Background: an optimization exercise with open tools, aiming at small area, a short achievable clock period and few clock cycles per item. Do not read the settings as production practice.
Where RTL was checked, it was by simulation tests only, not by an equivalence proof against the original.
Some runs may be left out. An edit can pass the tests and still lose a function that they never use.
The RTL of runs 2 to 5, 9 and 10 was laid out without a check of its function.

Fig. 1: run 1, met1 routing
Scale: 2 px per um.
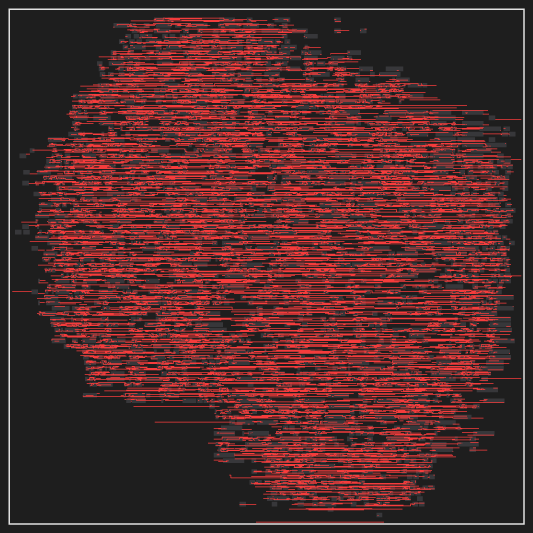
Fig. 2: run 1, signal wires on met2
Scale: 1.5 px per um.
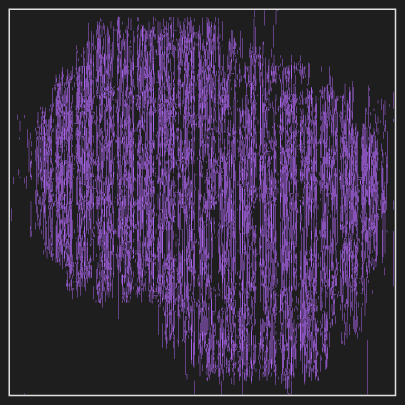
Fig. 3: run 1, M3 wires
Scale: 2 px per um.
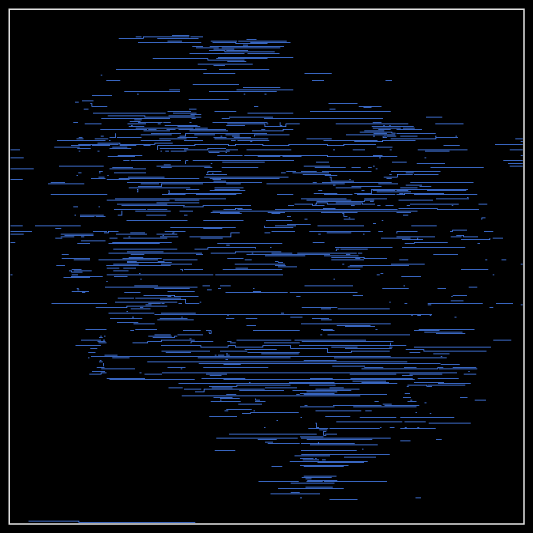
Fig. 4: run 1, metal 4
Scale: 1.5 px per um.
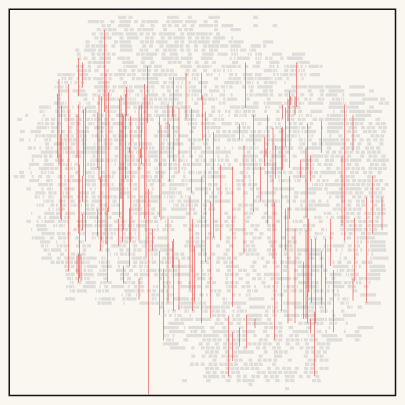
`design/flow/run.sh`:
```
#!/bin/bash
# synth_recipe.tcl (not shown) runs the flow's synth.tcl, then flattens the netlist and writes it again
# the make line also repeats each setting of config.mk as NAME=value (left out here)
make -C /OpenROAD-flow-scripts/flow DESIGN_CONFIG=/design/flow/config.mk WORK_HOME=/design/flow/orfs CLKGATE_MAP_FILE= SYNTH_SCRIPT=/design/flow/synth_recipe.tcl finish
```
`design/flow/config.mk`:
```
export PLATFORM = sky130hd
export DESIGN_NAME = pyjamask96
export DESIGN_NICKNAME = pyjamask96
export VERILOG_FILES = /design/flow/design.v
export SDC_FILE = /design/flow/constraint.sdc
export NUM_CORES = 4
export LEC_CHECK = 0
export CAP_MARGIN = 20
export CORE_MARGIN = 2
export CORE_UTILIZATION = 40
export PLACE_DENSITY = 0.6
export SLEW_MARGIN = 20
```
`design/flow/constraint.sdc`:
```
create_clock -name core_clock -period 8.0 [get_ports {clk}]
set_input_delay 1.6000 -clock core_clock [delete_from_list [all_inputs] [get_ports {clk}]]
set_output_delay 1.6000 -clock core_clock [all_outputs]
set_load 0.01 [all_outputs]
```
`design/flow/design.v`:
```
`timescale 1ns/1ps
module pyjamask96(
    input clk,
    input reset_n,
    input load,
    input start,
    input [7:0] byte_in,
    input [7:0] byte_key_in,
    output reg valid,
    output reg [7:0] byte_out 
    );
    localparam [3:0]  
        IDLE =              4'd0,
        LOAD_STATES =       4'd1,
        PYJAMASK_RND =      4'd2,
        ADD_RND_KEY =       4'd3,
        SUB_BYTES =         4'd4,
        MIX_ROWS =          4'd5,
        FINAL_RND =         4'd6,
        OUT =               4'd7,
        DONE =              4'd8;
    reg [0:95] state;
    reg [0:127] key_state;
    reg [2:0] curr_state, next_state;
    reg load_key_and_state;
    reg load_key;
    reg add_rnd_key;
    reg sub_byte;
    reg mix_row;
    reg ks_mix_col;
    reg ks_mix_and_rot;
    reg ks_add_const;
    reg rst;  
    reg out;  
    reg [3:0] round_count;
    reg [4:0] byte_count;
    always @(posedge clk or negedge reset_n) begin
        if(!reset_n) curr_state <= IDLE;
        else curr_state <= next_state;       
    end
    always@(*) begin
        case(curr_state)
            IDLE: begin
                if(load) begin
                    load_key_and_state = 1;
                    load_key           = 0;
                    add_rnd_key        = 0;
                    sub_byte           = 0;
                    mix_row            = 0;
                    ks_mix_col         = 0;
                    ks_mix_and_rot     = 0;
                    ks_add_const       = 0;
                    rst                = 0;
                    out                = 0;  
                    next_state         = LOAD_STATES;
                end
                else begin
                    load_key_and_state = 0;
                    load_key           = 0;
                    add_rnd_key        = 0;
                    sub_byte           = 0;
                    mix_row            = 0;
                    ks_mix_col         = 0;
                    ks_mix_and_rot     = 0;
                    ks_add_const       = 0;
                    rst                = 0;
                    out                = 0;                
                    next_state         = IDLE;
                end
            end
            LOAD_STATES: begin
                if(start) begin
                    load_key_and_state = 0;
                    load_key           = 0;
                    add_rnd_key        = 0;
                    sub_byte           = 0;
                    mix_row            = 0;
                    ks_mix_col         = 0;
                    ks_mix_and_rot     = 0;
                    ks_add_const       = 0;
                    rst                = 0;
                    out                = 0; 
                    next_state         = PYJAMASK_RND;
                end
                else begin
                    load_key_and_state = (byte_count <= 5'hb) ? 1 : 0;
                    load_key           = (byte_count >= 5'hb & byte_count <= 5'hf) ? 1 : 0;
                    add_rnd_key        = 0;
                    sub_byte           = 0;
                    mix_row            = 0;
                    ks_mix_col         = 0;
                    ks_mix_and_rot     = 0;
                    ks_add_const       = 0;
                    rst                = 0;
                    out                = 0;                   
                    next_state         = LOAD_STATES;
                end
            end
            PYJAMASK_RND: begin
                if(round_count == 14) begin
                    load_key_and_state     = 0;
                    load_key               = 0;
                    add_rnd_key            = 1;
                    sub_byte               = 0;
                    mix_row                = 0;
                    ks_mix_col             = 0;
                    ks_mix_and_rot         = 0;
                    ks_add_const           = 0;
                    rst                    = 1;
                    out                    = 0;               
                    next_state             = FINAL_RND;
                end
                else begin
                    load_key_and_state     = 0;
                    load_key               = 0;
                    add_rnd_key            = 1;
                    sub_byte               = 0;
                    mix_row                = 0;
                    ks_mix_col             = 1;
                    ks_mix_and_rot         = 0;
                    ks_add_const           = 0;
                    rst                    = 0;
                    out                    = 0;               
                    next_state             = ADD_RND_KEY;
                end
            end
            ADD_RND_KEY: begin
                load_key_and_state     = 0;
                load_key               = 0;
                add_rnd_key            = 0;
                sub_byte               = 1;
                mix_row                = 0;
                ks_mix_col             = 0;
                ks_mix_and_rot         = 1;
                ks_add_const           = 0;
                rst                    = 0;
                out                    = 0;                 
                next_state             = SUB_BYTES;
            end
            SUB_BYTES: begin
                load_key_and_state     = 0;
                load_key               = 0;
                add_rnd_key            = 0;
                sub_byte               = 0;
                mix_row                = 1;
                ks_mix_col             = 0;
                ks_mix_and_rot         = 0;
                ks_add_const           = 1;
                rst                    = 0;
                out                    = 0;   
                next_state             = MIX_ROWS;
            end
            MIX_ROWS: begin
                load_key_and_state     = 0;
                load_key               = 0;
                add_rnd_key            = 0;
                sub_byte               = 0;
                mix_row                = 0;
                ks_mix_col             = 0;
                ks_mix_and_rot         = 0;
                ks_add_const           = 0;
                rst                    = 0;
                out                    = 0;                 
                next_state             = PYJAMASK_RND;
            end
            FINAL_RND: begin
                load_key_and_state     = 0;
                load_key               = 0;
                add_rnd_key            = 0;
                sub_byte               = 0;
                mix_row                = 0;
                ks_mix_col             = 0;
                ks_mix_and_rot         = 0;
                ks_add_const           = 0;
                rst                    = 0;
                out                    = 1;   
                next_state             = OUT;
            end
            OUT: begin
                if(byte_count == 4'd12) begin
                    load_key_and_state     = 0;
                    load_key               = 0;
                    add_rnd_key            = 0;
                    sub_byte               = 0;
                    mix_row                = 0;
                    ks_mix_col             = 0;
                    ks_mix_and_rot         = 0;
                    ks_add_const           = 0;
                    rst                    = 1;
                    out                    = 0; 
                    next_state             = DONE;
                end
                else begin
                    load_key_and_state     = 0;
                    load_key               = 0;
                    add_rnd_key            = 0;
                    sub_byte               = 0;
                    mix_row                = 0;
                    ks_mix_col             = 0;
                    ks_mix_and_rot         = 0;
                    ks_add_const           = 0;
                    rst                    = 0;
                    out                    = 1;     
                    next_state             = OUT;
                end
            end
            DONE: begin
                load_key_and_state     = 0;
                load_key               = 0;
                add_rnd_key            = 0;
                sub_byte               = 0;
                mix_row                = 0;
                ks_mix_col             = 0;
                ks_mix_and_rot         = 0;
                ks_add_const           = 0;
                rst                    = 0;
                out                    = 0; 
                next_state             = IDLE;
            end
        endcase
    end
    always@(posedge clk) begin
        if(!reset_n) begin
            state <= 96'b0;
            round_count <= 4'b0;
        end
        if(rst) begin
            round_count <= 4'b0;
        end
        if(add_rnd_key) begin
            state <= state ^ key_state[0:95];
        end
        else if(load_key_and_state) begin
            state <= (state << 8) | byte_in;
        end
        else if(sub_byte) begin
            state <= sub_bytes_96(state);
        end
        else if(mix_row) begin
            state[0:31] <= mat_mult(32'ha3861085, state[0:31]);
            state[32:63] <= mat_mult(32'h63417021, state[32:63]);
            state[64:95] <= mat_mult(32'h692cf280, state[64:95]);
            round_count <= round_count + 1;
        end
    end
    always@(posedge clk) begin
        if(!reset_n) begin
            byte_count <= 5'b0;
            valid <= 0;
        end
        if(rst) begin
            byte_count <= 5'b0;
            valid <= 0;
        end
        else if(load_key) begin
            byte_count <= byte_count + 1;
        end
        else if(load_key_and_state) begin
            byte_count <= byte_count + 1;
        end
        else if(out) begin
            valid <= 1;
            byte_out <= state >> (8*byte_count);
            byte_count <= byte_count + 1;
        end
    end
    function [0:95] sub_bytes_96 (input [0:95] state);
        reg [0:31] s0, s1, s2;
        begin
            s0 = state[0:31];
            s1 = state[32:63];
            s2 = state[64:95];
            s0 = s0 ^ s1;
            s1 = s1 ^ s2;
            s2 = s2 ^ (s0 & s1);
            s0 = s0 ^ (s1 & s2);
            s1 = s1 ^ (s0 & s2);
            s2 = s2 ^ s0;
            s0 = s0 ^ s1;
            s2 = ~s2;
            s0 = s0 ^ s1;
            s1 = s1 ^ s0;
            s0 = s0 ^ s1;
            sub_bytes_96 = {s0, s1, s2};
        end
    endfunction
    function [0:31] mat_mult (input [0:31] mat_col, input [0:31] vec);
        integer i;
        reg [0:31] mask, res, tmp_mat_col;
        begin
            mask = 32'b0;
            res = 32'b0;
            tmp_mat_col = mat_col;
            for(i=31; i>=0; i=i-1) begin
                mask = -((vec >> i) & 1);
                res = res ^ (mask & tmp_mat_col);
                tmp_mat_col = {tmp_mat_col[31], tmp_mat_col[0:30]};
            end
            mat_mult = res;
        end
    endfunction
    always@(posedge clk) begin
        if(!reset_n) begin
            key_state <= 128'b0;
        end
        else if(load_key_and_state) begin
            key_state <= (key_state << 8) | byte_key_in;
        end
        else if(load_key) begin
            key_state <= (key_state << 8) | byte_key_in;
        end
        else if(ks_mix_col) begin
            key_state <= ks_mix_columns(key_state);
        end
        else if(ks_mix_and_rot) begin
            key_state <= ks_mix_and_rotate_rows(key_state);
        end
        else if(ks_add_const) begin
            key_state <= ks_add_constant(key_state, round_count);
        end
    end
    function [0:127] ks_mix_columns (input [0:127] key_state);
        reg [0:127] temp;
        reg [0:31] k0, k1, k2, k3;
        begin
            k0 = key_state[0:31];
            k1 = key_state[32:63];
            k2 = key_state[64:95];
            k3 = key_state[96:127];
            temp = k0 ^ k1 ^ k2 ^ k3;
            k0 = k0 ^ temp;
            k1 = k1 ^ temp;
            k2 = k2 ^ temp;
            k3 = k3 ^ temp;
            ks_mix_columns = {k0, k1, k2, k3};
        end
    endfunction
    function [0:127] ks_mix_and_rotate_rows(input [0:127] key_state);
        reg [0:31] k0, k1, k2, k3;
        begin
            k0 = key_state[0:31];
            k1 = key_state[32:63];
            k2 = key_state[64:95];
            k3 = key_state[96:127];
            k0 = mat_mult(32'hb881b9ca, k0);
            k1 = (k1 >> 8) | (k1 << (32 - 8));
            k2 = (k2 >> 15) | (k2 << (32 - 15));
            k3 = (k3 >> 18) | (k3 << (32 - 18));
            ks_mix_and_rotate_rows = {k0 ,k1, k2, k3};
        end
    endfunction
    function [0:127] ks_add_constant( input [0:127] key_state, input[3:0] ctr);
        reg [0:31] k0, k1, k2, k3;
        begin
            k0 = key_state[0:31];
            k1 = key_state[32:63];
            k2 = key_state[64:95];
            k3 = key_state[96:127];
            k0 = k0 ^ 32'h00000080 ^ ctr;
            k1 = k1 ^ 32'h00006a00;
            k2 = k2 ^ 32'h003f0000;
            k3 = k3 ^ 32'h24000000;
            ks_add_constant = {k0, k1, k2, k3};
        end
    endfunction
endmodule
```
==> results by group, run 1 <==
STA
  • Slew Viols, Final: 0
  • Final period util: 0.5986
  • Clock skew: 0.02180 ns
  • Min Tclk post-route: 4.788 ns
  • Setup TNS: 0 ns
  • RSZ-0062 raised after global routing: no
  • Relative slew slack: 0.1993
  • Final setup violation count: 0
  • Final Hold Fails: 0
  • Fmax: 208.8 MHz
  • Worst Tran Pin Value: 1.199 ns

Synthesis
  • Yosys Warn Count: 1
  • Distinct cells, synth: 68
  • Mapped Area: 25520 sq um
  • EDFF count, synth: 104
  • Seq/Total Area, Yosys: 0.2336
  • Syn nets: 2945
  • Avg Synthesized Cell Area: 8.738 sq um
  • Post-synth top flop: dfxtp_1
  • Synth area leaders: xnor2_1 24%, xor2_1 12%, edfxtp_1 12%
  • #FFs+latches synth: 245
  • Ys async rst share: 0.01224
  • Top cells by count, synth: 698 x xnor2_1, 364 x xor2_1, 220 x clkbuf_1
  • Leading area contributor after synthesis: xnor2_1
  • Most common cell in the netlist: xnor2_1
  • Post-Synthesis Cells: 2920
  • Synth top area share: 0.2396

Routing
  • Total Wirelength: 104800 um
  • DR pass1 iterations: 6
  • Initial DRC count: 3188
  • WL/cell: 29.62 um
  • Vias per inst: 6.274
  • DRC viols: 0
  • Vias: 22200
  • Post-route ant nets: 0

Critical path
  • Kind of critical path: input port to flop
  • CP Data Required Time: 8.23 ns
  • Startpoint types: input port
  • Crit-path max FO: 53
  • Slowest Stage Delay on Critical Path: 1.15 ns
  • Slowest-stage cell, CP: or4_4
  • Worst Path Arrival: 5.02 ns
  • CP cell instances: clkdlybuf4s50_1, buf_4, clkinv_2, or4_4, buf_4
  • Critical Path End Type: flop
  • Buf/Inv on CP: 4
  • Delay-heaviest family, CP: buffers and inverters
  • Cell repeated most along the worst path: buf_4

Clock tree
  • Clk sinks: 245
  • Postcts setup bufs: 0
  • CTS Buf Count: 34
  • Post-CTS Resized: 0
  • Clock insertion delay at the later pin of the skew report: 0.57 ns
  • CTS Buffer Depth: 3
  • CTS tree: done
  • Worst-path clk slew: 0.06 ns
  • CTS Hold Bufs: 0
  • CTS HTree Levels: 2
  • CTS Root Cell: clkbuf_16

Global routing
  • Initial antenna violation count: 1
  • Total GRT Usage: 0.3089
  • Largest net degree at the start of global routing: 83
  • First-pass GRT wire length: 150900 um
  • Total gr overflow: 0
  • Vias in the first global route: 21130

Run
  • Max-cap violations: 0

Die
  • Die Width: 256.6 um
  • Die area: 65830 sq um
  • # rows: 92
  • Starting Density: 0.4045
  • Height of the die: 256.6 um
  • Core Region: 63080 sq um
  • Ports: 29

Final layout
  • Area Overhead vs Synth: 4.967%
  • Post-route cell area: 26780 sq um
  • Sequential Area: 5964 sq um
  • Fillers: 6329
  • Area of the multi-input gates: 18020 sq um
  • Layout cells sized above 1: 0.05463
  • Layout net count: 2692

Place
  • Final weighted congestion in routability-driven placement: 1.018
  • Detail Placement HPWL: 72760 um
  • # port buffers: 28
  • Post-placement cell area: 25680 sq um

Run status
  • Outcome: finished clean

Min path
  • Worst Hold Class: flop to flop
Testbench counts for the RTL of run 1, summed over its fixed seeds: cycles 16,704, blocks 192.
Back to the opening pictures, Fig. 1:
longest straight run: 74.5 um
wire length on this layer: 42.8 mm

Back to the opening pictures, Fig. 2:
wire length on this layer: 44.7 mm
main direction: vertical
share of all routed wire: 43%
nets with wire on the layer: 2140

Back to the opening pictures, Fig. 3:
share of all routed wire: 11%
main direction: horizontal
wire length on this layer: 11400 um
longest straight run: 150 um

Back to the opening pictures, Fig. 4:
nets with wire on the layer: 104
longest straight run: 137 um
wire length on this layer: 5860 um
share of all routed wire: 5.6%
main direction: vertical

==> run 1: per-stage QoR <==
step | cells | setup slack (ns) | util | hold WS (ns)
5_1_grt | 3537 | 3.199 | 0.4245 | 0.4972
4_1_cts | 3537 | 3.348 | 0.4244 | 0.4759
3_3_place_gp | 3477 | 2.796 | 0.4071 | 0.4597
2_1_floorplan | 2920 | 2.951 | - | 0.4645
6_report | 3538 | 3.212 | 0.4246 | 0.4655
3_5_place_dp | 3477 | 2.769 | 0.4071 | 0.4638
==> run 1: flip-flops by register name, indices dropped and copies added, names as in the netlist <==
signal	cells
valid	1
byte_count	5
round_count	4
state	96
key_state	128
curr_state	3
byte_out	8
==> run 1: cell families (layout without fill, tap and decap cells) <==
group | count (synthesis) | count (layout) | synth area share
mux | 34 | 34 | 0.02511
xor+xnor | 1123 | 1123 | 0.4167
fa+ha+maj | 5 | 5 | 0.002452
flops | 245 | 245 | 0.2336
other cells | 0 | 1 | 0
compound gates | 644 | 644 | 0.1744
buf+inv | 372 | 143 | 0.06340
simple gates | 497 | 497 | 0.08429
==> run 1: final cells by class <==
| cell class | instances | area share |
|---|---|---|
| flip-flops and latches | 245 | 0.2227 |
| clock buffers | 45 | 0.03485 |
| diodes | 1 | 0.00009343 |
| multi-input cells | 2303 | 0.6728 |
| inverters | 13 | 0.001869 |
| well taps | 846 | 0.03952 |
| repair buffers | 70 | 0.02224 |
| clock inverters | 15 | 0.005980 |
==> run 1: worst reg2reg max path: stages (launching register included) <==
cell     delay (ns)
dfrtp_4        1.05
nor4b_1        0.62
a31o_4         0.39
or4_4          0.72
buf_4          0.72
==> run 1: metal layers <==
layer	up-vias	global-route usage	wire length, um
li1	9476	-	-
met1	10930	0.4281	42820
met2	1517	0.4550	44740
met3	272	0.06248	11390
met4	0	0.1529	5859
met5	-	0	0
==> run 1: layout by cell type (no fill, tap or decap), types with 11 or more instances in the layout <==
| cell | count |
|---|---|
| xnor2_1 | 698 |
| xor2_1 | 364 |
| nor2_1 | 207 |
| nand2_1 | 159 |
| a21oi_1 | 139 |
| dfxtp_1 | 138 |
| o21ai_0 | 106 |
| edfxtp_1 | 104 |
| a211oi_1 | 103 |
| xnor3_1 | 44 |
| o221ai_1 | 43 |
| a22oi_1 | 42 |
| buf_4 | 42 |
| a2bb2oi_1 | 39 |
| a221o_1 | 36 |
| nand3_1 | 36 |
| clkbuf_16 | 35 |
| a221oi_1 | 33 |
| a31oi_1 | 33 |
| o211ai_1 | 28 |
| clkdlybuf4s50_1 | 28 |
| mux4_2 | 24 |
| nand2b_1 | 23 |
| and3_1 | 20 |
| or3_1 | 15 |
| nor3_1 | 13 |
| inv_1 | 11 |
==> run 1: final timing paths <==
| check | from | to | slack [ns] | cells past startpoint |
|---|---|---|---|---|
| min in group asynchronous | reset_n | curr_state[2]$_DFF_PN0_ | 1.50 | 2 |
| min reg2reg | valid$_SDFF_PP0_ | valid$_SDFF_PP0_ | 0.47 | 1 |
| min | valid$_SDFF_PP0_ | valid$_SDFF_PP0_ | 0.47 | 1 |
| max in group asynchronous | reset_n | curr_state[0]$_DFF_PN0_ | 6.12 | 2 |
| max reg2reg | curr_state[0]$_DFF_PN0_ | state[0]$_DFFE_PP_ | 4.09 | 4 |
| max | reset_n | state[0]$_DFFE_PP_ | 3.21 | 5 |
--- run 2 (changed files replaced; the others as in run 1) ---
==> design/flow/design.v <==
`timescale 1ns/1ps
module pyjamask96(
    input clk,
    input reset_n,
    input load,
    input start,
    input [7:0] byte_in,
    input [7:0] byte_key_in,
    output reg valid,
    output reg [7:0] byte_out
    );
    localparam [2:0] IDLE = 3'd0, LOAD = 3'd1, RUN = 3'd2, WAIT = 3'd3, OUT = 3'd4;
    reg [2:0]   phase;
    reg [3:0]   cnt;
    reg         started;
    reg [95:0]  state;
    reg [127:0] key;
    wire [31:0] s0 = state[95:64], s1 = state[63:32], s2 = state[31:0];
    wire [31:0] k0 = key[127:96], k1 = key[95:64], k2 = key[63:32], k3 = key[31:0];
    wire [31:0] x0 = s0 ^ k0, x1 = s1 ^ k1, x2 = s2 ^ k2;
    wire [31:0] a0 = x0 ^ x1;
    wire [31:0] a1 = x1 ^ x2;
    wire [31:0] a2 = x2 ^ (a0 & a1);
    wire [31:0] b0 = a0 ^ (a1 & a2);
    wire [31:0] b1 = a1 ^ (b0 & a2);
    wire [31:0] b2 = a2 ^ b0;
    wire [31:0] sb1 = b0 ^ b1;
    wire [31:0] sb0 = b1;
    wire [31:0] sb2 = ~b2;
    wire [31:0] mr0, mr1, mr2;
    wire [31:0] ka = k0 ^ k1, kb = k2 ^ k3;
    wire [31:0] kx0 = k1 ^ kb;
    wire [31:0] kmk;
    wire [31:0] kx1 = k0 ^ kb, kx2 = k3 ^ ka, kx3 = k2 ^ ka;
    wire [31:0] nk0 = kmk ^ {24'h0, 4'h8, cnt};
    wire [31:0] nk1 = {kx1[7:0],  kx1[31:8]}  ^ 32'h00006a00;
    wire [31:0] nk2 = {kx2[14:0], kx2[31:15]} ^ 32'h003f0000;
    wire [31:0] nk3 = {kx3[17:0], kx3[31:18]} ^ 32'h24000000;
    wire [31:0] m0_f1;
    assign m0_f1[0] = sb0[0] ^ sb0[5];
    assign m0_f1[1] = sb0[1] ^ sb0[6];
    assign m0_f1[2] = sb0[2] ^ sb0[7];
    assign m0_f1[3] = sb0[3] ^ sb0[8];
    assign m0_f1[4] = sb0[4] ^ sb0[9];
    assign m0_f1[5] = sb0[5] ^ sb0[10];
    assign m0_f1[6] = sb0[6] ^ sb0[11];
    assign m0_f1[7] = sb0[7] ^ sb0[12];
    assign m0_f1[8] = sb0[8] ^ sb0[13];
    assign m0_f1[9] = sb0[9] ^ sb0[14];
    assign m0_f1[10] = sb0[10] ^ sb0[15];
    assign m0_f1[11] = sb0[11] ^ sb0[16];
    assign m0_f1[12] = sb0[12] ^ sb0[17];
    assign m0_f1[13] = sb0[13] ^ sb0[18];
    assign m0_f1[14] = sb0[14] ^ sb0[19];
    assign m0_f1[15] = sb0[15] ^ sb0[20];
    assign m0_f1[16] = sb0[16] ^ sb0[21];
    assign m0_f1[17] = sb0[17] ^ sb0[22];
    assign m0_f1[18] = sb0[18] ^ sb0[23];
    assign m0_f1[19] = sb0[19] ^ sb0[24];
    assign m0_f1[20] = sb0[20] ^ sb0[25];
    assign m0_f1[21] = sb0[21] ^ sb0[26];
    assign m0_f1[22] = sb0[22] ^ sb0[27];
    assign m0_f1[23] = sb0[23] ^ sb0[28];
    assign m0_f1[24] = sb0[24] ^ sb0[29];
    assign m0_f1[25] = sb0[25] ^ sb0[30];
    assign m0_f1[26] = sb0[26] ^ sb0[31];
    assign m0_f1[27] = sb0[27] ^ sb0[0];
    assign m0_f1[28] = sb0[28] ^ sb0[1];
    assign m0_f1[29] = sb0[29] ^ sb0[2];
    assign m0_f1[30] = sb0[30] ^ sb0[3];
    assign m0_f1[31] = sb0[31] ^ sb0[4];
    wire [31:0] m0_f2;
    assign m0_f2[0] = sb0[0] ^ m0_f1[2];
    assign m0_f2[1] = sb0[1] ^ m0_f1[3];
    assign m0_f2[2] = sb0[2] ^ m0_f1[4];
    assign m0_f2[3] = sb0[3] ^ m0_f1[5];
    assign m0_f2[4] = sb0[4] ^ m0_f1[6];
    assign m0_f2[5] = sb0[5] ^ m0_f1[7];
    assign m0_f2[6] = sb0[6] ^ m0_f1[8];
    assign m0_f2[7] = sb0[7] ^ m0_f1[9];
    assign m0_f2[8] = sb0[8] ^ m0_f1[10];
    assign m0_f2[9] = sb0[9] ^ m0_f1[11];
    assign m0_f2[10] = sb0[10] ^ m0_f1[12];
    assign m0_f2[11] = sb0[11] ^ m0_f1[13];
    assign m0_f2[12] = sb0[12] ^ m0_f1[14];
    assign m0_f2[13] = sb0[13] ^ m0_f1[15];
    assign m0_f2[14] = sb0[14] ^ m0_f1[16];
    assign m0_f2[15] = sb0[15] ^ m0_f1[17];
    assign m0_f2[16] = sb0[16] ^ m0_f1[18];
    assign m0_f2[17] = sb0[17] ^ m0_f1[19];
    assign m0_f2[18] = sb0[18] ^ m0_f1[20];
    assign m0_f2[19] = sb0[19] ^ m0_f1[21];
    assign m0_f2[20] = sb0[20] ^ m0_f1[22];
    assign m0_f2[21] = sb0[21] ^ m0_f1[23];
    assign m0_f2[22] = sb0[22] ^ m0_f1[24];
    assign m0_f2[23] = sb0[23] ^ m0_f1[25];
    assign m0_f2[24] = sb0[24] ^ m0_f1[26];
    assign m0_f2[25] = sb0[25] ^ m0_f1[27];
    assign m0_f2[26] = sb0[26] ^ m0_f1[28];
    assign m0_f2[27] = sb0[27] ^ m0_f1[29];
    assign m0_f2[28] = sb0[28] ^ m0_f1[30];
    assign m0_f2[29] = sb0[29] ^ m0_f1[31];
    assign m0_f2[30] = sb0[30] ^ m0_f1[0];
    assign m0_f2[31] = sb0[31] ^ m0_f1[1];
    assign mr0[0] = sb0[31] ^ m0_f1[14] ^ m0_f1[24] ^ m0_f2[0] ^ m0_f2[6];
    assign mr0[1] = sb0[0] ^ m0_f1[15] ^ m0_f1[25] ^ m0_f2[1] ^ m0_f2[7];
    assign mr0[2] = sb0[1] ^ m0_f1[16] ^ m0_f1[26] ^ m0_f2[2] ^ m0_f2[8];
    assign mr0[3] = sb0[2] ^ m0_f1[17] ^ m0_f1[27] ^ m0_f2[3] ^ m0_f2[9];
    assign mr0[4] = sb0[3] ^ m0_f1[18] ^ m0_f1[28] ^ m0_f2[4] ^ m0_f2[10];
    assign mr0[5] = sb0[4] ^ m0_f1[19] ^ m0_f1[29] ^ m0_f2[5] ^ m0_f2[11];
    assign mr0[6] = sb0[5] ^ m0_f1[20] ^ m0_f1[30] ^ m0_f2[6] ^ m0_f2[12];
    assign mr0[7] = sb0[6] ^ m0_f1[21] ^ m0_f1[31] ^ m0_f2[7] ^ m0_f2[13];
    assign mr0[8] = sb0[7] ^ m0_f1[22] ^ m0_f1[0] ^ m0_f2[8] ^ m0_f2[14];
    assign mr0[9] = sb0[8] ^ m0_f1[23] ^ m0_f1[1] ^ m0_f2[9] ^ m0_f2[15];
    assign mr0[10] = sb0[9] ^ m0_f1[24] ^ m0_f1[2] ^ m0_f2[10] ^ m0_f2[16];
    assign mr0[11] = sb0[10] ^ m0_f1[25] ^ m0_f1[3] ^ m0_f2[11] ^ m0_f2[17];
    assign mr0[12] = sb0[11] ^ m0_f1[26] ^ m0_f1[4] ^ m0_f2[12] ^ m0_f2[18];
    assign mr0[13] = sb0[12] ^ m0_f1[27] ^ m0_f1[5] ^ m0_f2[13] ^ m0_f2[19];
    assign mr0[14] = sb0[13] ^ m0_f1[28] ^ m0_f1[6] ^ m0_f2[14] ^ m0_f2[20];
    assign mr0[15] = sb0[14] ^ m0_f1[29] ^ m0_f1[7] ^ m0_f2[15] ^ m0_f2[21];
    assign mr0[16] = sb0[15] ^ m0_f1[30] ^ m0_f1[8] ^ m0_f2[16] ^ m0_f2[22];
    assign mr0[17] = sb0[16] ^ m0_f1[31] ^ m0_f1[9] ^ m0_f2[17] ^ m0_f2[23];
    assign mr0[18] = sb0[17] ^ m0_f1[0] ^ m0_f1[10] ^ m0_f2[18] ^ m0_f2[24];
    assign mr0[19] = sb0[18] ^ m0_f1[1] ^ m0_f1[11] ^ m0_f2[19] ^ m0_f2[25];
    assign mr0[20] = sb0[19] ^ m0_f1[2] ^ m0_f1[12] ^ m0_f2[20] ^ m0_f2[26];
    assign mr0[21] = sb0[20] ^ m0_f1[3] ^ m0_f1[13] ^ m0_f2[21] ^ m0_f2[27];
    assign mr0[22] = sb0[21] ^ m0_f1[4] ^ m0_f1[14] ^ m0_f2[22] ^ m0_f2[28];
    assign mr0[23] = sb0[22] ^ m0_f1[5] ^ m0_f1[15] ^ m0_f2[23] ^ m0_f2[29];
    assign mr0[24] = sb0[23] ^ m0_f1[6] ^ m0_f1[16] ^ m0_f2[24] ^ m0_f2[30];
    assign mr0[25] = sb0[24] ^ m0_f1[7] ^ m0_f1[17] ^ m0_f2[25] ^ m0_f2[31];
    assign mr0[26] = sb0[25] ^ m0_f1[8] ^ m0_f1[18] ^ m0_f2[26] ^ m0_f2[0];
    assign mr0[27] = sb0[26] ^ m0_f1[9] ^ m0_f1[19] ^ m0_f2[27] ^ m0_f2[1];
    assign mr0[28] = sb0[27] ^ m0_f1[10] ^ m0_f1[20] ^ m0_f2[28] ^ m0_f2[2];
    assign mr0[29] = sb0[28] ^ m0_f1[11] ^ m0_f1[21] ^ m0_f2[29] ^ m0_f2[3];
    assign mr0[30] = sb0[29] ^ m0_f1[12] ^ m0_f1[22] ^ m0_f2[30] ^ m0_f2[4];
    assign mr0[31] = sb0[30] ^ m0_f1[13] ^ m0_f1[23] ^ m0_f2[31] ^ m0_f2[5];
    wire [31:0] m1_f1;
    assign m1_f1[0] = sb1[0] ^ sb1[8];
    assign m1_f1[1] = sb1[1] ^ sb1[9];
    assign m1_f1[2] = sb1[2] ^ sb1[10];
    assign m1_f1[3] = sb1[3] ^ sb1[11];
    assign m1_f1[4] = sb1[4] ^ sb1[12];
    assign m1_f1[5] = sb1[5] ^ sb1[13];
    assign m1_f1[6] = sb1[6] ^ sb1[14];
    assign m1_f1[7] = sb1[7] ^ sb1[15];
    assign m1_f1[8] = sb1[8] ^ sb1[16];
    assign m1_f1[9] = sb1[9] ^ sb1[17];
    assign m1_f1[10] = sb1[10] ^ sb1[18];
    assign m1_f1[11] = sb1[11] ^ sb1[19];
    assign m1_f1[12] = sb1[12] ^ sb1[20];
    assign m1_f1[13] = sb1[13] ^ sb1[21];
    assign m1_f1[14] = sb1[14] ^ sb1[22];
    assign m1_f1[15] = sb1[15] ^ sb1[23];
    assign m1_f1[16] = sb1[16] ^ sb1[24];
    assign m1_f1[17] = sb1[17] ^ sb1[25];
    assign m1_f1[18] = sb1[18] ^ sb1[26];
    assign m1_f1[19] = sb1[19] ^ sb1[27];
    assign m1_f1[20] = sb1[20] ^ sb1[28];
    assign m1_f1[21] = sb1[21] ^ sb1[29];
    assign m1_f1[22] = sb1[22] ^ sb1[30];
    assign m1_f1[23] = sb1[23] ^ sb1[31];
    assign m1_f1[24] = sb1[24] ^ sb1[0];
    assign m1_f1[25] = sb1[25] ^ sb1[1];
    assign m1_f1[26] = sb1[26] ^ sb1[2];
    assign m1_f1[27] = sb1[27] ^ sb1[3];
    assign m1_f1[28] = sb1[28] ^ sb1[4];
    assign m1_f1[29] = sb1[29] ^ sb1[5];
    assign m1_f1[30] = sb1[30] ^ sb1[6];
    assign m1_f1[31] = sb1[31] ^ sb1[7];
    wire [31:0] m1_f2;
    assign m1_f2[0] = sb1[0] ^ sb1[15];
    assign m1_f2[1] = sb1[1] ^ sb1[16];
    assign m1_f2[2] = sb1[2] ^ sb1[17];
    assign m1_f2[3] = sb1[3] ^ sb1[18];
    assign m1_f2[4] = sb1[4] ^ sb1[19];
    assign m1_f2[5] = sb1[5] ^ sb1[20];
    assign m1_f2[6] = sb1[6] ^ sb1[21];
    assign m1_f2[7] = sb1[7] ^ sb1[22];
    assign m1_f2[8] = sb1[8] ^ sb1[23];
    assign m1_f2[9] = sb1[9] ^ sb1[24];
    assign m1_f2[10] = sb1[10] ^ sb1[25];
    assign m1_f2[11] = sb1[11] ^ sb1[26];
    assign m1_f2[12] = sb1[12] ^ sb1[27];
    assign m1_f2[13] = sb1[13] ^ sb1[28];
    assign m1_f2[14] = sb1[14] ^ sb1[29];
    assign m1_f2[15] = sb1[15] ^ sb1[30];
    assign m1_f2[16] = sb1[16] ^ sb1[31];
    assign m1_f2[17] = sb1[17] ^ sb1[0];
    assign m1_f2[18] = sb1[18] ^ sb1[1];
    assign m1_f2[19] = sb1[19] ^ sb1[2];
    assign m1_f2[20] = sb1[20] ^ sb1[3];
    assign m1_f2[21] = sb1[21] ^ sb1[4];
    assign m1_f2[22] = sb1[22] ^ sb1[5];
    assign m1_f2[23] = sb1[23] ^ sb1[6];
    assign m1_f2[24] = sb1[24] ^ sb1[7];
    assign m1_f2[25] = sb1[25] ^ sb1[8];
    assign m1_f2[26] = sb1[26] ^ sb1[9];
    assign m1_f2[27] = sb1[27] ^ sb1[10];
    assign m1_f2[28] = sb1[28] ^ sb1[11];
    assign m1_f2[29] = sb1[29] ^ sb1[12];
    assign m1_f2[30] = sb1[30] ^ sb1[13];
    assign m1_f2[31] = sb1[31] ^ sb1[14];
    assign mr1[0] = sb1[6] ^ sb1[19] ^ sb1[31] ^ m1_f1[1] ^ m1_f1[7] ^ m1_f1[18] ^ m1_f2[2];
    assign mr1[1] = sb1[7] ^ sb1[20] ^ sb1[0] ^ m1_f1[2] ^ m1_f1[8] ^ m1_f1[19] ^ m1_f2[3];
    assign mr1[2] = sb1[8] ^ sb1[21] ^ sb1[1] ^ m1_f1[3] ^ m1_f1[9] ^ m1_f1[20] ^ m1_f2[4];
    assign mr1[3] = sb1[9] ^ sb1[22] ^ sb1[2] ^ m1_f1[4] ^ m1_f1[10] ^ m1_f1[21] ^ m1_f2[5];
    assign mr1[4] = sb1[10] ^ sb1[23] ^ sb1[3] ^ m1_f1[5] ^ m1_f1[11] ^ m1_f1[22] ^ m1_f2[6];
    assign mr1[5] = sb1[11] ^ sb1[24] ^ sb1[4] ^ m1_f1[6] ^ m1_f1[12] ^ m1_f1[23] ^ m1_f2[7];
    assign mr1[6] = sb1[12] ^ sb1[25] ^ sb1[5] ^ m1_f1[7] ^ m1_f1[13] ^ m1_f1[24] ^ m1_f2[8];
    assign mr1[7] = sb1[13] ^ sb1[26] ^ sb1[6] ^ m1_f1[8] ^ m1_f1[14] ^ m1_f1[25] ^ m1_f2[9];
    assign mr1[8] = sb1[14] ^ sb1[27] ^ sb1[7] ^ m1_f1[9] ^ m1_f1[15] ^ m1_f1[26] ^ m1_f2[10];
    assign mr1[9] = sb1[15] ^ sb1[28] ^ sb1[8] ^ m1_f1[10] ^ m1_f1[16] ^ m1_f1[27] ^ m1_f2[11];
    assign mr1[10] = sb1[16] ^ sb1[29] ^ sb1[9] ^ m1_f1[11] ^ m1_f1[17] ^ m1_f1[28] ^ m1_f2[12];
    assign mr1[11] = sb1[17] ^ sb1[30] ^ sb1[10] ^ m1_f1[12] ^ m1_f1[18] ^ m1_f1[29] ^ m1_f2[13];
    assign mr1[12] = sb1[18] ^ sb1[31] ^ sb1[11] ^ m1_f1[13] ^ m1_f1[19] ^ m1_f1[30] ^ m1_f2[14];
    assign mr1[13] = sb1[19] ^ sb1[0] ^ sb1[12] ^ m1_f1[14] ^ m1_f1[20] ^ m1_f1[31] ^ m1_f2[15];
    assign mr1[14] = sb1[20] ^ sb1[1] ^ sb1[13] ^ m1_f1[15] ^ m1_f1[21] ^ m1_f1[0] ^ m1_f2[16];
    assign mr1[15] = sb1[21] ^ sb1[2] ^ sb1[14] ^ m1_f1[16] ^ m1_f1[22] ^ m1_f1[1] ^ m1_f2[17];
    assign mr1[16] = sb1[22] ^ sb1[3] ^ sb1[15] ^ m1_f1[17] ^ m1_f1[23] ^ m1_f1[2] ^ m1_f2[18];
    assign mr1[17] = sb1[23] ^ sb1[4] ^ sb1[16] ^ m1_f1[18] ^ m1_f1[24] ^ m1_f1[3] ^ m1_f2[19];
    assign mr1[18] = sb1[24] ^ sb1[5] ^ sb1[17] ^ m1_f1[19] ^ m1_f1[25] ^ m1_f1[4] ^ m1_f2[20];
    assign mr1[19] = sb1[25] ^ sb1[6] ^ sb1[18] ^ m1_f1[20] ^ m1_f1[26] ^ m1_f1[5] ^ m1_f2[21];
    assign mr1[20] = sb1[26] ^ sb1[7] ^ sb1[19] ^ m1_f1[21] ^ m1_f1[27] ^ m1_f1[6] ^ m1_f2[22];
    assign mr1[21] = sb1[27] ^ sb1[8] ^ sb1[20] ^ m1_f1[22] ^ m1_f1[28] ^ m1_f1[7] ^ m1_f2[23];
    assign mr1[22] = sb1[28] ^ sb1[9] ^ sb1[21] ^ m1_f1[23] ^ m1_f1[29] ^ m1_f1[8] ^ m1_f2[24];
    assign mr1[23] = sb1[29] ^ sb1[10] ^ sb1[22] ^ m1_f1[24] ^ m1_f1[30] ^ m1_f1[9] ^ m1_f2[25];
    assign mr1[24] = sb1[30] ^ sb1[11] ^ sb1[23] ^ m1_f1[25] ^ m1_f1[31] ^ m1_f1[10] ^ m1_f2[26];
    assign mr1[25] = sb1[31] ^ sb1[12] ^ sb1[24] ^ m1_f1[26] ^ m1_f1[0] ^ m1_f1[11] ^ m1_f2[27];
    assign mr1[26] = sb1[0] ^ sb1[13] ^ sb1[25] ^ m1_f1[27] ^ m1_f1[1] ^ m1_f1[12] ^ m1_f2[28];
    assign mr1[27] = sb1[1] ^ sb1[14] ^ sb1[26] ^ m1_f1[28] ^ m1_f1[2] ^ m1_f1[13] ^ m1_f2[29];
    assign mr1[28] = sb1[2] ^ sb1[15] ^ sb1[27] ^ m1_f1[29] ^ m1_f1[3] ^ m1_f1[14] ^ m1_f2[30];
    assign mr1[29] = sb1[3] ^ sb1[16] ^ sb1[28] ^ m1_f1[30] ^ m1_f1[4] ^ m1_f1[15] ^ m1_f2[31];
    assign mr1[30] = sb1[4] ^ sb1[17] ^ sb1[29] ^ m1_f1[31] ^ m1_f1[5] ^ m1_f1[16] ^ m1_f2[0];
    assign mr1[31] = sb1[5] ^ sb1[18] ^ sb1[30] ^ m1_f1[0] ^ m1_f1[6] ^ m1_f1[17] ^ m1_f2[1];
    wire [31:0] m2_f1;
    assign m2_f1[0] = sb2[0] ^ sb2[6];
    assign m2_f1[1] = sb2[1] ^ sb2[7];
    assign m2_f1[2] = sb2[2] ^ sb2[8];
    assign m2_f1[3] = sb2[3] ^ sb2[9];
    assign m2_f1[4] = sb2[4] ^ sb2[10];
    assign m2_f1[5] = sb2[5] ^ sb2[11];
    assign m2_f1[6] = sb2[6] ^ sb2[12];
    assign m2_f1[7] = sb2[7] ^ sb2[13];
    assign m2_f1[8] = sb2[8] ^ sb2[14];
    assign m2_f1[9] = sb2[9] ^ sb2[15];
    assign m2_f1[10] = sb2[10] ^ sb2[16];
    assign m2_f1[11] = sb2[11] ^ sb2[17];
    assign m2_f1[12] = sb2[12] ^ sb2[18];
    assign m2_f1[13] = sb2[13] ^ sb2[19];
    assign m2_f1[14] = sb2[14] ^ sb2[20];
    assign m2_f1[15] = sb2[15] ^ sb2[21];
    assign m2_f1[16] = sb2[16] ^ sb2[22];
    assign m2_f1[17] = sb2[17] ^ sb2[23];
    assign m2_f1[18] = sb2[18] ^ sb2[24];
    assign m2_f1[19] = sb2[19] ^ sb2[25];
    assign m2_f1[20] = sb2[20] ^ sb2[26];
    assign m2_f1[21] = sb2[21] ^ sb2[27];
    assign m2_f1[22] = sb2[22] ^ sb2[28];
    assign m2_f1[23] = sb2[23] ^ sb2[29];
    assign m2_f1[24] = sb2[24] ^ sb2[30];
    assign m2_f1[25] = sb2[25] ^ sb2[31];
    assign m2_f1[26] = sb2[26] ^ sb2[0];
    assign m2_f1[27] = sb2[27] ^ sb2[1];
    assign m2_f1[28] = sb2[28] ^ sb2[2];
    assign m2_f1[29] = sb2[29] ^ sb2[3];
    assign m2_f1[30] = sb2[30] ^ sb2[4];
    assign m2_f1[31] = sb2[31] ^ sb2[5];
    wire [31:0] m2_f2;
    assign m2_f2[0] = sb2[0] ^ m2_f1[31];
    assign m2_f2[1] = sb2[1] ^ m2_f1[0];
    assign m2_f2[2] = sb2[2] ^ m2_f1[1];
    assign m2_f2[3] = sb2[3] ^ m2_f1[2];
    assign m2_f2[4] = sb2[4] ^ m2_f1[3];
    assign m2_f2[5] = sb2[5] ^ m2_f1[4];
    assign m2_f2[6] = sb2[6] ^ m2_f1[5];
    assign m2_f2[7] = sb2[7] ^ m2_f1[6];
    assign m2_f2[8] = sb2[8] ^ m2_f1[7];
    assign m2_f2[9] = sb2[9] ^ m2_f1[8];
    assign m2_f2[10] = sb2[10] ^ m2_f1[9];
    assign m2_f2[11] = sb2[11] ^ m2_f1[10];
    assign m2_f2[12] = sb2[12] ^ m2_f1[11];
    assign m2_f2[13] = sb2[13] ^ m2_f1[12];
    assign m2_f2[14] = sb2[14] ^ m2_f1[13];
    assign m2_f2[15] = sb2[15] ^ m2_f1[14];
    assign m2_f2[16] = sb2[16] ^ m2_f1[15];
    assign m2_f2[17] = sb2[17] ^ m2_f1[16];
    assign m2_f2[18] = sb2[18] ^ m2_f1[17];
    assign m2_f2[19] = sb2[19] ^ m2_f1[18];
    assign m2_f2[20] = sb2[20] ^ m2_f1[19];
    assign m2_f2[21] = sb2[21] ^ m2_f1[20];
    assign m2_f2[22] = sb2[22] ^ m2_f1[21];
    assign m2_f2[23] = sb2[23] ^ m2_f1[22];
    assign m2_f2[24] = sb2[24] ^ m2_f1[23];
    assign m2_f2[25] = sb2[25] ^ m2_f1[24];
    assign m2_f2[26] = sb2[26] ^ m2_f1[25];
    assign m2_f2[27] = sb2[27] ^ m2_f1[26];
    assign m2_f2[28] = sb2[28] ^ m2_f1[27];
    assign m2_f2[29] = sb2[29] ^ m2_f1[28];
    assign m2_f2[30] = sb2[30] ^ m2_f1[29];
    assign m2_f2[31] = sb2[31] ^ m2_f1[30];
    assign mr2[0] = sb2[24] ^ m2_f1[4] ^ m2_f1[12] ^ m2_f1[13] ^ m2_f2[2] ^ m2_f2[17];
    assign mr2[1] = sb2[25] ^ m2_f1[5] ^ m2_f1[13] ^ m2_f1[14] ^ m2_f2[3] ^ m2_f2[18];
    assign mr2[2] = sb2[26] ^ m2_f1[6] ^ m2_f1[14] ^ m2_f1[15] ^ m2_f2[4] ^ m2_f2[19];
    assign mr2[3] = sb2[27] ^ m2_f1[7] ^ m2_f1[15] ^ m2_f1[16] ^ m2_f2[5] ^ m2_f2[20];
    assign mr2[4] = sb2[28] ^ m2_f1[8] ^ m2_f1[16] ^ m2_f1[17] ^ m2_f2[6] ^ m2_f2[21];
    assign mr2[5] = sb2[29] ^ m2_f1[9] ^ m2_f1[17] ^ m2_f1[18] ^ m2_f2[7] ^ m2_f2[22];
    assign mr2[6] = sb2[30] ^ m2_f1[10] ^ m2_f1[18] ^ m2_f1[19] ^ m2_f2[8] ^ m2_f2[23];
    assign mr2[7] = sb2[31] ^ m2_f1[11] ^ m2_f1[19] ^ m2_f1[20] ^ m2_f2[9] ^ m2_f2[24];
    assign mr2[8] = sb2[0] ^ m2_f1[12] ^ m2_f1[20] ^ m2_f1[21] ^ m2_f2[10] ^ m2_f2[25];
    assign mr2[9] = sb2[1] ^ m2_f1[13] ^ m2_f1[21] ^ m2_f1[22] ^ m2_f2[11] ^ m2_f2[26];
    assign mr2[10] = sb2[2] ^ m2_f1[14] ^ m2_f1[22] ^ m2_f1[23] ^ m2_f2[12] ^ m2_f2[27];
    assign mr2[11] = sb2[3] ^ m2_f1[15] ^ m2_f1[23] ^ m2_f1[24] ^ m2_f2[13] ^ m2_f2[28];
    assign mr2[12] = sb2[4] ^ m2_f1[16] ^ m2_f1[24] ^ m2_f1[25] ^ m2_f2[14] ^ m2_f2[29];
    assign mr2[13] = sb2[5] ^ m2_f1[17] ^ m2_f1[25] ^ m2_f1[26] ^ m2_f2[15] ^ m2_f2[30];
    assign mr2[14] = sb2[6] ^ m2_f1[18] ^ m2_f1[26] ^ m2_f1[27] ^ m2_f2[16] ^ m2_f2[31];
    assign mr2[15] = sb2[7] ^ m2_f1[19] ^ m2_f1[27] ^ m2_f1[28] ^ m2_f2[17] ^ m2_f2[0];
    assign mr2[16] = sb2[8] ^ m2_f1[20] ^ m2_f1[28] ^ m2_f1[29] ^ m2_f2[18] ^ m2_f2[1];
    assign mr2[17] = sb2[9] ^ m2_f1[21] ^ m2_f1[29] ^ m2_f1[30] ^ m2_f2[19] ^ m2_f2[2];
    assign mr2[18] = sb2[10] ^ m2_f1[22] ^ m2_f1[30] ^ m2_f1[31] ^ m2_f2[20] ^ m2_f2[3];
    assign mr2[19] = sb2[11] ^ m2_f1[23] ^ m2_f1[31] ^ m2_f1[0] ^ m2_f2[21] ^ m2_f2[4];
    assign mr2[20] = sb2[12] ^ m2_f1[24] ^ m2_f1[0] ^ m2_f1[1] ^ m2_f2[22] ^ m2_f2[5];
    assign mr2[21] = sb2[13] ^ m2_f1[25] ^ m2_f1[1] ^ m2_f1[2] ^ m2_f2[23] ^ m2_f2[6];
    assign mr2[22] = sb2[14] ^ m2_f1[26] ^ m2_f1[2] ^ m2_f1[3] ^ m2_f2[24] ^ m2_f2[7];
    assign mr2[23] = sb2[15] ^ m2_f1[27] ^ m2_f1[3] ^ m2_f1[4] ^ m2_f2[25] ^ m2_f2[8];
    assign mr2[24] = sb2[16] ^ m2_f1[28] ^ m2_f1[4] ^ m2_f1[5] ^ m2_f2[26] ^ m2_f2[9];
    assign mr2[25] = sb2[17] ^ m2_f1[29] ^ m2_f1[5] ^ m2_f1[6] ^ m2_f2[27] ^ m2_f2[10];
    assign mr2[26] = sb2[18] ^ m2_f1[30] ^ m2_f1[6] ^ m2_f1[7] ^ m2_f2[28] ^ m2_f2[11];
    assign mr2[27] = sb2[19] ^ m2_f1[31] ^ m2_f1[7] ^ m2_f1[8] ^ m2_f2[29] ^ m2_f2[12];
    assign mr2[28] = sb2[20] ^ m2_f1[0] ^ m2_f1[8] ^ m2_f1[9] ^ m2_f2[30] ^ m2_f2[13];
    assign mr2[29] = sb2[21] ^ m2_f1[1] ^ m2_f1[9] ^ m2_f1[10] ^ m2_f2[31] ^ m2_f2[14];
    assign mr2[30] = sb2[22] ^ m2_f1[2] ^ m2_f1[10] ^ m2_f1[11] ^ m2_f2[0] ^ m2_f2[15];
    assign mr2[31] = sb2[23] ^ m2_f1[3] ^ m2_f1[11] ^ m2_f1[12] ^ m2_f2[1] ^ m2_f2[16];
    wire [31:0] mk_f1;
    assign mk_f1[0] = kx0[0] ^ kx0[4];
    assign mk_f1[1] = kx0[1] ^ kx0[5];
    assign mk_f1[2] = kx0[2] ^ kx0[6];
    assign mk_f1[3] = kx0[3] ^ kx0[7];
    assign mk_f1[4] = kx0[4] ^ kx0[8];
    assign mk_f1[5] = kx0[5] ^ kx0[9];
    assign mk_f1[6] = kx0[6] ^ kx0[10];
    assign mk_f1[7] = kx0[7] ^ kx0[11];
    assign mk_f1[8] = kx0[8] ^ kx0[12];
    assign mk_f1[9] = kx0[9] ^ kx0[13];
    assign mk_f1[10] = kx0[10] ^ kx0[14];
    assign mk_f1[11] = kx0[11] ^ kx0[15];
    assign mk_f1[12] = kx0[12] ^ kx0[16];
    assign mk_f1[13] = kx0[13] ^ kx0[17];
    assign mk_f1[14] = kx0[14] ^ kx0[18];
    assign mk_f1[15] = kx0[15] ^ kx0[19];
    assign mk_f1[16] = kx0[16] ^ kx0[20];
    assign mk_f1[17] = kx0[17] ^ kx0[21];
    assign mk_f1[18] = kx0[18] ^ kx0[22];
    assign mk_f1[19] = kx0[19] ^ kx0[23];
    assign mk_f1[20] = kx0[20] ^ kx0[24];
    assign mk_f1[21] = kx0[21] ^ kx0[25];
    assign mk_f1[22] = kx0[22] ^ kx0[26];
    assign mk_f1[23] = kx0[23] ^ kx0[27];
    assign mk_f1[24] = kx0[24] ^ kx0[28];
    assign mk_f1[25] = kx0[25] ^ kx0[29];
    assign mk_f1[26] = kx0[26] ^ kx0[30];
    assign mk_f1[27] = kx0[27] ^ kx0[31];
    assign mk_f1[28] = kx0[28] ^ kx0[0];
    assign mk_f1[29] = kx0[29] ^ kx0[1];
    assign mk_f1[30] = kx0[30] ^ kx0[2];
    assign mk_f1[31] = kx0[31] ^ kx0[3];
    wire [31:0] mk_f2;
    assign mk_f2[0] = kx0[0] ^ kx0[15];
    assign mk_f2[1] = kx0[1] ^ kx0[16];
    assign mk_f2[2] = kx0[2] ^ kx0[17];
    assign mk_f2[3] = kx0[3] ^ kx0[18];
    assign mk_f2[4] = kx0[4] ^ kx0[19];
    assign mk_f2[5] = kx0[5] ^ kx0[20];
    assign mk_f2[6] = kx0[6] ^ kx0[21];
    assign mk_f2[7] = kx0[7] ^ kx0[22];
    assign mk_f2[8] = kx0[8] ^ kx0[23];
    assign mk_f2[9] = kx0[9] ^ kx0[24];
    assign mk_f2[10] = kx0[10] ^ kx0[25];
    assign mk_f2[11] = kx0[11] ^ kx0[26];
    assign mk_f2[12] = kx0[12] ^ kx0[27];
    assign mk_f2[13] = kx0[13] ^ kx0[28];
    assign mk_f2[14] = kx0[14] ^ kx0[29];
    assign mk_f2[15] = kx0[15] ^ kx0[30];
    assign mk_f2[16] = kx0[16] ^ kx0[31];
    assign mk_f2[17] = kx0[17] ^ kx0[0];
    assign mk_f2[18] = kx0[18] ^ kx0[1];
    assign mk_f2[19] = kx0[19] ^ kx0[2];
    assign mk_f2[20] = kx0[20] ^ kx0[3];
    assign mk_f2[21] = kx0[21] ^ kx0[4];
    assign mk_f2[22] = kx0[22] ^ kx0[5];
    assign mk_f2[23] = kx0[23] ^ kx0[6];
    assign mk_f2[24] = kx0[24] ^ kx0[7];
    assign mk_f2[25] = kx0[25] ^ kx0[8];
    assign mk_f2[26] = kx0[26] ^ kx0[9];
    assign mk_f2[27] = kx0[27] ^ kx0[10];
    assign mk_f2[28] = kx0[28] ^ kx0[11];
    assign mk_f2[29] = kx0[29] ^ kx0[12];
    assign mk_f2[30] = kx0[30] ^ kx0[13];
    assign mk_f2[31] = kx0[31] ^ kx0[14];
    wire [31:0] mk_f3;
    assign mk_f3[0] = mk_f1[0] ^ mk_f1[15];
    assign mk_f3[1] = mk_f1[1] ^ mk_f1[16];
    assign mk_f3[2] = mk_f1[2] ^ mk_f1[17];
    assign mk_f3[3] = mk_f1[3] ^ mk_f1[18];
    assign mk_f3[4] = mk_f1[4] ^ mk_f1[19];
    assign mk_f3[5] = mk_f1[5] ^ mk_f1[20];
    assign mk_f3[6] = mk_f1[6] ^ mk_f1[21];
    assign mk_f3[7] = mk_f1[7] ^ mk_f1[22];
    assign mk_f3[8] = mk_f1[8] ^ mk_f1[23];
    assign mk_f3[9] = mk_f1[9] ^ mk_f1[24];
    assign mk_f3[10] = mk_f1[10] ^ mk_f1[25];
    assign mk_f3[11] = mk_f1[11] ^ mk_f1[26];
    assign mk_f3[12] = mk_f1[12] ^ mk_f1[27];
    assign mk_f3[13] = mk_f1[13] ^ mk_f1[28];
    assign mk_f3[14] = mk_f1[14] ^ mk_f1[29];
    assign mk_f3[15] = mk_f1[15] ^ mk_f1[30];
    assign mk_f3[16] = mk_f1[16] ^ mk_f1[31];
    assign mk_f3[17] = mk_f1[17] ^ mk_f1[0];
    assign mk_f3[18] = mk_f1[18] ^ mk_f1[1];
    assign mk_f3[19] = mk_f1[19] ^ mk_f1[2];
    assign mk_f3[20] = mk_f1[20] ^ mk_f1[3];
    assign mk_f3[21] = mk_f1[21] ^ mk_f1[4];
    assign mk_f3[22] = mk_f1[22] ^ mk_f1[5];
    assign mk_f3[23] = mk_f1[23] ^ mk_f1[6];
    assign mk_f3[24] = mk_f1[24] ^ mk_f1[7];
    assign mk_f3[25] = mk_f1[25] ^ mk_f1[8];
    assign mk_f3[26] = mk_f1[26] ^ mk_f1[9];
    assign mk_f3[27] = mk_f1[27] ^ mk_f1[10];
    assign mk_f3[28] = mk_f1[28] ^ mk_f1[11];
    assign mk_f3[29] = mk_f1[29] ^ mk_f1[12];
    assign mk_f3[30] = mk_f1[30] ^ mk_f1[13];
    assign mk_f3[31] = mk_f1[31] ^ mk_f1[14];
    assign kmk[0] = kx0[25] ^ mk_f1[16] ^ mk_f1[24] ^ mk_f1[30] ^ mk_f2[3] ^ mk_f2[8] ^ mk_f3[0];
    assign kmk[1] = kx0[26] ^ mk_f1[17] ^ mk_f1[25] ^ mk_f1[31] ^ mk_f2[4] ^ mk_f2[9] ^ mk_f3[1];
    assign kmk[2] = kx0[27] ^ mk_f1[18] ^ mk_f1[26] ^ mk_f1[0] ^ mk_f2[5] ^ mk_f2[10] ^ mk_f3[2];
    assign kmk[3] = kx0[28] ^ mk_f1[19] ^ mk_f1[27] ^ mk_f1[1] ^ mk_f2[6] ^ mk_f2[11] ^ mk_f3[3];
    assign kmk[4] = kx0[29] ^ mk_f1[20] ^ mk_f1[28] ^ mk_f1[2] ^ mk_f2[7] ^ mk_f2[12] ^ mk_f3[4];
    assign kmk[5] = kx0[30] ^ mk_f1[21] ^ mk_f1[29] ^ mk_f1[3] ^ mk_f2[8] ^ mk_f2[13] ^ mk_f3[5];
    assign kmk[6] = kx0[31] ^ mk_f1[22] ^ mk_f1[30] ^ mk_f1[4] ^ mk_f2[9] ^ mk_f2[14] ^ mk_f3[6];
    assign kmk[7] = kx0[0] ^ mk_f1[23] ^ mk_f1[31] ^ mk_f1[5] ^ mk_f2[10] ^ mk_f2[15] ^ mk_f3[7];
    assign kmk[8] = kx0[1] ^ mk_f1[24] ^ mk_f1[0] ^ mk_f1[6] ^ mk_f2[11] ^ mk_f2[16] ^ mk_f3[8];
    assign kmk[9] = kx0[2] ^ mk_f1[25] ^ mk_f1[1] ^ mk_f1[7] ^ mk_f2[12] ^ mk_f2[17] ^ mk_f3[9];
    assign kmk[10] = kx0[3] ^ mk_f1[26] ^ mk_f1[2] ^ mk_f1[8] ^ mk_f2[13] ^ mk_f2[18] ^ mk_f3[10];
    assign kmk[11] = kx0[4] ^ mk_f1[27] ^ mk_f1[3] ^ mk_f1[9] ^ mk_f2[14] ^ mk_f2[19] ^ mk_f3[11];
    assign kmk[12] = kx0[5] ^ mk_f1[28] ^ mk_f1[4] ^ mk_f1[10] ^ mk_f2[15] ^ mk_f2[20] ^ mk_f3[12];
    assign kmk[13] = kx0[6] ^ mk_f1[29] ^ mk_f1[5] ^ mk_f1[11] ^ mk_f2[16] ^ mk_f2[21] ^ mk_f3[13];
    assign kmk[14] = kx0[7] ^ mk_f1[30] ^ mk_f1[6] ^ mk_f1[12] ^ mk_f2[17] ^ mk_f2[22] ^ mk_f3[14];
    assign kmk[15] = kx0[8] ^ mk_f1[31] ^ mk_f1[7] ^ mk_f1[13] ^ mk_f2[18] ^ mk_f2[23] ^ mk_f3[15];
    assign kmk[16] = kx0[9] ^ mk_f1[0] ^ mk_f1[8] ^ mk_f1[14] ^ mk_f2[19] ^ mk_f2[24] ^ mk_f3[16];
    assign kmk[17] = kx0[10] ^ mk_f1[1] ^ mk_f1[9] ^ mk_f1[15] ^ mk_f2[20] ^ mk_f2[25] ^ mk_f3[17];
    assign kmk[18] = kx0[11] ^ mk_f1[2] ^ mk_f1[10] ^ mk_f1[16] ^ mk_f2[21] ^ mk_f2[26] ^ mk_f3[18];
    assign kmk[19] = kx0[12] ^ mk_f1[3] ^ mk_f1[11] ^ mk_f1[17] ^ mk_f2[22] ^ mk_f2[27] ^ mk_f3[19];
    assign kmk[20] = kx0[13] ^ mk_f1[4] ^ mk_f1[12] ^ mk_f1[18] ^ mk_f2[23] ^ mk_f2[28] ^ mk_f3[20];
    assign kmk[21] = kx0[14] ^ mk_f1[5] ^ mk_f1[13] ^ mk_f1[19] ^ mk_f2[24] ^ mk_f2[29] ^ mk_f3[21];
    assign kmk[22] = kx0[15] ^ mk_f1[6] ^ mk_f1[14] ^ mk_f1[20] ^ mk_f2[25] ^ mk_f2[30] ^ mk_f3[22];
    assign kmk[23] = kx0[16] ^ mk_f1[7] ^ mk_f1[15] ^ mk_f1[21] ^ mk_f2[26] ^ mk_f2[31] ^ mk_f3[23];
    assign kmk[24] = kx0[17] ^ mk_f1[8] ^ mk_f1[16] ^ mk_f1[22] ^ mk_f2[27] ^ mk_f2[0] ^ mk_f3[24];
    assign kmk[25] = kx0[18] ^ mk_f1[9] ^ mk_f1[17] ^ mk_f1[23] ^ mk_f2[28] ^ mk_f2[1] ^ mk_f3[25];
    assign kmk[26] = kx0[19] ^ mk_f1[10] ^ mk_f1[18] ^ mk_f1[24] ^ mk_f2[29] ^ mk_f2[2] ^ mk_f3[26];
    assign kmk[27] = kx0[20] ^ mk_f1[11] ^ mk_f1[19] ^ mk_f1[25] ^ mk_f2[30] ^ mk_f2[3] ^ mk_f3[27];
    assign kmk[28] = kx0[21] ^ mk_f1[12] ^ mk_f1[20] ^ mk_f1[26] ^ mk_f2[31] ^ mk_f2[4] ^ mk_f3[28];
    assign kmk[29] = kx0[22] ^ mk_f1[13] ^ mk_f1[21] ^ mk_f1[27] ^ mk_f2[0] ^ mk_f2[5] ^ mk_f3[29];
    assign kmk[30] = kx0[23] ^ mk_f1[14] ^ mk_f1[22] ^ mk_f1[28] ^ mk_f2[1] ^ mk_f2[6] ^ mk_f3[30];
    assign kmk[31] = kx0[24] ^ mk_f1[15] ^ mk_f1[23] ^ mk_f1[29] ^ mk_f2[2] ^ mk_f2[7] ^ mk_f3[31];
    wire last_load  = (phase == LOAD) & (cnt == 4'd15);
    wire last_round = (phase == RUN) & (cnt == 4'd13);
    wire last_out   = (phase == OUT) & (cnt == 4'd11);
    always @(posedge clk or negedge reset_n) begin
        if (!reset_n) begin
            phase   <= IDLE;
            cnt     <= 4'd0;
            started <= 1'b0;
            valid   <= 1'b0;
        end else begin
            case (phase)
                IDLE: begin
                    cnt <= 4'd1;
                    if (load) phase <= LOAD;
                end
                LOAD: begin
                    cnt <= cnt + 4'd1;
                    started <= 1'b0;
                    if (cnt == 4'd15) phase <= RUN;
                end
                RUN: begin
                    cnt <= cnt + 4'd1;
                    if (start) started <= 1'b1;
                    if (cnt == 4'd13) begin
                        cnt <= 4'd0;
                        if (start | started) begin
                            phase <= OUT;
                            valid <= 1'b1;
                        end else begin
                            phase <= WAIT;
                        end
                    end
                end
                WAIT: begin
                    cnt <= 4'd0;
                    if (start) begin
                        phase <= OUT;
                        valid <= 1'b1;
                    end
                end
                default: begin  
                    cnt <= cnt + 4'd1;
                    if (cnt == 4'd11) begin
                        phase <= IDLE;
                        valid <= 1'b0;
                    end
                end
            endcase
        end
    end
    wire shift_in  = (phase == IDLE & load) | (phase == LOAD);
    wire state_in  = shift_in & ((phase == IDLE) | (cnt < 4'd12));
    always @(posedge clk) begin
        if (state_in)
            state <= {state[87:0], byte_in};
        else if (phase == RUN)
            state <= {mr0, mr1, mr2};
        else if (phase == OUT)
            state <= {8'h00, state[95:8]};
    end
    always @(posedge clk) begin
        if (shift_in)
            key <= {key[119:0], byte_key_in};
        else if (phase == RUN)
            key <= {nk0, nk1, nk2, nk3};
        else if (phase == OUT)
            key[127:32] <= {8'h00, key[127:40]};
    end
    always @(*) byte_out = state[7:0] ^ key[39:32];
endmodule
==> results by group, run 2 <==
Die
  • Height of the die: 251.9 um
  • Die Width: 251.9 um

Synthesis
  • Top cells by count, synth: 603 x xnor2_1, 224 x edfxtp_1, 219 x nor2_1
  • #FFs+latches synth: 233
  • Ys async rst share: 0.03863
  • Yosys Warn Count: 1
  • Distinct cells, synth: 56
  • Seq/Total Area, Yosys: 0.2828
  • Synth area leaders: edfxtp_1 27%, xnor2_1 21%, xnor3_1 15%
  • EDFF count, synth: 224

STA
  • Fmax: 237.3 MHz
  • Final Hold Fails: 0
  • Relative slew slack: 0.2164
  • Min Tclk post-route: 4.214 ns
  • Final setup violation count: 0
  • Setup TNS: 0 ns

Run
  • Max-cap violations: 0

Routing
  • Post-route ant nets: 0
  • Vias per inst: 5.633
  • Vias: 17140

Global routing
  • Total GRT Usage: 0.2526
  • Largest net degree at the start of global routing: 238

Critical path
  • RR Startpoint: key[99]$_DFFE_PP_
  • Critical Path End Type: flop
  • CP Data Required Time: 8.20 ns
  • R2r worst-path depth: 7
  • Slowest-stage cell, CP: buf_4

Place
  • Final weighted congestion in routability-driven placement: 0.9929
  • Post-placement cell area: 25320 sq um

Run status
  • Outcome: finished clean

Clock tree
  • Worst-path clk slew: 0.06 ns
  • CTS Buffer Depth: 3
  • CTS Hold Bufs: 0

Final layout
  • Fillers: 5764
  • Area Overhead vs Synth: 6.764%
  • Biggest register: key

Min path
  • HP Start: valid$_DFFE_PN0P_
  • Worst Hold Class: flop to flop
-- run 2: cell count changes in the layout (fill, tap and decap cells not counted), sizes merged, moves of 36 or more --
cell | before | now
a211oi | 103 | 4
a21oi | 140 | 97
a2bb2oi | 39 | 0
and3 | 20 | 90
dfxtp | 138 | 0
edfxtp | 104 | 224
o221ai | 43 | 0
xnor2 | 703 | 667
xnor3 | 44 | 173
xor2 | 369 | 196
-- run 2: stage by stage --
step	worst slack [ns]	std cells	util	hold WS (ns)
after floorplan	1.880	2326	-	0.5351
after global placement	3.233	2990	0.4179	0.4971
after detailed placement	3.214	2990	0.4179	0.5067
after CTS	3.802	3042	0.4332	0.5202
after global routing	3.626	3042	0.4332	0.5860
final	3.786	3043	0.4333	0.5055
-- run 2: layout make-up --
type / count / area (sq um) / share of cell area
clock inverter: 14 / 168.9 / 0.006435
timing repair buffer: 49 / 450.4 / 0.01716
sequential: 233 / 6952 / 0.2648
inverter: 9 / 33.78 / 0.001287
antenna: 1 / 2.502 / 0.00009534
tap: 782 / 978.4 / 0.03728
multi-input combinational: 1917 / 16900 / 0.6440
clock buffer: 38 / 759.5 / 0.02894
-- run 2: routing by layer --
layer / GRT usage / wire length (um)
met5: 0 / 8
met4: 0.09028 / 3073
met3: 0.02208 / 6061
met2: 0.4066 / 37160
met1: 0.3565 / 34540
-- run 2: logic make-up after synthesis --
logic type,Yosys count,synth area share
compound gates,345,0.08097
buf+inv,176,0.03222
flops,233,0.2828
simple gates,520,0.09400
fa+ha+maj,2,0.001018
xor+xnor,1050,0.5090
-- run 2: worst max-delay path by stage --
| stage | start | endpoint | slack [ns] | cells past startpoint |
|---|---|---|---|---|
| global route | load | state[17]$_DFFE_PP_ | 3.63 | 6 |
| detailed placement | load | state[7]$_DFFE_PP_ | 3.21 | 6 |
| CTS | load | state[7]$_DFFE_PP_ | 3.80 | 6 |
| global placement | load | state[12]$_DFFE_PP_ | 3.23 | 6 |
| finish | load | state[65]$_DFFE_PP_ | 3.79 | 6 |
| floorplan | load | key[100]$_DFFE_PP_ | 1.88 | 2 |
-- run 2: worst register-to-register path, stage by stage (launching register included) --
cell	delay [ns]
edfxtp_1	0.53
xnor2_1	0.50
nand2_1	0.13
xnor2_1	0.58
xnor3_1	0.58
xor2_1	0.31
xnor3_1	0.60
a221o_1	0.34
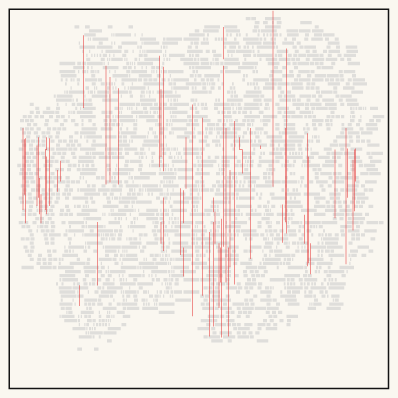
Fig. 5. Metal 4 (run 2).
Scale: 1.5 px per um.
share of all routed wire: 3.8%
nets with wire on the layer: 47
longest straight run: 141 um
wire length on this layer: 3070 um

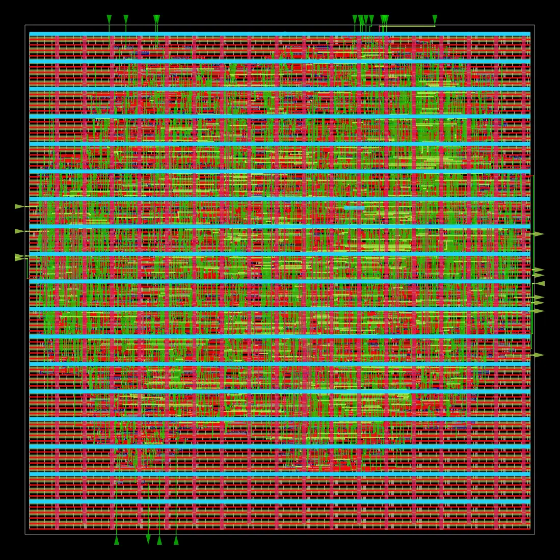
Fig. 6. Full-chip view from the flow's report step (run 2).
# rows: 90
Total Wirelength: 80850 um

--- run 3: outline of the changes from run 2 ---
design/flow/design.v: 533 -> 564 lines; modules unchanged: 0
  pyjamask96: edited, 532 -> 563 lines
==> results by group, run 3 <==
Run status
  • Outcome: finished clean

Critical path
  • Crit path capture: state[24]$_DFFE_PP_
  • RR Startpoint: state[60]$_DFFE_PP_
  • Startpoint types: flop
  • CP Data Required Time: 8.30 ns
  • Critical Path Source: state[60]$_DFFE_PP_

Global routing
  • First-pass GRT wire length: 112200 um
  • Initial antenna violation count: 0
  • Largest net degree at the start of global routing: 127
  • Vias in the first global route: 15120
  • Total gr overflow: 0

STA
  • Min Tclk post-route: 3.644 ns
  • Clock skew: 0.03481 ns
  • Final period util: 0.4555
  • Fmax: 274.5 MHz
  • Hold Slack: 0.4696 ns
  • RSZ-0062 raised after global routing: no
  • Relative slew slack: 0.1954

Final layout
  • Commonest non-fill, non-tap cells in the layout: 773 x xnor2_1, 270 x xor2_1, 240 x nand2_1, 146 x o21ai_0, 131 x nor2_1
  • Biggest register: key
  • Biggest regs: key (128), state (96), cnt (4)
  • Area Overhead vs Synth: 10.13%

Synthesis
  • Leading area contributor after synthesis: xnor2_1
  • Synth Area in Simple Gates: 0.08136
  • Post-Synthesis Cells: 2171
  • Avg Synthesized Cell Area: 9.549 sq um
  • Distinct cells, synth: 40
  • Syn nets: 2193
  • XOR/XNOR share of the synthesized area: 0.5462
  • Yosys Warn Count: 1
  • Largest family of logic cells by synthesized area: XOR/XNOR gates
  • #FFs+latches synth: 233
  • Mux contribution to synthesized area: 0.01213

Place
  • # port buffers: 28

Clock tree
  • CTS tree: done
  • Clock insertion delay at the later pin of the skew report: 0.61 ns
  • CTS Root Cell: clkbuf_16
  • Postcts setup bufs: 0

Routing
  • Initial DRC count: 1866
  • DRC viols: 0
  • Vias: 15330
  • WL/cell: 27.64 um

Die
  • Starting Density: 0.4041
  • # rows: 83
  • Core Region: 51300 sq um
  • Die area: 53660 sq um
  • Ports: 29

Run
  • Max-cap violations: 0
-- run 3: worst min path at each step --
stage	startpoint	endpoint	slack, ns	cells after the start
finish	key[113]$_DFF_P_	key[121]$_DFF_P_	0.47	2
global route	key[113]$_DFF_P_	key[121]$_DFF_P_	0.49	2
CTS	key[113]$_DFF_P_	key[121]$_DFF_P_	0.47	2
detailed placement	key[97]$_DFF_P_	key[105]$_DFF_P_	0.48	2
global placement	key[92]$_DFF_P_	key[100]$_DFF_P_	0.47	2
floorplan	key[92]$_DFF_P_	key[100]$_DFF_P_	0.45	2
-- run 3: metal layers --
layer	track usage	share of wire	wire length, um
met5	0	0	0
met3	0.03654	0.077	6096
met1	0.4024	0.42	33690
met4	0.1508	0.057	4525
met2	0.4615	0.44	35190
-- run 3: kinds of logic (layout without fill, tap and decap cells) --
logic type | after synthesis | after routing
AO/OA/AOI/OAI | 265 | 265
XOR/XNOR | 1148 | 1148
adder cells (fa/ha/maj) | 2 | 2
buffers and inverters | 78 | 102
flip-flops | 233 | 233
multiplexers | 25 | 25
other | 0 | 1
AND/OR/NAND/NOR | 420 | 420
-- run 3: layout make-up --
class                   count  area, sq um
fillers                  4986        28470
clock inverters            15        236.5
well taps                 680        850.8
diodes                      1        2.502
flip-flops and latches    233         5670
multi-input cells        1860        14770
inverters                   4        15.01
repair buffers             42        389.1
clock buffers              41        893.4
-- run 3: worst max-delay path, stage by stage (launching register included) --
cell and delay (ns):
edfxtp_1 0.48, nor2b_1 0.19, xnor2_1 0.88, xnor2_1 0.55
xnor2_1 0.56, xnor3_1 0.48, mux2i_1 0.13, o21ai_0 0.08
-- run 3: per-stage QoR --
stage / cell area (sq um) / std cells / setup slack, ns
after floorplan: 20730 / 2171 / 4.183
after global placement: 21690 / 2819 / 4.301
after detailed placement: 21690 / 2819 / 4.426
after CTS: 22820 / 2875 / 4.401
after global routing: 22830 / 2875 / 4.239
final: 22830 / 2876 / 4.356
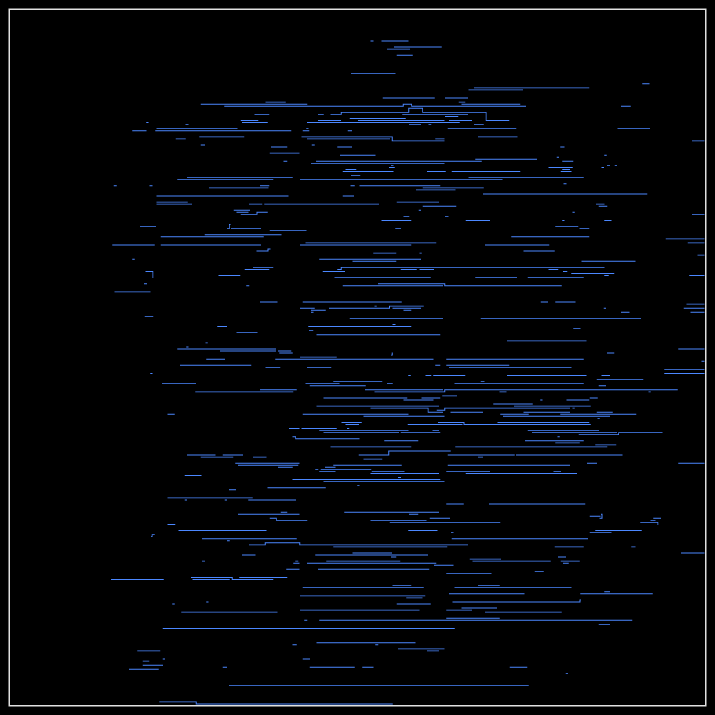
Fig. 7. M3 wires (run 3).
Scale: 3 px per um.
longest straight run: 104 um
wire length on this layer: 6100 um

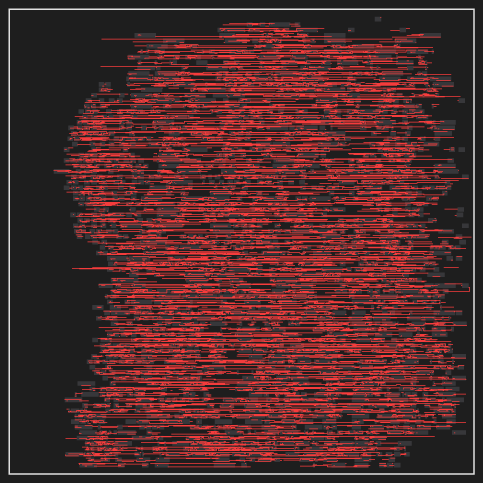
Fig. 8. Met1 routing (run 3).
Scale: 2 px per um.
longest straight run: 80.5 um
main direction: horizontal
wire length on this layer: 33.7 mm
share of all routed wire: 42%
nets with wire on the layer: 2081

==> run 4: changes to the inputs <==
--- a/design/flow/config.mk
+++ b/design/flow/config.mk
@@ -10,3 +10,4 @@
 export CORE_UTILIZATION = 40
 export PLACE_DENSITY = 0.6
+export SETUP_SLACK_MARGIN = 5
 export SLEW_MARGIN = 20
==> results by group, run 4 <==
Run status
  • Outcome: finished clean

Die
  • # rows: 83
  • Die Width: 231.7 um
  • Ports: 29
  • Die area: 53660 sq um

Final layout
  • Layout cells sized above 1: 0.1445
  • Area Overhead vs Synth: 17.53%
  • Biggest register: key
  • Max reg flops: 128
  • Commonest non-fill, non-tap cell in the layout: xnor2_1

Global routing
  • Vias in the first global route: 15310
  • First-pass GRT wire length: 114300 um
  • Largest net degree at the start of global routing: 102
  • Initial antenna violation count: 0
  • Most used routing layer: met2
  • Met2 usage: 0.4654
  • Met1 GRT Util: 0.4094
  • Met3 Use GR: 0.04774
  • Total GRT Usage: 0.3010

Critical path
  • Critical Path End Type: flop
  • Kind of critical path: flop to flop
  • R2r setup slk: 4.91 ns
  • Startpoint types: flop
  • Slowest Stage Delay on Critical Path: 0.77 ns
  • RR Startpoint: key[22]$_DFF_P_
  • Crit-path max FO: 4
  • Delay-heaviest family, CP: XOR/XNOR gates
  • Worst Path Arrival: 3.38 ns
  • CP Data Required Time: 8.30 ns
  • Buf/Inv on CP: 0
  • R2r worst-path depth: 8

Min path
  • Worst Hold Class: flop to flop
  • Hold Path Depth: 2
  • HP Start: key[102]$_DFF_P_
  • WHS Endpoint: key[110]$_DFF_P_

Synthesis
  • Mapped Area: 20730 sq um
  • Most common cell in the netlist: xnor2_1
  • Leading area contributor after synthesis: xnor2_1
  • Ys async rst share: 0.03863
  • Avg Synthesized Cell Area: 9.549 sq um
  • #FFs+latches synth: 233
  • Post-Synthesis Cells: 2171
  • EDFF count, synth: 96
  • Seq/Total Area, Yosys: 0.2735
  • Post-synthesis compound-gate area fraction: 0.07001
  • Mux contribution to synthesized area: 0.01213
  • Largest family of logic cells by synthesized area: XOR/XNOR gates
  • Synth area leaders: xnor2_1 33%, edfxtp_1 14%, dfxtp_1 12%
  • XOR/XNOR share of the synthesized area: 0.5462
  • Distinct cells, synth: 40
  • Synth top area share: 0.3270

STA
  • Worst Tran Pin Value: 1.148 ns
  • Min Tclk post-route: 3.087 ns
  • Fmax: 323.9 MHz
  • Final setup violation count: 0
  • Slew Viols, Final: 0
  • Final Hold Fails: 0
  • Setup TNS: 0 ns

Routing
  • Vias per inst: 5.352
  • WL/cell: 27.90 um
  • Total Wirelength: 81390 um
  • DR pass1 iterations: 5
  • DRC viols: 0
  • Post-route ant nets: 0

Clock tree
  • CTS Hold Bufs: 0
  • Clock insertion delay at the later pin of the skew report: 0.60 ns
  • Clk sinks: 233
  • CTS HTree Levels: 1

Run
  • Max-cap violations: 0

Place
  • Dpl cells: 2823
  • Detail Placement HPWL: 64300 um
run 4: worst max-delay path by stage:
stage | from | cells past startpoint | endpoint
6_report | key[22]$_DFF_P_ | 8 | state[66]$_DFFE_PP_
5_1_grt | state[17]$_DFFE_PP_ | 8 | state[84]$_DFFE_PP_
4_1_cts | key[28]$_DFF_P_ | 8 | state[73]$_DFFE_PP_
3_5_place_dp | phase[1]$_DFFE_PN0P_ | 5 | state[51]$_DFFE_PP_
3_3_place_gp | state[61]$_DFFE_PP_ | 8 | state[7]$_DFFE_PP_
2_1_floorplan | phase[1]$_DFFE_PN0P_ | 6 | state[0]$_DFFE_PP_
run 4: worst min-delay path, delay by kind of cell, from the launching register on:
kind / cells / cell delay, ns
DFF: 1 / 0.34
and+or+nand+nor: 2 / 0.10
run 4: repair_timing:
action                     4_1_cts  5_1_grt
setup endpoints to repair      145      112
pin swaps                        8       19
resized for setup              121       69
setup buffers                   15       23
gates cloned                     1        1
run 4: cell type report:
cell class                 count  area [sq um]
multi-input combinational   1862         16140
tap                          680         850.8
inverter                       4         15.01
timing repair buffer          84         710.7
clock buffer                  43         900.9
sequential                   233          5672
clock inverter                10         76.32
antenna                        1         2.502
fill                        4822         26940
run 4: kinds of logic after synthesis:
logic type               count (synthesis)
buffers and inverters                   78
XOR/XNOR                              1148
AND/OR/NAND/NOR                        420
multiplexers                            25
adder cells (fa/ha/maj)                  2
flip-flops                             233
AO/OA/AOI/OAI                          265
run 4: per-stage QoR:
step / area (sq um) / setup slack [ns]
2_1_floorplan: 20730 / 5.075
6_report: 24360 / 4.913
5_1_grt: 24360 / 4.898
3_5_place_dp: 21720 / 4.424
4_1_cts: 23650 / 4.884
3_3_place_gp: 21720 / 4.394
run 4: per-layer routing:
| metal | wire length [um] | vias to the layer above | share of wire |
|---|---|---|---|
| li1 | - | 7071 | - |
| met1 | 33580 | 7601 | 0.41 |
| met2 | 35780 | 775 | 0.44 |
| met3 | 7405 | 166 | 0.091 |
| met4 | 4632 | 0 | 0.057 |
| met5 | 0 | - | 0 |
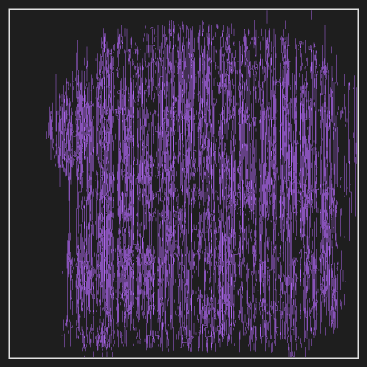
Fig. 9. Signal wires on met2 (run 4).
Scale: 1.5 px per um.
wire length on this layer: 35.8 mm
longest straight run: 137 um
main direction: vertical

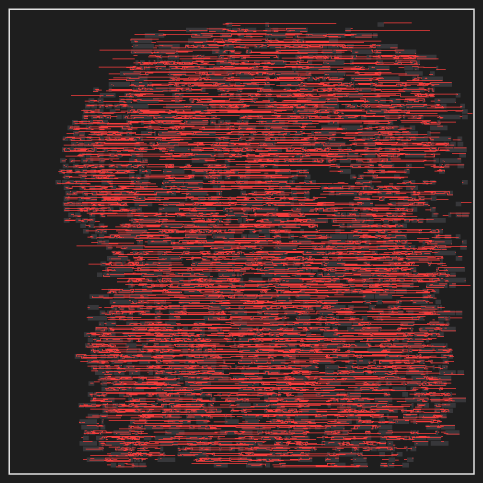
Fig. 10. Met1 routing (run 4).
Scale: 2 px per um.
wire length on this layer: 33.6 mm
longest straight run: 88.3 um
share of all routed wire: 41%
main direction: horizontal
nets with wire on the layer: 2113

==> run 5: changes to the inputs <==
--- a/design/flow/config.mk
+++ b/design/flow/config.mk
@@ -6,4 +6,5 @@
 export NUM_CORES = 4
 export LEC_CHECK = 0
+export ABC_AREA = 1
 export CAP_MARGIN = 20
 export CORE_MARGIN = 2
==> results by group, run 5 <==
Synthesis
  • Leading area contributor after synthesis: nand2_1
  • Post-synth top flop: dfxtp_1
  • Most common cell in the netlist: nand2_1
  • Post-Synthesis Cells: 5289
  • Seq/Total Area, Yosys: 0.1974
  • Avg Synthesized Cell Area: 5.431 sq um
  • Syn nets: 5311
  • Yosys Warn Count: 1

Place
  • Post-placement cell area: 29910 sq um
  • Final weighted congestion in routability-driven placement: 1.046
  • # port buffers: 28

Min path
  • HP Start: key[109]$_DFF_P_

Clock tree
  • CTS tree: done
  • CTS Buf Count: 31
  • Clock insertion delay at the later pin of the skew report: 0.61 ns
  • CTS HTree Levels: 1

Die
  • Core Region: 71240 sq um
  • Starting Density: 0.4032
  • # rows: 98
  • Die area: 73970 sq um

Final layout
  • Area Overhead vs Synth: 14.35%
  • Ant. Diodes: 0
  • Biggest regs: key (128), state (96), cnt (4)
  • Layout net count: 5400

STA
  • Final Hold Fails: 0
  • Worst Tran Pin Value: 1.093 ns
  • Setup TNS: 0 ns
  • Post-route setup slack: 4.929 ns
  • Fmax: 325.6 MHz

Global routing
  • Vias in the first global route: 29580
  • Total gr overflow: 0

Routing
  • Initial DRC count: 3896
  • DR pass1 iterations: 9
  • WL/cell: 21.57 um

Run status
  • Outcome: finished clean

Run
  • Max-cap violations: 0

Critical path
  • Buf/Inv on CP: 2
  • Startpoint types: flop
  • CP Data Required Time: 8.36 ns
  • Slowest-stage cell, CP: edfxtp_1
  • Delay-heaviest family, CP: simple AND/OR/NAND/NOR gates
  • R2r setup slk: 4.93 ns
-- run 5: cell count changes after synthesis, moves of 39 or more --
cell and change:
o21ai_0 +70, xnor3_1 -39, nand3_1 +461, inv_1 +531, nor2_1 -72, nand2_1 +2779, xnor2_1 -622
-- run 5: per-layer routing --
metal,part of all wire,vias up
li1,-,16470
met1,0.40,15370
met2,0.42,1587
met3,0.095,366
met4,0.083,4
met5,0.00022,-
-- run 5: cell type report --
class / instances / area [sq um]
multi-input cells: 4399 / 21370
inverters: 564 / 2132
well taps: 950 / 1189
clock inverters: 13 / 76.32
fillers: 7751 / 38390
clock buffers: 44 / 925.9
flip-flops and latches: 233 / 5680
repair buffers: 149 / 1471
-- run 5: worst max-delay path by stage --
stage | end | cells past startpoint | from | slack (ns)
after global placement | state[3]$_DFFE_PP_ | 5 | phase[1]$_DFFE_PN0P_ | 4.53
after floorplan | state[0]$_DFFE_PP_ | 6 | phase[2]$_DFFE_PN0P_ | 5.38
after detailed placement | state[3]$_DFFE_PP_ | 5 | phase[1]$_DFFE_PN0P_ | 4.45
after CTS | state[82]$_DFFE_PP_ | 16 | state[25]$_DFFE_PP_ | 4.98
final | state[75]$_DFFE_PP_ | 16 | state[24]$_DFFE_PP_ | 4.93
after global routing | state[75]$_DFFE_PP_ | 16 | state[24]$_DFFE_PP_ | 4.88
-- run 5: stage by stage --
step           instances    util  hold slack (ns)
2_1_floorplan       5289       -           0.4718
3_3_place_gp        6185  0.4198           0.5125
3_5_place_dp        6185  0.4198           0.5205
4_1_cts             6261  0.4387           0.5239
5_1_grt             6352  0.4611           0.5529
6_report            6352  0.4611           0.5165
-- run 5: logic make-up (layout without fill, tap and decap cells) --
group,Yosys count,in the layout,synth area share
compound gates,326,326,0.07305
buf+inv,657,770,0.08794
flops,233,233,0.1974
xor+xnor,422,422,0.1335
simple gates,3649,3649,0.5072
fa+ha+maj,2,2,0.0008710
-- run 5: repair_timing --
| item | in CTS | in global routing |
|---|---|---|
| pin swaps | 5 | 27 |
| resized for setup | 56 | 159 |
| hold buffers | 0 | 0 |
| endpoints found under the setup margin | 132 | 133 |
| hold endpoints to repair | 0 | 0 |
| cloned | 0 | 0 |
| buffers inserted | 19 | 91 |
-- run 5: tightest hold or removal path, stage by stage (launching register included) --
cell and delay (ns):
dfxtp_1 0.35, nand2_1 0.08, o21ai_0 0.07
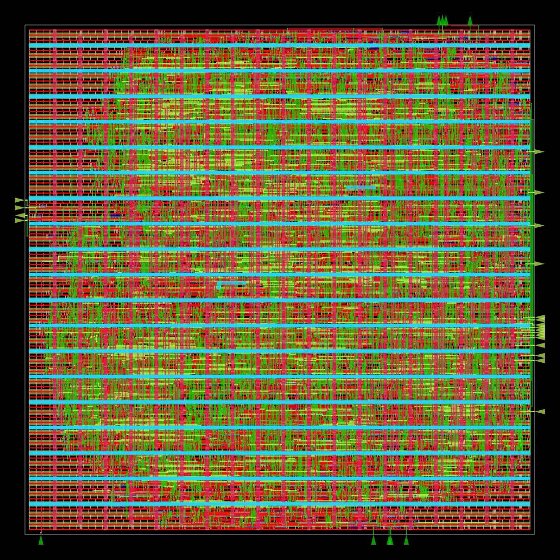
Fig. 11. Full-chip view from the flow's report step (run 5).
post-route cell area: 32850 sq um
Die Width: 272.0 um
height of the die: 272.0 um
Total Wirelength: 137000 um
Ports: 29

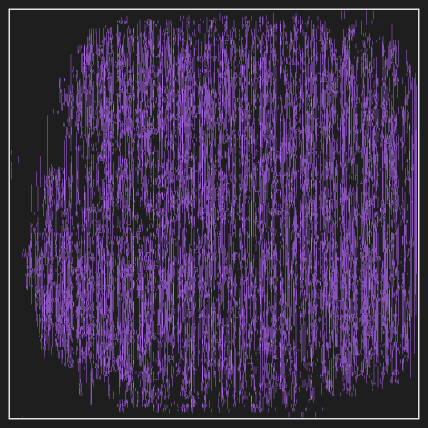
Fig. 12. Signal wires on met2 (run 5).
Scale: 1.5 px per um.
main direction: vertical
nets with wire on the layer: 4045
longest straight run: 184 um

==> run 6: too many edits to list; what changed since run 5 <==
design/flow/design.v: 564 -> 590 lines; modules unchanged: 0
  pyjamask96: edited, 563 -> 589 lines
==> design/flow/flow/run.sh (new file) <==
#!/bin/bash
set -euo pipefail
bash standard.sh SETUP_SLACK_MARGIN=5.4 finish > orfs_make.log 2>&1
==> design/flow/standard.sh (new file) <==
#!/bin/bash
# synth_recipe.tcl (not shown) runs the flow's synth.tcl, then flattens the netlist and writes it again
# the make line also repeats each setting of config.mk as NAME=value (left out here)
make -C /OpenROAD-flow-scripts/flow DESIGN_CONFIG=/design/flow/config.mk WORK_HOME=/design/flow/orfs CLKGATE_MAP_FILE= SYNTH_SCRIPT=/design/flow/synth_recipe.tcl "${@:-finish}"
--- a/design/flow/config.mk
+++ b/design/flow/config.mk
@@ -6,5 +6,4 @@
 export NUM_CORES = 4
 export LEC_CHECK = 0
-export ABC_AREA = 1
 export CAP_MARGIN = 20
 export CORE_MARGIN = 2
removed: design/flow/run.sh
==> results by group, run 6 <==
Critical path
  • Path length in cells of the critical path: 7
  • RR Startpoint: key[0]$_DFF_P_
  • Worst r2r dst: state[13]$_DFF_P_
  • R2r setup slk: 5.20 ns
  • R2r worst-path depth: 7
  • Worst Path Arrival: 3.27 ns
  • Critical Path Source: key[0]$_DFF_P_
  • Startpoint types: flop
  • Crit-path max FO: 4
  • Crit path capture: state[13]$_DFF_P_
  • Critical Path End Type: flop
  • CP Data Required Time: 8.47 ns
  • Delay-heaviest family, CP: XOR/XNOR gates
  • CP cell instances: xnor3_2, xnor2_4, xnor3_2, xnor2_4, xnor2_4, xnor2_1, a31o_2
  • Buf/Inv on CP: 0

Die
  • Die Width: 232.1 um
  • Starting Density: 0.4048
  • Core Region: 51410 sq um

STA
  • Relative slew slack: 0.2651
  • Fmax: 356.5 MHz
  • Final setup violation count: 0
  • Post-route setup slack: 5.195 ns
  • Final period util: 0.3506
  • Final Hold Fails: 0
  • Min Tclk post-route: 2.805 ns
  • Clock skew: 0.02516 ns

Clock tree
  • Clk sinks: 234
  • CTS Hold Bufs: 0
  • CTS HTree Levels: 1
  • Clock insertion delay at the later pin of the skew report: 0.59 ns
  • CTS Buf Count: 27
  • Worst-path clk slew: 0.06 ns
  • CTS Buffer Depth: 3

Global routing
  • Met3 Use GR: 0.04433
  • Initial antenna violation count: 1
  • Largest net degree at the start of global routing: 102
  • Met2 usage: 0.4566
  • First-pass GRT wire length: 116500 um
  • Total gr overflow: 0
  • Vias in the first global route: 15450
  • Met1 GRT Util: 0.4265
  • Total GRT Usage: 0.3080

Synthesis
  • Seq/Total Area, Yosys: 0.2276
  • Yosys Warn Count: 1
  • Synth area leaders: xnor3_1 24%, xnor2_1 23%, dfxtp_1 22%
  • Distinct cells, synth: 42
  • Leading area contributor after synthesis: xnor3_1
  • Most common cell in the netlist: xnor2_1
  • Mapped Area: 20810 sq um
  • Synth top area share: 0.2381
  • #FFs+latches synth: 234
  • Ys async rst share: 0.04274
  • Post-synth top flop: dfxtp_1
  • Syn nets: 2022
  • EDFF count, synth: 0
  • Avg Synthesized Cell Area: 10.40 sq um

Run
  • Max-cap violations: 0

Final layout
  • Layout cells sized above 1: 0.3684
  • Biggest regs: key (128), state (96), cnt (4)
  • Area Overhead vs Synth: 36.22%
  • Commonest non-fill, non-tap cells in the layout: 343 x xnor2_1, 234 x buf_4, 231 x nand2_1, 167 x xnor3_1, 159 x o21ai_0
  • Commonest non-fill, non-tap cell in the layout: xnor2_1
  • Max reg flops: 128

Min path
  • Worst Hold Class: flop to flop

Routing
  • Post-route ant nets: 0
  • WL/cell: 29.76 um
  • Initial DRC count: 1923
  • Total Wirelength: 87650 um
  • DR pass1 iterations: 6
  • DRC viols: 0

Place
  • Final weighted congestion in routability-driven placement: 1.013
  • Dpl cells: 2656
  • Pre-CTS setup slack: 4.555 ns
  • # port buffers: 28

Run status
  • Outcome: finished clean
Testbench counts for the RTL of run 6, summed over its fixed seeds: cycles 8,064, blocks 192.
## run 6: cell count changes after synthesis, moves of 220 or more
cell / delta
nand2_1: -2789
inv_1: -526
nand3_1: -460
xnor2_1: +387
xnor3_1: +220
## run 6: logic make-up after synthesis
group | share of synthesized area
xor gates and xnor gates | 0.5844
and+or+nand+nor | 0.07131
AOI/OAI and AO/OA | 0.07834
adders and majority gates | 0.001202
muxes | 0.02044
buffers and inverters | 0.01678
DFF | 0.2276
## run 6: area by class of cell
| type | count | area (sq um) | share of cell area |
|---|---|---|---|
| well taps | 680 | 850.8 | 0.03001 |
| diodes | 1 | 2.502 | 0.00008828 |
| repair buffers | 290 | 2462 | 0.08686 |
| repair inverters | 1 | 5.005 | 0.0001766 |
| clock inverters | 7 | 55.05 | 0.001942 |
| inverters | 9 | 37.54 | 0.001324 |
| multi-input cells | 1681 | 19120 | 0.6747 |
| flip-flops and latches | 234 | 5007 | 0.1766 |
| clock buffers | 42 | 802.0 | 0.02829 |
## run 6: per-layer routing
layer / routed length, um / up-vias
li1: - / 7101
met1: 33820 / 8284
met2: 37760 / 1100
met3: 9231 / 267
met4: 6839 / 0
met5: 0 / -
## run 6: worst min path at each step
stage / cells past startpoint / slack (ns) / to / startpoint
6_report: 2 / 0.46 / key[85]$_DFF_P_ / key[77]$_DFF_P_
5_1_grt: 2 / 0.50 / key[85]$_DFF_P_ / key[77]$_DFF_P_
4_1_cts: 2 / 0.49 / key[85]$_DFF_P_ / key[77]$_DFF_P_
3_5_place_dp: 2 / 0.48 / key[85]$_DFF_P_ / key[77]$_DFF_P_
3_3_place_gp: 2 / 0.48 / key[83]$_DFF_P_ / key[75]$_DFF_P_
2_1_floorplan: 2 / 0.46 / key[93]$_DFF_P_ / key[85]$_DFF_P_
## run 6: metrics by stage
| step | util | hold WS (ns) | instance area, sq um |
|---|---|---|---|
| detailed placement | 0.4245 | 0.4790 | 21820 |
| floorplan | - | 0.4580 | 20810 |
| global placement | 0.4243 | 0.4777 | 21810 |
| global route | 0.5514 | 0.4952 | 28340 |
| finish | 0.5514 | 0.4636 | 28350 |
| CTS | 0.5051 | 0.4853 | 25960 |
## run 6: worst reg2reg max path, cell delays in order (launching register included)
cell and delay [ns]:
dfxtp_4 0.40, xnor3_2 0.58, xnor2_4 0.28, xnor3_2 0.53, xnor2_4 0.34, xnor2_4 0.20
xnor2_1 0.11, a31o_2 0.24
## run 6: what timing repair did
item,CTS,global route
pin swaps,111,143
gates resized for setup,426,289
buffers inserted,113,125
gates cloned,0,1
setup endpoints to repair,137,113
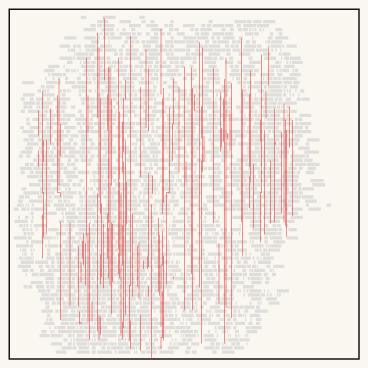
Fig. 13. Metal 4 (run 6).
Scale: 1.5 px per um.
share of all routed wire: 7.8%
nets with wire on the layer: 105
main direction: vertical
longest straight run: 176 um

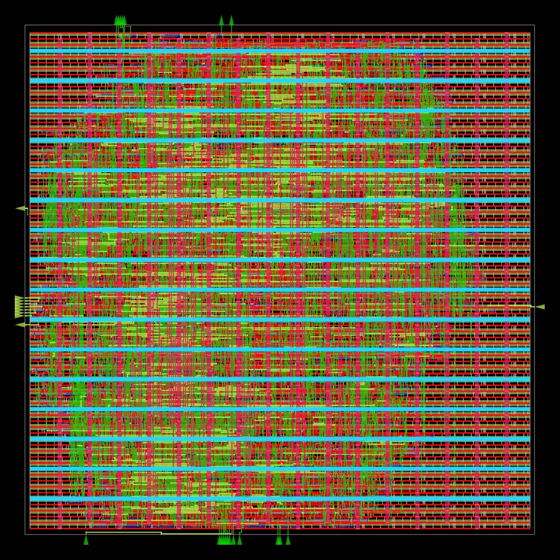
Fig. 14. Full-chip view from the flow's report step (run 6).
post-route cell area: 28350 sq um
# rows: 83
height of the die: 232.1 um
fin cells: 2945
die area: 53870 sq um

==> run 7: changes to the inputs <==
==> design/flow/flow/run.sh (replaced) <==
#!/bin/bash
set -euo pipefail
bash standard.sh SETUP_SLACK_MARGIN=5.7 finish > orfs_make.log 2>&1
==> results by group, run 7 <==
STA
  • Clock skew: 0.02478 ns
  • Worst Tran Pin Value: 1.130 ns
  • Slew Viols, Final: 0
  • Setup TNS: 0 ns
  • Final setup violation count: 0
  • Final Hold Fails: 0
  • Min Tclk post-route: 3.030 ns
  • Post-route setup slack: 4.970 ns
  • Relative slew slack: 0.2460
  • Final period util: 0.3788
  • RSZ-0062 raised after global routing: yes
  • Fmax: 330.0 MHz

Synthesis
  • Top cells by count, synth: 539 x xnor2_1, 233 x nand2_1, 224 x dfxtp_1
  • Ys async rst share: 0.04274
  • Most common cell in the netlist: xnor2_1
  • Leading area contributor after synthesis: xnor3_1
  • Synth top area share: 0.2381
  • #FFs+latches synth: 234
  • Distinct cells, synth: 42
  • Synth area leaders: xnor3_1 24%, xnor2_1 23%, dfxtp_1 22%
  • Yosys Warn Count: 1
  • Post-Synthesis Cells: 2000
  • Mapped Area: 20810 sq um
  • Seq/Total Area, Yosys: 0.2276
  • Avg Synthesized Cell Area: 10.40 sq um

Final layout
  • Biggest regs: key (128), state (96), cnt (4)
  • Layout cells sized above 1: 0.5577
  • Area of the multi-input gates: 21870 sq um
  • Sequential Area: 5176 sq um
  • Fillers: 3139
  • Area Overhead vs Synth: 66.23%
  • Max reg flops: 128
  • Layout net count: 2538
  • Commonest non-fill, non-tap cell in the layout: buf_4
  • Commonest non-fill, non-tap cells in the layout: 336 x buf_4, 231 x xnor2_1, 222 x nand2_1, 171 x xnor2_2, 147 x xnor2_4
  • Biggest register: key

Critical path
  • RR Startpoint: key[76]$_DFF_P_
  • Cell repeated most along the worst path: o21ai_0
  • Worst Path Arrival: 3.46 ns
  • Critical Path End Type: flop
  • Worst r2r dst: state[19]$_DFF_P_
  • Kind of critical path: input port to flop
  • Crit-path max FO: 2
  • Delay-heaviest family, CP: XOR/XNOR gates
  • CP cell instances: clkdlybuf4s50_1, xnor2_1, o21ai_0, a22oi_1, o21ai_0
  • Startpoint types: input port
  • Slowest-stage cell, CP: xnor2_1
  • CP Data Required Time: 8.43 ns
  • R2r worst-path depth: 7
  • Buf/Inv on CP: 1

Clock tree
  • CTS Root Cell: clkbuf_16
  • CTS Buf Count: 29
  • Clock insertion delay at the later pin of the skew report: 0.61 ns
  • Clk sinks: 234
  • CTS Buffer Depth: 3
  • CTS tree: done
  • Worst-path clk slew: 0.07 ns

Min path
  • WHS Endpoint: key[84]$_DFF_P_
  • HP Start: key[76]$_DFF_P_
  • Hold Path Depth: 2
  • Worst Hold Class: flop to flop

Routing
  • WL/cell: 33.41 um
  • Initial DRC count: 2609
  • DRC viols: 0
  • Vias per inst: 6.013
  • Vias: 19360

Place
  • Detail Placement HPWL: 63110 um
  • # port buffers: 28
  • Pre-CTS setup slack: 4.741 ns

Run status
  • Outcome: finished clean

Die
  • Ports: 29
  • Die area: 53870 sq um
  • # rows: 83
  • Core Region: 51410 sq um

Global routing
  • Initial antenna violation count: 2
  • Total GRT Usage: 0.3523
  • Total gr overflow: 0
  • First-pass GRT wire length: 133800 um
  • Largest net degree at the start of global routing: 117
  • Vias in the first global route: 18020

Run
  • Max-cap violations: 0
run 7: changes by cell type in the layout (fill, tap and decap cells not counted), moves of 40 or more:
cell / before / now
buf_4: 234 / 336
xnor2_4: 61 / 147
dfxtp_4: 40 / 85
dfxtp_1: 93 / 48
buf_6: 24 / 136
buf_12: 12 / 62
o21ai_1: 7 / 47
o21ai_0: 159 / 102
xnor2_1: 343 / 231
run 7: worst max path at each step:
stage / startpoint / slack [ns] / endpoint / cells past startpoint
finish: byte_key_in[6] / 4.97 / state[6]$_DFF_P_ / 5
global route: byte_key_in[6] / 5.04 / state[6]$_DFF_P_ / 5
CTS: state[37]$_DFF_P_ / 5.26 / byte_out[5] / 1
detailed placement: key[9]$_DFF_P_ / 4.74 / state[22]$_DFF_P_ / 7
global placement: state[12]$_DFF_P_ / 4.74 / state[30]$_DFF_P_ / 7
floorplan: key[9]$_DFF_P_ / 5.61 / state[22]$_DFF_P_ / 7
run 7: per-layer routing:
metal | up-vias | routed length (um) | GRT usage
met1 | 9436 | 36060 | 0.4451
met3 | 612 | 14670 | 0.07785
met4 | 4 | 11660 | 0.2598
li1 | 7628 | - | -
met2 | 1683 | 45160 | 0.5299
met5 | - | 25 | 0
run 7: repair_timing:
item / in CTS / in global routing
setup endpoints to repair: 139 / 141
setup buffers: 359 / 164
gates cloned: 1 / 0
hold buffers: 0 / 0
pin swaps: 300 / 231
hold endpoints to repair: 0 / 0
resized for setup: 988 / 322
run 7: area by class of cell:
| cell class | count | area share |
|---|---|---|
| well taps | 680 | 0.02460 |
| repair buffers | 561 | 0.1627 |
| flip-flops and latches | 234 | 0.1496 |
| multi-input cells | 1681 | 0.6321 |
| clock buffers | 39 | 0.02441 |
| clock inverters | 15 | 0.005462 |
| inverters | 9 | 0.0009766 |
| diodes | 1 | 0.00007234 |
run 7: cell families (layout without fill, tap and decap cells):
family                   count (synthesis)  count (layout)  synth area share
XOR/XNOR                               997             997            0.5844
AO/OA/AOI/OAI                          281             281           0.07834
other                                    0               1                 0
buffers and inverters                   85             624           0.01678
multiplexers                            41              41           0.02044
AND/OR/NAND/NOR                        360             360           0.07131
flip-flops                             234             234            0.2276
adder cells (fa/ha/maj)                  2               2          0.001202
run 7: stage by stage:
stage	cell area, sq um	hold WS (ns)	util
after floorplan	21160	0.4363	-
after detailed placement	22090	0.4547	0.4297
after CTS	31540	0.4716	0.6135
after global routing	34590	0.4894	0.6729
after global placement	22070	0.4559	0.4293
final	34590	0.4734	0.6729
run 7: worst reg2reg max path, cell delays in order (launching register included):
cell and delay [ns]:
dfxtp_1 0.36, xnor3_2 0.67, xor2_1 0.50, xnor2_1 0.20
xnor2_2 0.47, xor2_4 0.23, xnor2_1 0.19, o21ai_1 0.11
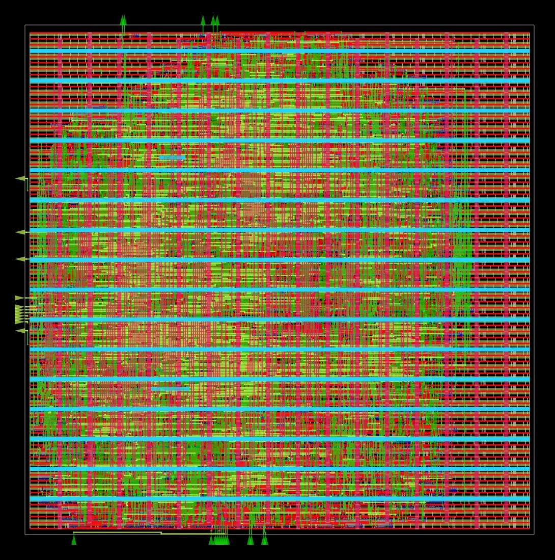
Fig. 15. Full-chip view from the flow's report step (run 7).
Total Wirelength: 107600 um
Die Width: 232.1 um
final core occ: 0.6729
fin cells: 3220

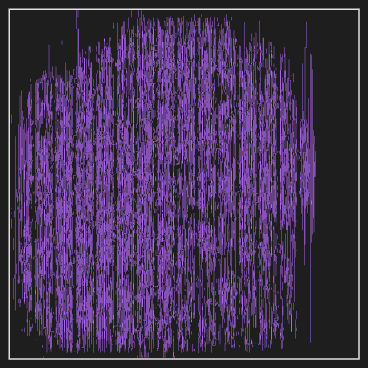
Fig. 16. Signal wires on met2 (run 7).
Scale: 1.5 px per um.
longest straight run: 193 um
wire length on this layer: 45.2 mm

==> run 8: changes to the inputs <==
==> design/flow/run.sh (new file) <==
#!/bin/bash
# synth_recipe.tcl (not shown) runs the flow's synth.tcl, then flattens the netlist and writes it again
# the make line also repeats each setting of config.mk as NAME=value (left out here)
make -C /OpenROAD-flow-scripts/flow DESIGN_CONFIG=/design/flow/config.mk WORK_HOME=/design/flow/orfs CLKGATE_MAP_FILE= SYNTH_SCRIPT=/design/flow/synth_recipe.tcl finish
removed: design/flow/flow/run.sh
removed: design/flow/standard.sh
==> results by group, run 8 <==
STA
  • Worst Tran Pin Value: 1.287 ns
  • Min Tclk post-route: 3.068 ns
  • Final period util: 0.3835
  • Final Hold Fails: 0
  • Relative slew slack: 0.1410
  • Fmax: 325.9 MHz
  • Final setup violation count: 0
  • Slew Viols, Final: 0

Routing
  • Vias per inst: 5.531
  • Vias: 15060
  • Post-route ant nets: 0

Place
  • Dpl cells: 2656
  • Detail Placement HPWL: 63840 um
  • # port buffers: 28

Critical path
  • Startpoint types: flop
  • Slowest-stage cell, CP: xnor2_1
  • Worst Path Arrival: 3.48 ns
  • Buf/Inv on CP: 0
  • Delay-heaviest family, CP: XOR/XNOR gates
  • Critical Path End Type: flop
  • Cell repeated most along the worst path: xnor2_1
  • Crit-path max FO: 5

Synthesis
  • Largest family of logic cells by synthesized area: XOR/XNOR gates
  • Avg Synthesized Cell Area: 10.40 sq um
  • Adder-Cell Fraction of Synth Area: 0.001203
  • Distinct cells, synth: 42
  • Mapped Area: 20810 sq um
  • Mux contribution to synthesized area: 0.02044
  • Seq/Total Area, Yosys: 0.2276
  • Synth top area share: 0.2381
  • Most common cell in the netlist: xnor2_1
  • Ys async rst share: 0.04274
  • Synth area leaders: xnor3_1 24%, xnor2_1 23%, dfxtp_1 22%
  • #FFs+latches synth: 234
  • Post-synth top flop: dfxtp_1

Final layout
  • Max reg flops: 128
  • Biggest register: key
  • Layout cells sized above 1: 0.1195
  • Commonest non-fill, non-tap cell in the layout: xnor2_1
  • Commonest non-fill, non-tap cells in the layout: 471 x xnor2_1, 233 x nand2_1, 215 x dfxtp_1, 207 x xnor3_1, 171 x xor2_1
  • Area Overhead vs Synth: 14.20%
  • Final core occ: 0.4623

Clock tree
  • Worst-path clk slew: 0.06 ns
  • Clock insertion delay at the later pin of the skew report: 0.59 ns
  • CTS HTree Levels: 1
  • CTS tree: done
  • CTS Buffer Depth: 3
  • CTS Hold Bufs: 0

Global routing
  • Total GRT Usage: 0.2918
  • Largest net degree at the start of global routing: 102
  • Initial antenna violation count: 1

Die
  • Height of the die: 232.1 um
  • Die Width: 232.1 um
  • Ports: 29
  • Core Region: 51410 sq um
  • Starting Density: 0.4048
  • Die area: 53870 sq um

Min path
  • Worst Hold Class: flop to flop

Run status
  • Outcome: finished clean
-- run 8: cell type report --
class / instances / area (sq um)
fill: 4840 / 27640
multi-input combinational: 1681 / 16650
sequential: 234 / 4765
tap: 680 / 850.8
clock buffer: 42 / 802.0
timing repair buffer: 68 / 606.8
clock inverter: 7 / 55.05
inverter: 9 / 33.78
antenna: 1 / 2.502
-- run 8: kinds of logic (layout without fill, tap and decap cells) --
logic type      Yosys count  count (layout)
xor+xnor                997             997
simple gates            360             360
compound gates          281             281
flops                   234             234
buf+inv                  85             126
mux                      41              41
fa+ha+maj                 2               2
other cells               0               1
-- run 8: routing by layer --
layer,global-route usage,part of all wire
met1,0.4148,0.42
met2,0.4357,0.43
met3,0.03450,0.090
met4,0.1488,0.060
met5,0,0
-- run 8: path summary, 6_finish.rpt --
| check | start | to | slack (ns) | cells past startpoint |
|---|---|---|---|---|
| min reg2reg | key[77]$_DFF_P_ | key[85]$_DFF_P_ | 0.49 | 2 |
| max | key[12]$_DFF_P_ | state[28]$_DFF_P_ | 4.93 | 7 |
| max in group asynchronous | reset_n | ph_run$_DFF_PN0_ | 6.31 | 1 |
| max reg2reg | key[12]$_DFF_P_ | state[28]$_DFF_P_ | 4.93 | 7 |
| min in group asynchronous | reset_n | ph_rot$_DFF_PN0_ | 1.33 | 1 |
| min | key[77]$_DFF_P_ | key[85]$_DFF_P_ | 0.49 | 2 |
-- run 8: repair_timing --
| action | CTS | global route |
|---|---|---|
| resized for setup | 75 | 81 |
| endpoints found under the setup margin | 67 | 59 |
| endpoints found under the hold margin | 0 | 0 |
| buffers inserted | 6 | 10 |
| pin swaps | 6 | 9 |
-- run 8: tightest hold or removal path: stages (launching register included) --
cell and delay [ns]:
dfxtp_1 0.33, nand2_1 0.07, nand2_1 0.04
-- run 8: metrics by stage --
step	setup slack, ns	hold slack, ns	area [sq um]
after CTS	4.782	0.4852	23090
after global routing	4.947	0.5190	23760
after global placement	4.539	0.4777	21810
after detailed placement	4.555	0.4790	21820
final	4.932	0.4862	23770
after floorplan	5.414	0.4580	20810
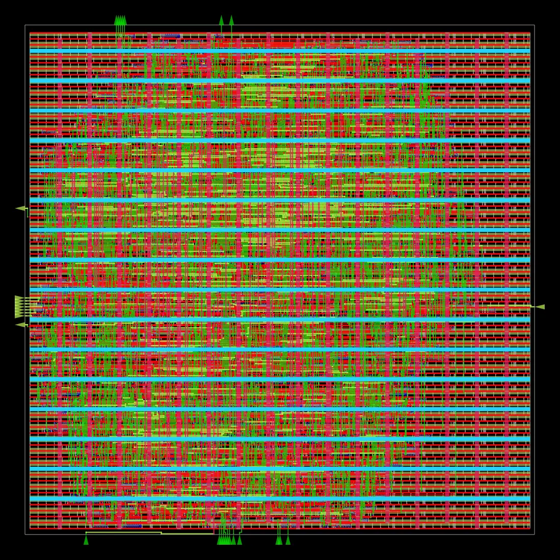
Fig. 17. Full-chip view from the flow's report step (run 8).
post-route cell area: 23770 sq um
fin cells: 2722

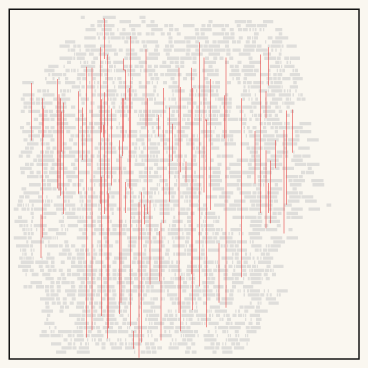
Fig. 18. Metal 4 (run 8).
Scale: 1.5 px per um.
share of all routed wire: 6.0%
longest straight run: 193 um
nets with wire on the layer: 54

==> run 9: changes to the inputs <==
--- a/design/flow/design.v
+++ b/design/flow/design.v
@@ -10,5 +10,5 @@
     output reg [7:0] byte_out
     );
-    reg         ph_ld, ph_run, ph_rot;
+    reg         ph_ld, ks1, ph_run, ph_rot;
     reg         loading;
     reg         started;
@@ -16,10 +16,14 @@
     reg [95:0]  state;
     reg [127:0] key;     
-    wire [31:0] x1 = state[95:64], x2 = state[63:32], x0 = state[31:0];
+    wire [95:0] sl = {state[39:32], state[31:24], state[23:16], state[15:8], state[7:0], state[95:88], state[87:80], state[79:72], state[71:64], state[63:56], state[55:48], state[47:40]};    
+    wire [31:0] x0 = sl[95:64], x1 = sl[63:32], x2 = sl[31:0];
     wire [31:0] k0 = key[127:96], k1 = key[95:64], k2 = key[63:32], k3 = key[31:0];
-    wire [31:0] sb0 = x1 ^ (x0 & x2);
-    wire [31:0] sb1 = x2 ^ (x0 | x1);
-    wire [31:0] sb2 = ~(x0 ^ (x1 & ~x2));
+    wire g = ph_run;
+    wire [31:0] sb0 = ({32{g}} & x1) ^ ({32{g}} & x0 & x2);
+    wire [31:0] sb1 = ({32{g}} & x2) ^ ({32{g}} & (x0 | x1));
+    wire [31:0] sb2 = ({32{g}} & x0) ^ ({32{g}} & x1 & ~x2);
     wire [31:0] mr0, mr1, mr2;
+    wire [95:0] mr = {mr0, mr1, mr2};
+    wire [95:0] rk = {k0, k1, ~k2};
     wire [31:0] ka = k0 ^ k1, kb = k2 ^ k3;
     wire [31:0] kx0 = k1 ^ kb;
@@ -524,4 +528,5 @@
         if (!reset_n) begin
             ph_ld   <= 1'b1;
+            ks1     <= 1'b0;
             ph_run  <= 1'b0;
             ph_rot  <= 1'b0;
@@ -543,12 +548,18 @@
                         loading <= 1'b0;
                         ph_ld   <= 1'b0;
-                        ph_run  <= 1'b1;
+                        ks1     <= 1'b1;
                     end
                 end
             end
+            if (ks1) begin
+                cnt    <= 4'd1;
+                ks1    <= 1'b0;
+                ph_run <= 1'b1;
+                if (start) started <= 1'b1;
+            end
             if (ph_run) begin
                 cnt <= cnt + 4'd1;
                 if (start) started <= 1'b1;
-                if (cnt == 4'd13) begin
+                if (cnt == 4'd14) begin
                     cnt    <= 4'd0;
                     ph_run <= 1'b0;
@@ -572,13 +583,11 @@
         end
     end
-    wire [7:0] low_in = (loading & cnt[3] & cnt[2]) ? state[95:88] : (byte_in ^ byte_key_in);
-    always @(posedge clk) begin
-        if (ph_ld)
-            state <= {state[87:0], low_in};
-        else if (ph_run)
-            state <= {mr1 ^ nk1, mr2 ^ nk2, mr0 ^ nk0};
-        else
-            state <= {state[7:0], state[95:8]};
-    end
+    wire       rot_in = ks1 | (loading & cnt[3] & cnt[2]);
+    wire [7:0] low_in = rot_in ? state[95:88] : (byte_in ^ byte_key_in);
+    wire [95:0] b = ph_run ? {rk[55:48], rk[47:40], rk[39:32], rk[31:24], rk[23:16], rk[15:8], rk[7:0], rk[95:88], rk[87:80], rk[79:72], rk[71:64], rk[63:56]} :
+                    ph_rot ? {state[7:0], state[95:8]} :
+                             {state[87:0], low_in};
+    always @(posedge clk)
+        state <= {mr[55:48], mr[47:40], mr[39:32], mr[31:24], mr[23:16], mr[15:8], mr[7:0], mr[95:88], mr[87:80], mr[79:72], mr[71:64], mr[63:56]} ^ b;
     always @(posedge clk) begin
         if (ph_ld)
@@ -587,4 +596,4 @@
             key <= {nk0, nk1, nk2, nk3};
     end
-    always @(*) byte_out = state[39:32];
+    always @(*) byte_out = state[47:40];
 endmodule
==> results by group, run 9 <==
Global routing
  • Total gr overflow: 0
  • Largest net degree at the start of global routing: 137
  • Total GRT Usage: 0.2852
  • First-pass GRT wire length: 109600 um
  • Initial antenna violation count: 2
  • Vias in the first global route: 15310

Final layout
  • Area of the multi-input gates: 15440 sq um
  • Layout net count: 2283
  • Layout cells sized above 1: 0.07399
  • Area Overhead vs Synth: 9.340%
  • Commonest non-fill, non-tap cell in the layout: xnor2_1
  • Fillers: 5023
  • Max reg flops: 128
  • Post-route cell area: 22510 sq um
  • Commonest non-fill, non-tap cells in the layout: 758 x xnor2_1, 281 x xor2_1, 260 x nand2_1, 216 x dfxtp_1, 153 x o21ai_0
  • Biggest register: key
  • Sequential Area: 4795 sq um
  • Ant. Diodes: 0
  • Biggest regs: key (128), state (96), cnt (4)

Routing
  • WL/cell: 26.03 um
  • Initial DRC count: 1580
  • DR pass1 iterations: 5
  • Vias: 15860
  • Vias per inst: 5.352
  • DRC viols: 0
  • Total Wirelength: 77140 um
  • Post-route ant nets: 0

Die
  • Die area: 53310 sq um
  • Ports: 29
  • Core Region: 51090 sq um
  • # rows: 83
  • Starting Density: 0.4030

STA
  • Fmax: 336.9 MHz
  • RSZ-0062 raised after global routing: yes
  • Final period util: 0.3710
  • Final Hold Fails: 0
  • Final setup violation count: 0
  • Setup TNS: 0 ns
  • Clock skew: 0.03473 ns
  • Slew Viols, Final: 0
  • Relative slew slack: 0.2918
  • Min Tclk post-route: 2.968 ns
  • Worst Tran Pin Value: 1.062 ns

Clock tree
  • CTS tree: done
  • CTS Buf Count: 30
  • CTS Root Cell: clkbuf_16
  • Clock insertion delay at the later pin of the skew report: 0.62 ns
  • CTS Hold Bufs: 0
  • CTS HTree Levels: 1
  • CTS Buffer Depth: 3
  • Worst-path clk slew: 0.06 ns
  • Clk sinks: 235

Critical path
  • Cell repeated most along the worst path: xnor2_1
  • Kind of critical path: flop to flop
  • CP Data Required Time: 8.46 ns
  • Startpoint types: flop
  • CP cell instances: inv_2, buf_8, nor2_1, xnor2_1, xor2_1, xnor2_2, xnor2_1
  • Slowest-stage cell, CP: dfrtp_4
  • Worst Path Arrival: 3.42 ns
  • Critical Path End Type: flop
  • Crit-path max FO: 47
  • Slowest Stage Delay on Critical Path: 0.62 ns

Synthesis
  • Post-Synthesis Cells: 2305
  • Post-synth top flop: dfxtp_1
  • #FFs+latches synth: 235
  • Most common cell in the netlist: xnor2_1
  • Top cells by count, synth: 770 x xnor2_1, 285 x xor2_1, 260 x nand2_1
  • Distinct cells, synth: 46
  • Ys async rst share: 0.04681
  • Seq/Total Area, Yosys: 0.2312
  • Syn nets: 2327
  • EDFF count, synth: 0
  • Mapped Area: 20590 sq um
  • Synth top area share: 0.3275
  • Leading area contributor after synthesis: xnor2_1
  • Synth area leaders: xnor2_1 33%, dfxtp_1 22%, xor2_1 12%
  • Yosys Warn Count: 1
  • Avg Synthesized Cell Area: 8.933 sq um

Min path
  • Worst Hold Class: flop to flop

Place
  • Post-placement cell area: 21270 sq um
  • Detail Placement HPWL: 61660 um
  • Dpl cells: 2906
  • # port buffers: 28
  • Final weighted congestion in routability-driven placement: 1.039

Run status
  • Outcome: finished clean

Run
  • Max-cap violations: 0
[run 9: cell types whose count changed after synthesis, moves of 16 or more]
cell and delta:
xnor2_1 +231, xnor3_1 -183, xor2_1 +78, a21oi_1 +46
buf_2 +40, nor2b_1 +33, nand2_1 +27, a21o_1 -26
mux2i_1 +24, a22oi_1 -21, o21ai_1 +20, xnor3_2 +19
clkbuf_1 -16
[run 9: area by class of cell]
type,count,area share
clock buffer,40,0.03768
sequential,235,0.2130
clock inverter,15,0.006113
multi-input combinational,1952,0.6858
timing repair buffer,39,0.01912
tap,680,0.03779
inverter,3,0.0005002
[run 9: cell families after synthesis]
kind of cell	synth area share
simple gates	0.09570
mux	0.02850
buf+inv	0.02668
compound gates	0.07942
fa+ha+maj	0.001215
flops	0.2312
xor+xnor	0.5373
[run 9: path summary, 6_finish.rpt]
| check | to | startpoint | slack (ns) | depth (start not counted) |
|---|---|---|---|---|
| hold / removal | key[18]$_DFF_P_ | key[10]$_DFF_P_ | 0.51 | 2 |
| setup reg to reg | state[50]$_DFF_P_ | ph_run$_DFF_PN0_ | 5.03 | 7 |
| setup / recovery | state[50]$_DFF_P_ | ph_run$_DFF_PN0_ | 5.03 | 7 |
| min in group asynchronous | ph_rot$_DFF_PN0_ | reset_n | 1.33 | 1 |
| max in group asynchronous | ph_run$_DFF_PN0_ | reset_n | 6.28 | 1 |
| hold reg to reg | key[18]$_DFF_P_ | key[10]$_DFF_P_ | 0.51 | 2 |
[run 9: metal layers]
metal | track usage | part of all wire | vias to the layer above
li1 | - | - | 7283
met1 | 0.3699 | 0.41 | 7615
met2 | 0.4533 | 0.44 | 744
met3 | 0.03471 | 0.075 | 218
met4 | 0.1724 | 0.074 | 2
met5 | 0 | 0.00023 | -
[run 9: repair_timing]
item	CTS	global route
pin swaps	0	0
setup endpoints to repair	99	46
buffers inserted	1	2
gates resized for setup	42	15
hold endpoints to repair	0	0
[run 9: per-stage QoR]
| stage | util | hold WS (ns) | worst slack, ns |
|---|---|---|---|
| 4_1_cts | 0.4384 | 0.5103 | 5.001 |
| 3_5_place_dp | 0.4163 | 0.5008 | 4.393 |
| 3_3_place_gp | 0.4161 | 0.4997 | 4.442 |
| 6_report | 0.4406 | 0.5105 | 5.032 |
| 2_1_floorplan | - | 0.4681 | 5.395 |
| 5_1_grt | 0.4406 | 0.5312 | 4.930 |
[run 9: critical path: cells and delay by family (launching register included)]
| family | cells | cell delay (ns) |
|---|---|---|
| buffers and inverters | 2 | 0.30 |
| XOR/XNOR | 4 | 1.23 |
| flip-flops | 1 | 0.62 |
| AND/OR/NAND/NOR | 1 | 0.60 |
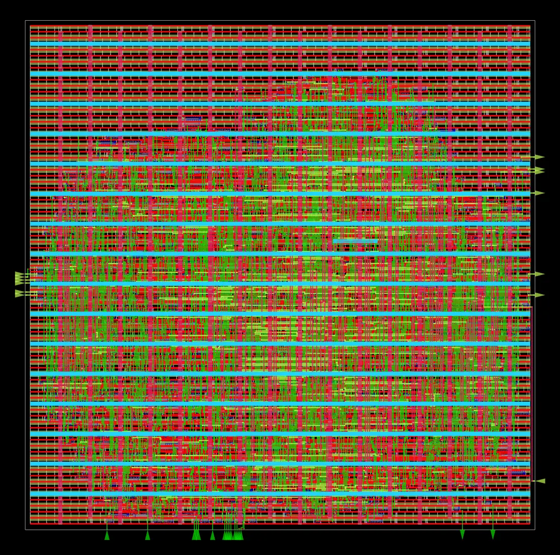
Fig. 19. Full-chip view from the flow's report step (run 9).
fin cells: 2964
Die Width: 230.9 um

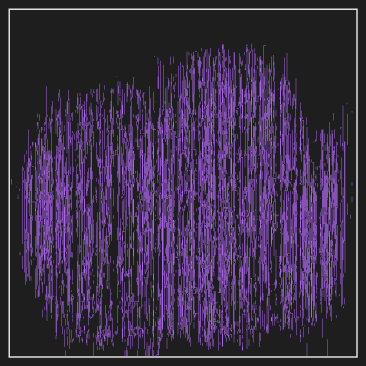
Fig. 20. Signal wires on met2 (run 9).
Scale: 1.5 px per um.
nets with wire on the layer: 1816
main direction: vertical
wire length on this layer: 34.3 mm

==> run 10: changes to the inputs <==
==> design/flow/flow/run.sh (new file) <==
#!/bin/bash
set -euo pipefail
bash standard.sh SETUP_SLACK_MARGIN=5.4 finish > orfs_make.log 2>&1
==> design/flow/standard.sh (new file) <==
#!/bin/bash
# synth_recipe.tcl (not shown) runs the flow's synth.tcl, then flattens the netlist and writes it again
# the make line also repeats each setting of config.mk as NAME=value (left out here)
make -C /OpenROAD-flow-scripts/flow DESIGN_CONFIG=/design/flow/config.mk WORK_HOME=/design/flow/orfs CLKGATE_MAP_FILE= SYNTH_SCRIPT=/design/flow/synth_recipe.tcl "${@:-finish}"
removed: design/flow/run.sh
==> results by group, run 10 <==
Synthesis
  • Synth top area share: 0.3275
  • Post-synthesis compound-gate area fraction: 0.07942
  • Most common cell in the netlist: xnor2_1
  • Mux contribution to synthesized area: 0.02850
  • EDFF count, synth: 0
  • XOR/XNOR share of the synthesized area: 0.5373
  • Post-Synthesis Cells: 2305
  • Leading area contributor after synthesis: xnor2_1
  • Mapped Area: 20590 sq um
  • Syn nets: 2327
  • #FFs+latches synth: 235
  • Largest family of logic cells by synthesized area: XOR/XNOR gates
  • Yosys Warn Count: 1

Final layout
  • Area Overhead vs Synth: 15.79%
  • Biggest regs: key (128), state (96), cnt (4)
  • Commonest non-fill, non-tap cells in the layout: 721 x xnor2_1, 258 x nand2_1, 249 x xor2_1, 182 x dfxtp_1, 146 x o21ai_0
  • Commonest non-fill, non-tap cell in the layout: xnor2_1
  • Max reg flops: 128
  • Fillers: 4944
  • Area of the multi-input gates: 16230 sq um

Place
  • Final weighted congestion in routability-driven placement: 1.026
  • Detail Placement HPWL: 62180 um

Routing
  • WL/cell: 26.75 um
  • DR pass1 iterations: 8

Critical path
  • Crit-path max FO: 2
  • Kind of critical path: flop to primary output
  • Critical Path End Type: primary output
  • Buf/Inv on CP: 1
  • Critical Path Source: valid$_DFF_PN0_
  • Startpoint types: flop
  • Slowest-stage cell, CP: dfrtp_1
  • Slowest Stage Delay on Critical Path: 0.37 ns
  • R2r setup slk: 5.35 ns

STA
  • Clock skew: 0.03511 ns
  • RSZ-0062 raised after global routing: yes
  • Relative slew slack: 0.2133
  • Hold Slack: 0.5106 ns
  • Final Hold Fails: 0
  • Final period util: 0.3389
  • Slew Viols, Final: 0
  • Min Tclk post-route: 2.712 ns

Global routing
  • Met3 Use GR: 0.03137
  • Total gr overflow: 0
  • First-pass GRT wire length: 112900 um
  • Total GRT Usage: 0.2951
  • Met2 usage: 0.4765
  • Most used routing layer: met2

Clock tree
  • CTS HTree Levels: 1
  • CTS Hold Bufs: 0
  • CTS Root Cell: clkbuf_16
  • Worst-path clk slew: 0.06 ns
  • Clock insertion delay at the later pin of the skew report: 0.60 ns
  • Clk sinks: 235
  • CTS tree: done
  • CTS Buffer Depth: 3

Run status
  • Outcome: finished clean

Die
  • Ports: 29
  • Core Region: 51090 sq um
  • # rows: 83
## run 10: cell counts after synthesis
Identical to the previous run, type by type.
## run 10: final timing paths
kind / to / depth (start not counted)
max: valid / 1
min: started$_DFF_PN0_ / 2
max reg2reg: state[25]$_DFF_P_ / 7
min reg2reg: started$_DFF_PN0_ / 2
max in group asynchronous: ph_rot$_DFF_PN0_ / 1
min in group asynchronous: cnt[3]$_DFFE_PN0P_ / 1
## run 10: area by class of cell
cell class / count / area share
Timing Repair Buffer: 70 / 0.03348
Sequential cell: 235 / 0.2032
Antenna cell: 1 / 0.0001050
Multi-Input combinational cell: 1952 / 0.6806
Inverter: 3 / 0.0004723
Clock inverter: 14 / 0.007662
Tap cell: 680 / 0.03569
Clock buffer: 44 / 0.03878
## run 10: timing repair
action	4_1_cts	5_1_grt
gates cloned	1	1
buffers inserted	21	11
pin swaps	25	19
endpoints found under the setup margin	176	100
resized for setup	177	90
## run 10: worst min-delay path, cell delays in order, from the launching register on
cell	delay, ns
dfrtp_1	0.34
o21ai_0	0.08
nand2_1	0.06
## run 10: cell families (layout without fill, tap and decap cells)
| family | count (synthesis) | count (layout) |
|---|---|---|
| AOI/OAI and AO/OA | 301 | 301 |
| xor gates and xnor gates | 1141 | 1141 |
| adders and majority gates | 2 | 2 |
| buffers and inverters | 118 | 131 |
| DFF | 235 | 235 |
| muxes | 58 | 58 |
| other | 0 | 1 |
| and+or+nand+nor | 450 | 450 |
## run 10: per-stage QoR
step / std cells / worst slack [ns]
floorplan: 2305 / 5.412
global placement: 2906 / 4.208
detailed placement: 2906 / 4.272
CTS: 2986 / 5.267
global route: 2998 / 5.266
finish: 2999 / 5.289
## run 10: metal layers
layer | wire length (um) | vias to the layer above | part of all wire
met5 | 13 | - | 0.00016
met4 | 6279 | 2 | 0.078
met3 | 5340 | 214 | 0.067
met2 | 35860 | 776 | 0.45
met1 | 32730 | 7750 | 0.41
li1 | - | 7321 | -
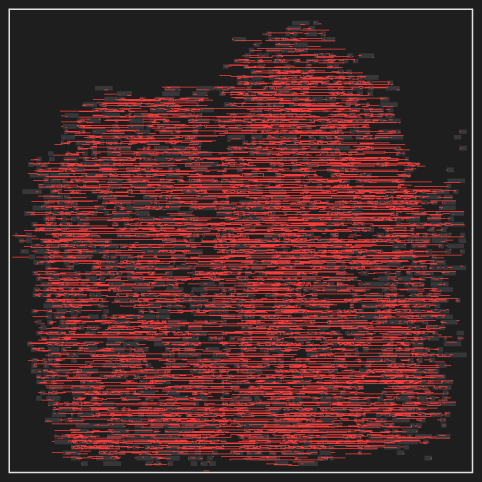
Fig. 21. Met1 routing (run 10).
Scale: 2 px per um.
longest straight run: 79.6 um
nets with wire on the layer: 2185
share of all routed wire: 41%
main direction: horizontal

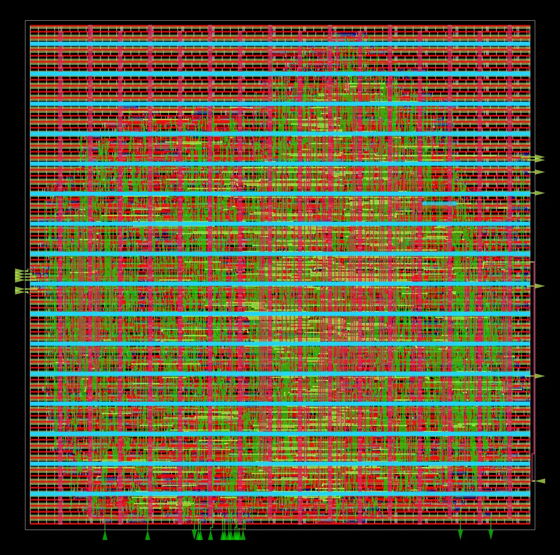
Fig. 22. Full-chip view from the flow's report step (run 10).
fin cells: 2999
Total Wirelength: 80230 um
die area: 53310 sq um
final core occ: 0.4666
height of the die: 230.9 um

## afterwards: timing with drivers on the ports
The flow's constraints put no driver on any port. The routed layouts listed below were extracted and timed again, unchanged, in two steps.
Step 1 (the two cells are an assumption about what drives the block):
set clk [get_ports {clk}]
set_driving_cell -lib_cell sky130_fd_sc_hd__clkbuf_16 $clk
set_driving_cell -lib_cell sky130_fd_sc_hd__buf_2 [delete_from_list [all_inputs] $clk]
Step 2 also shifts input and output timing later by t, the mid clock arrival at the registers, as if the neighbouring blocks saw the same clock.
Slacks: ideal ports / drivers / drivers and shift; pairs: ideal ports / drivers.
run	t (ns)	setup slack, ns	latest minus earliest clock arrival (ns)	worst data-port slew with drivers (ns)	pins driven straight from the clock port
run 1	0.614	3.212 / 3.247 / 2.633	0.022 / 0.022	0.06	1
run 2	0.617	3.786 / 3.805 / 3.188	0.017 / 0.017	0.04	1
run 3	0.643	4.356 / 4.356 / 4.356	0.035 / 0.035	0.05	1
run 4	0.639	4.913 / 4.913 / 4.913	0.026 / 0.027	0.05	1
run 5	0.664	4.929 / 4.929 / 4.739	0.039 / 0.038	0.04	1
run 6	0.627	5.195 / 5.195 / 4.661	0.026 / 0.026	0.04	1
run 7	0.649	4.970 / 4.983 / 4.334	0.026 / 0.025	0.05	1
run 8	0.626	4.932 / 4.932 / 4.701	0.021 / 0.022	0.04	1
run 9	0.655	5.032 / 5.019 / 4.445	0.035 / 0.035	0.03	1
run 10	0.637	5.288 / 5.235 / 4.880	0.035 / 0.035	0.03	1
After both steps every run listed still meets setup and hold. For run 7, which loses most, drivers alone change the setup slack by +0.013 ns; drivers and shift together by -0.636 ns.
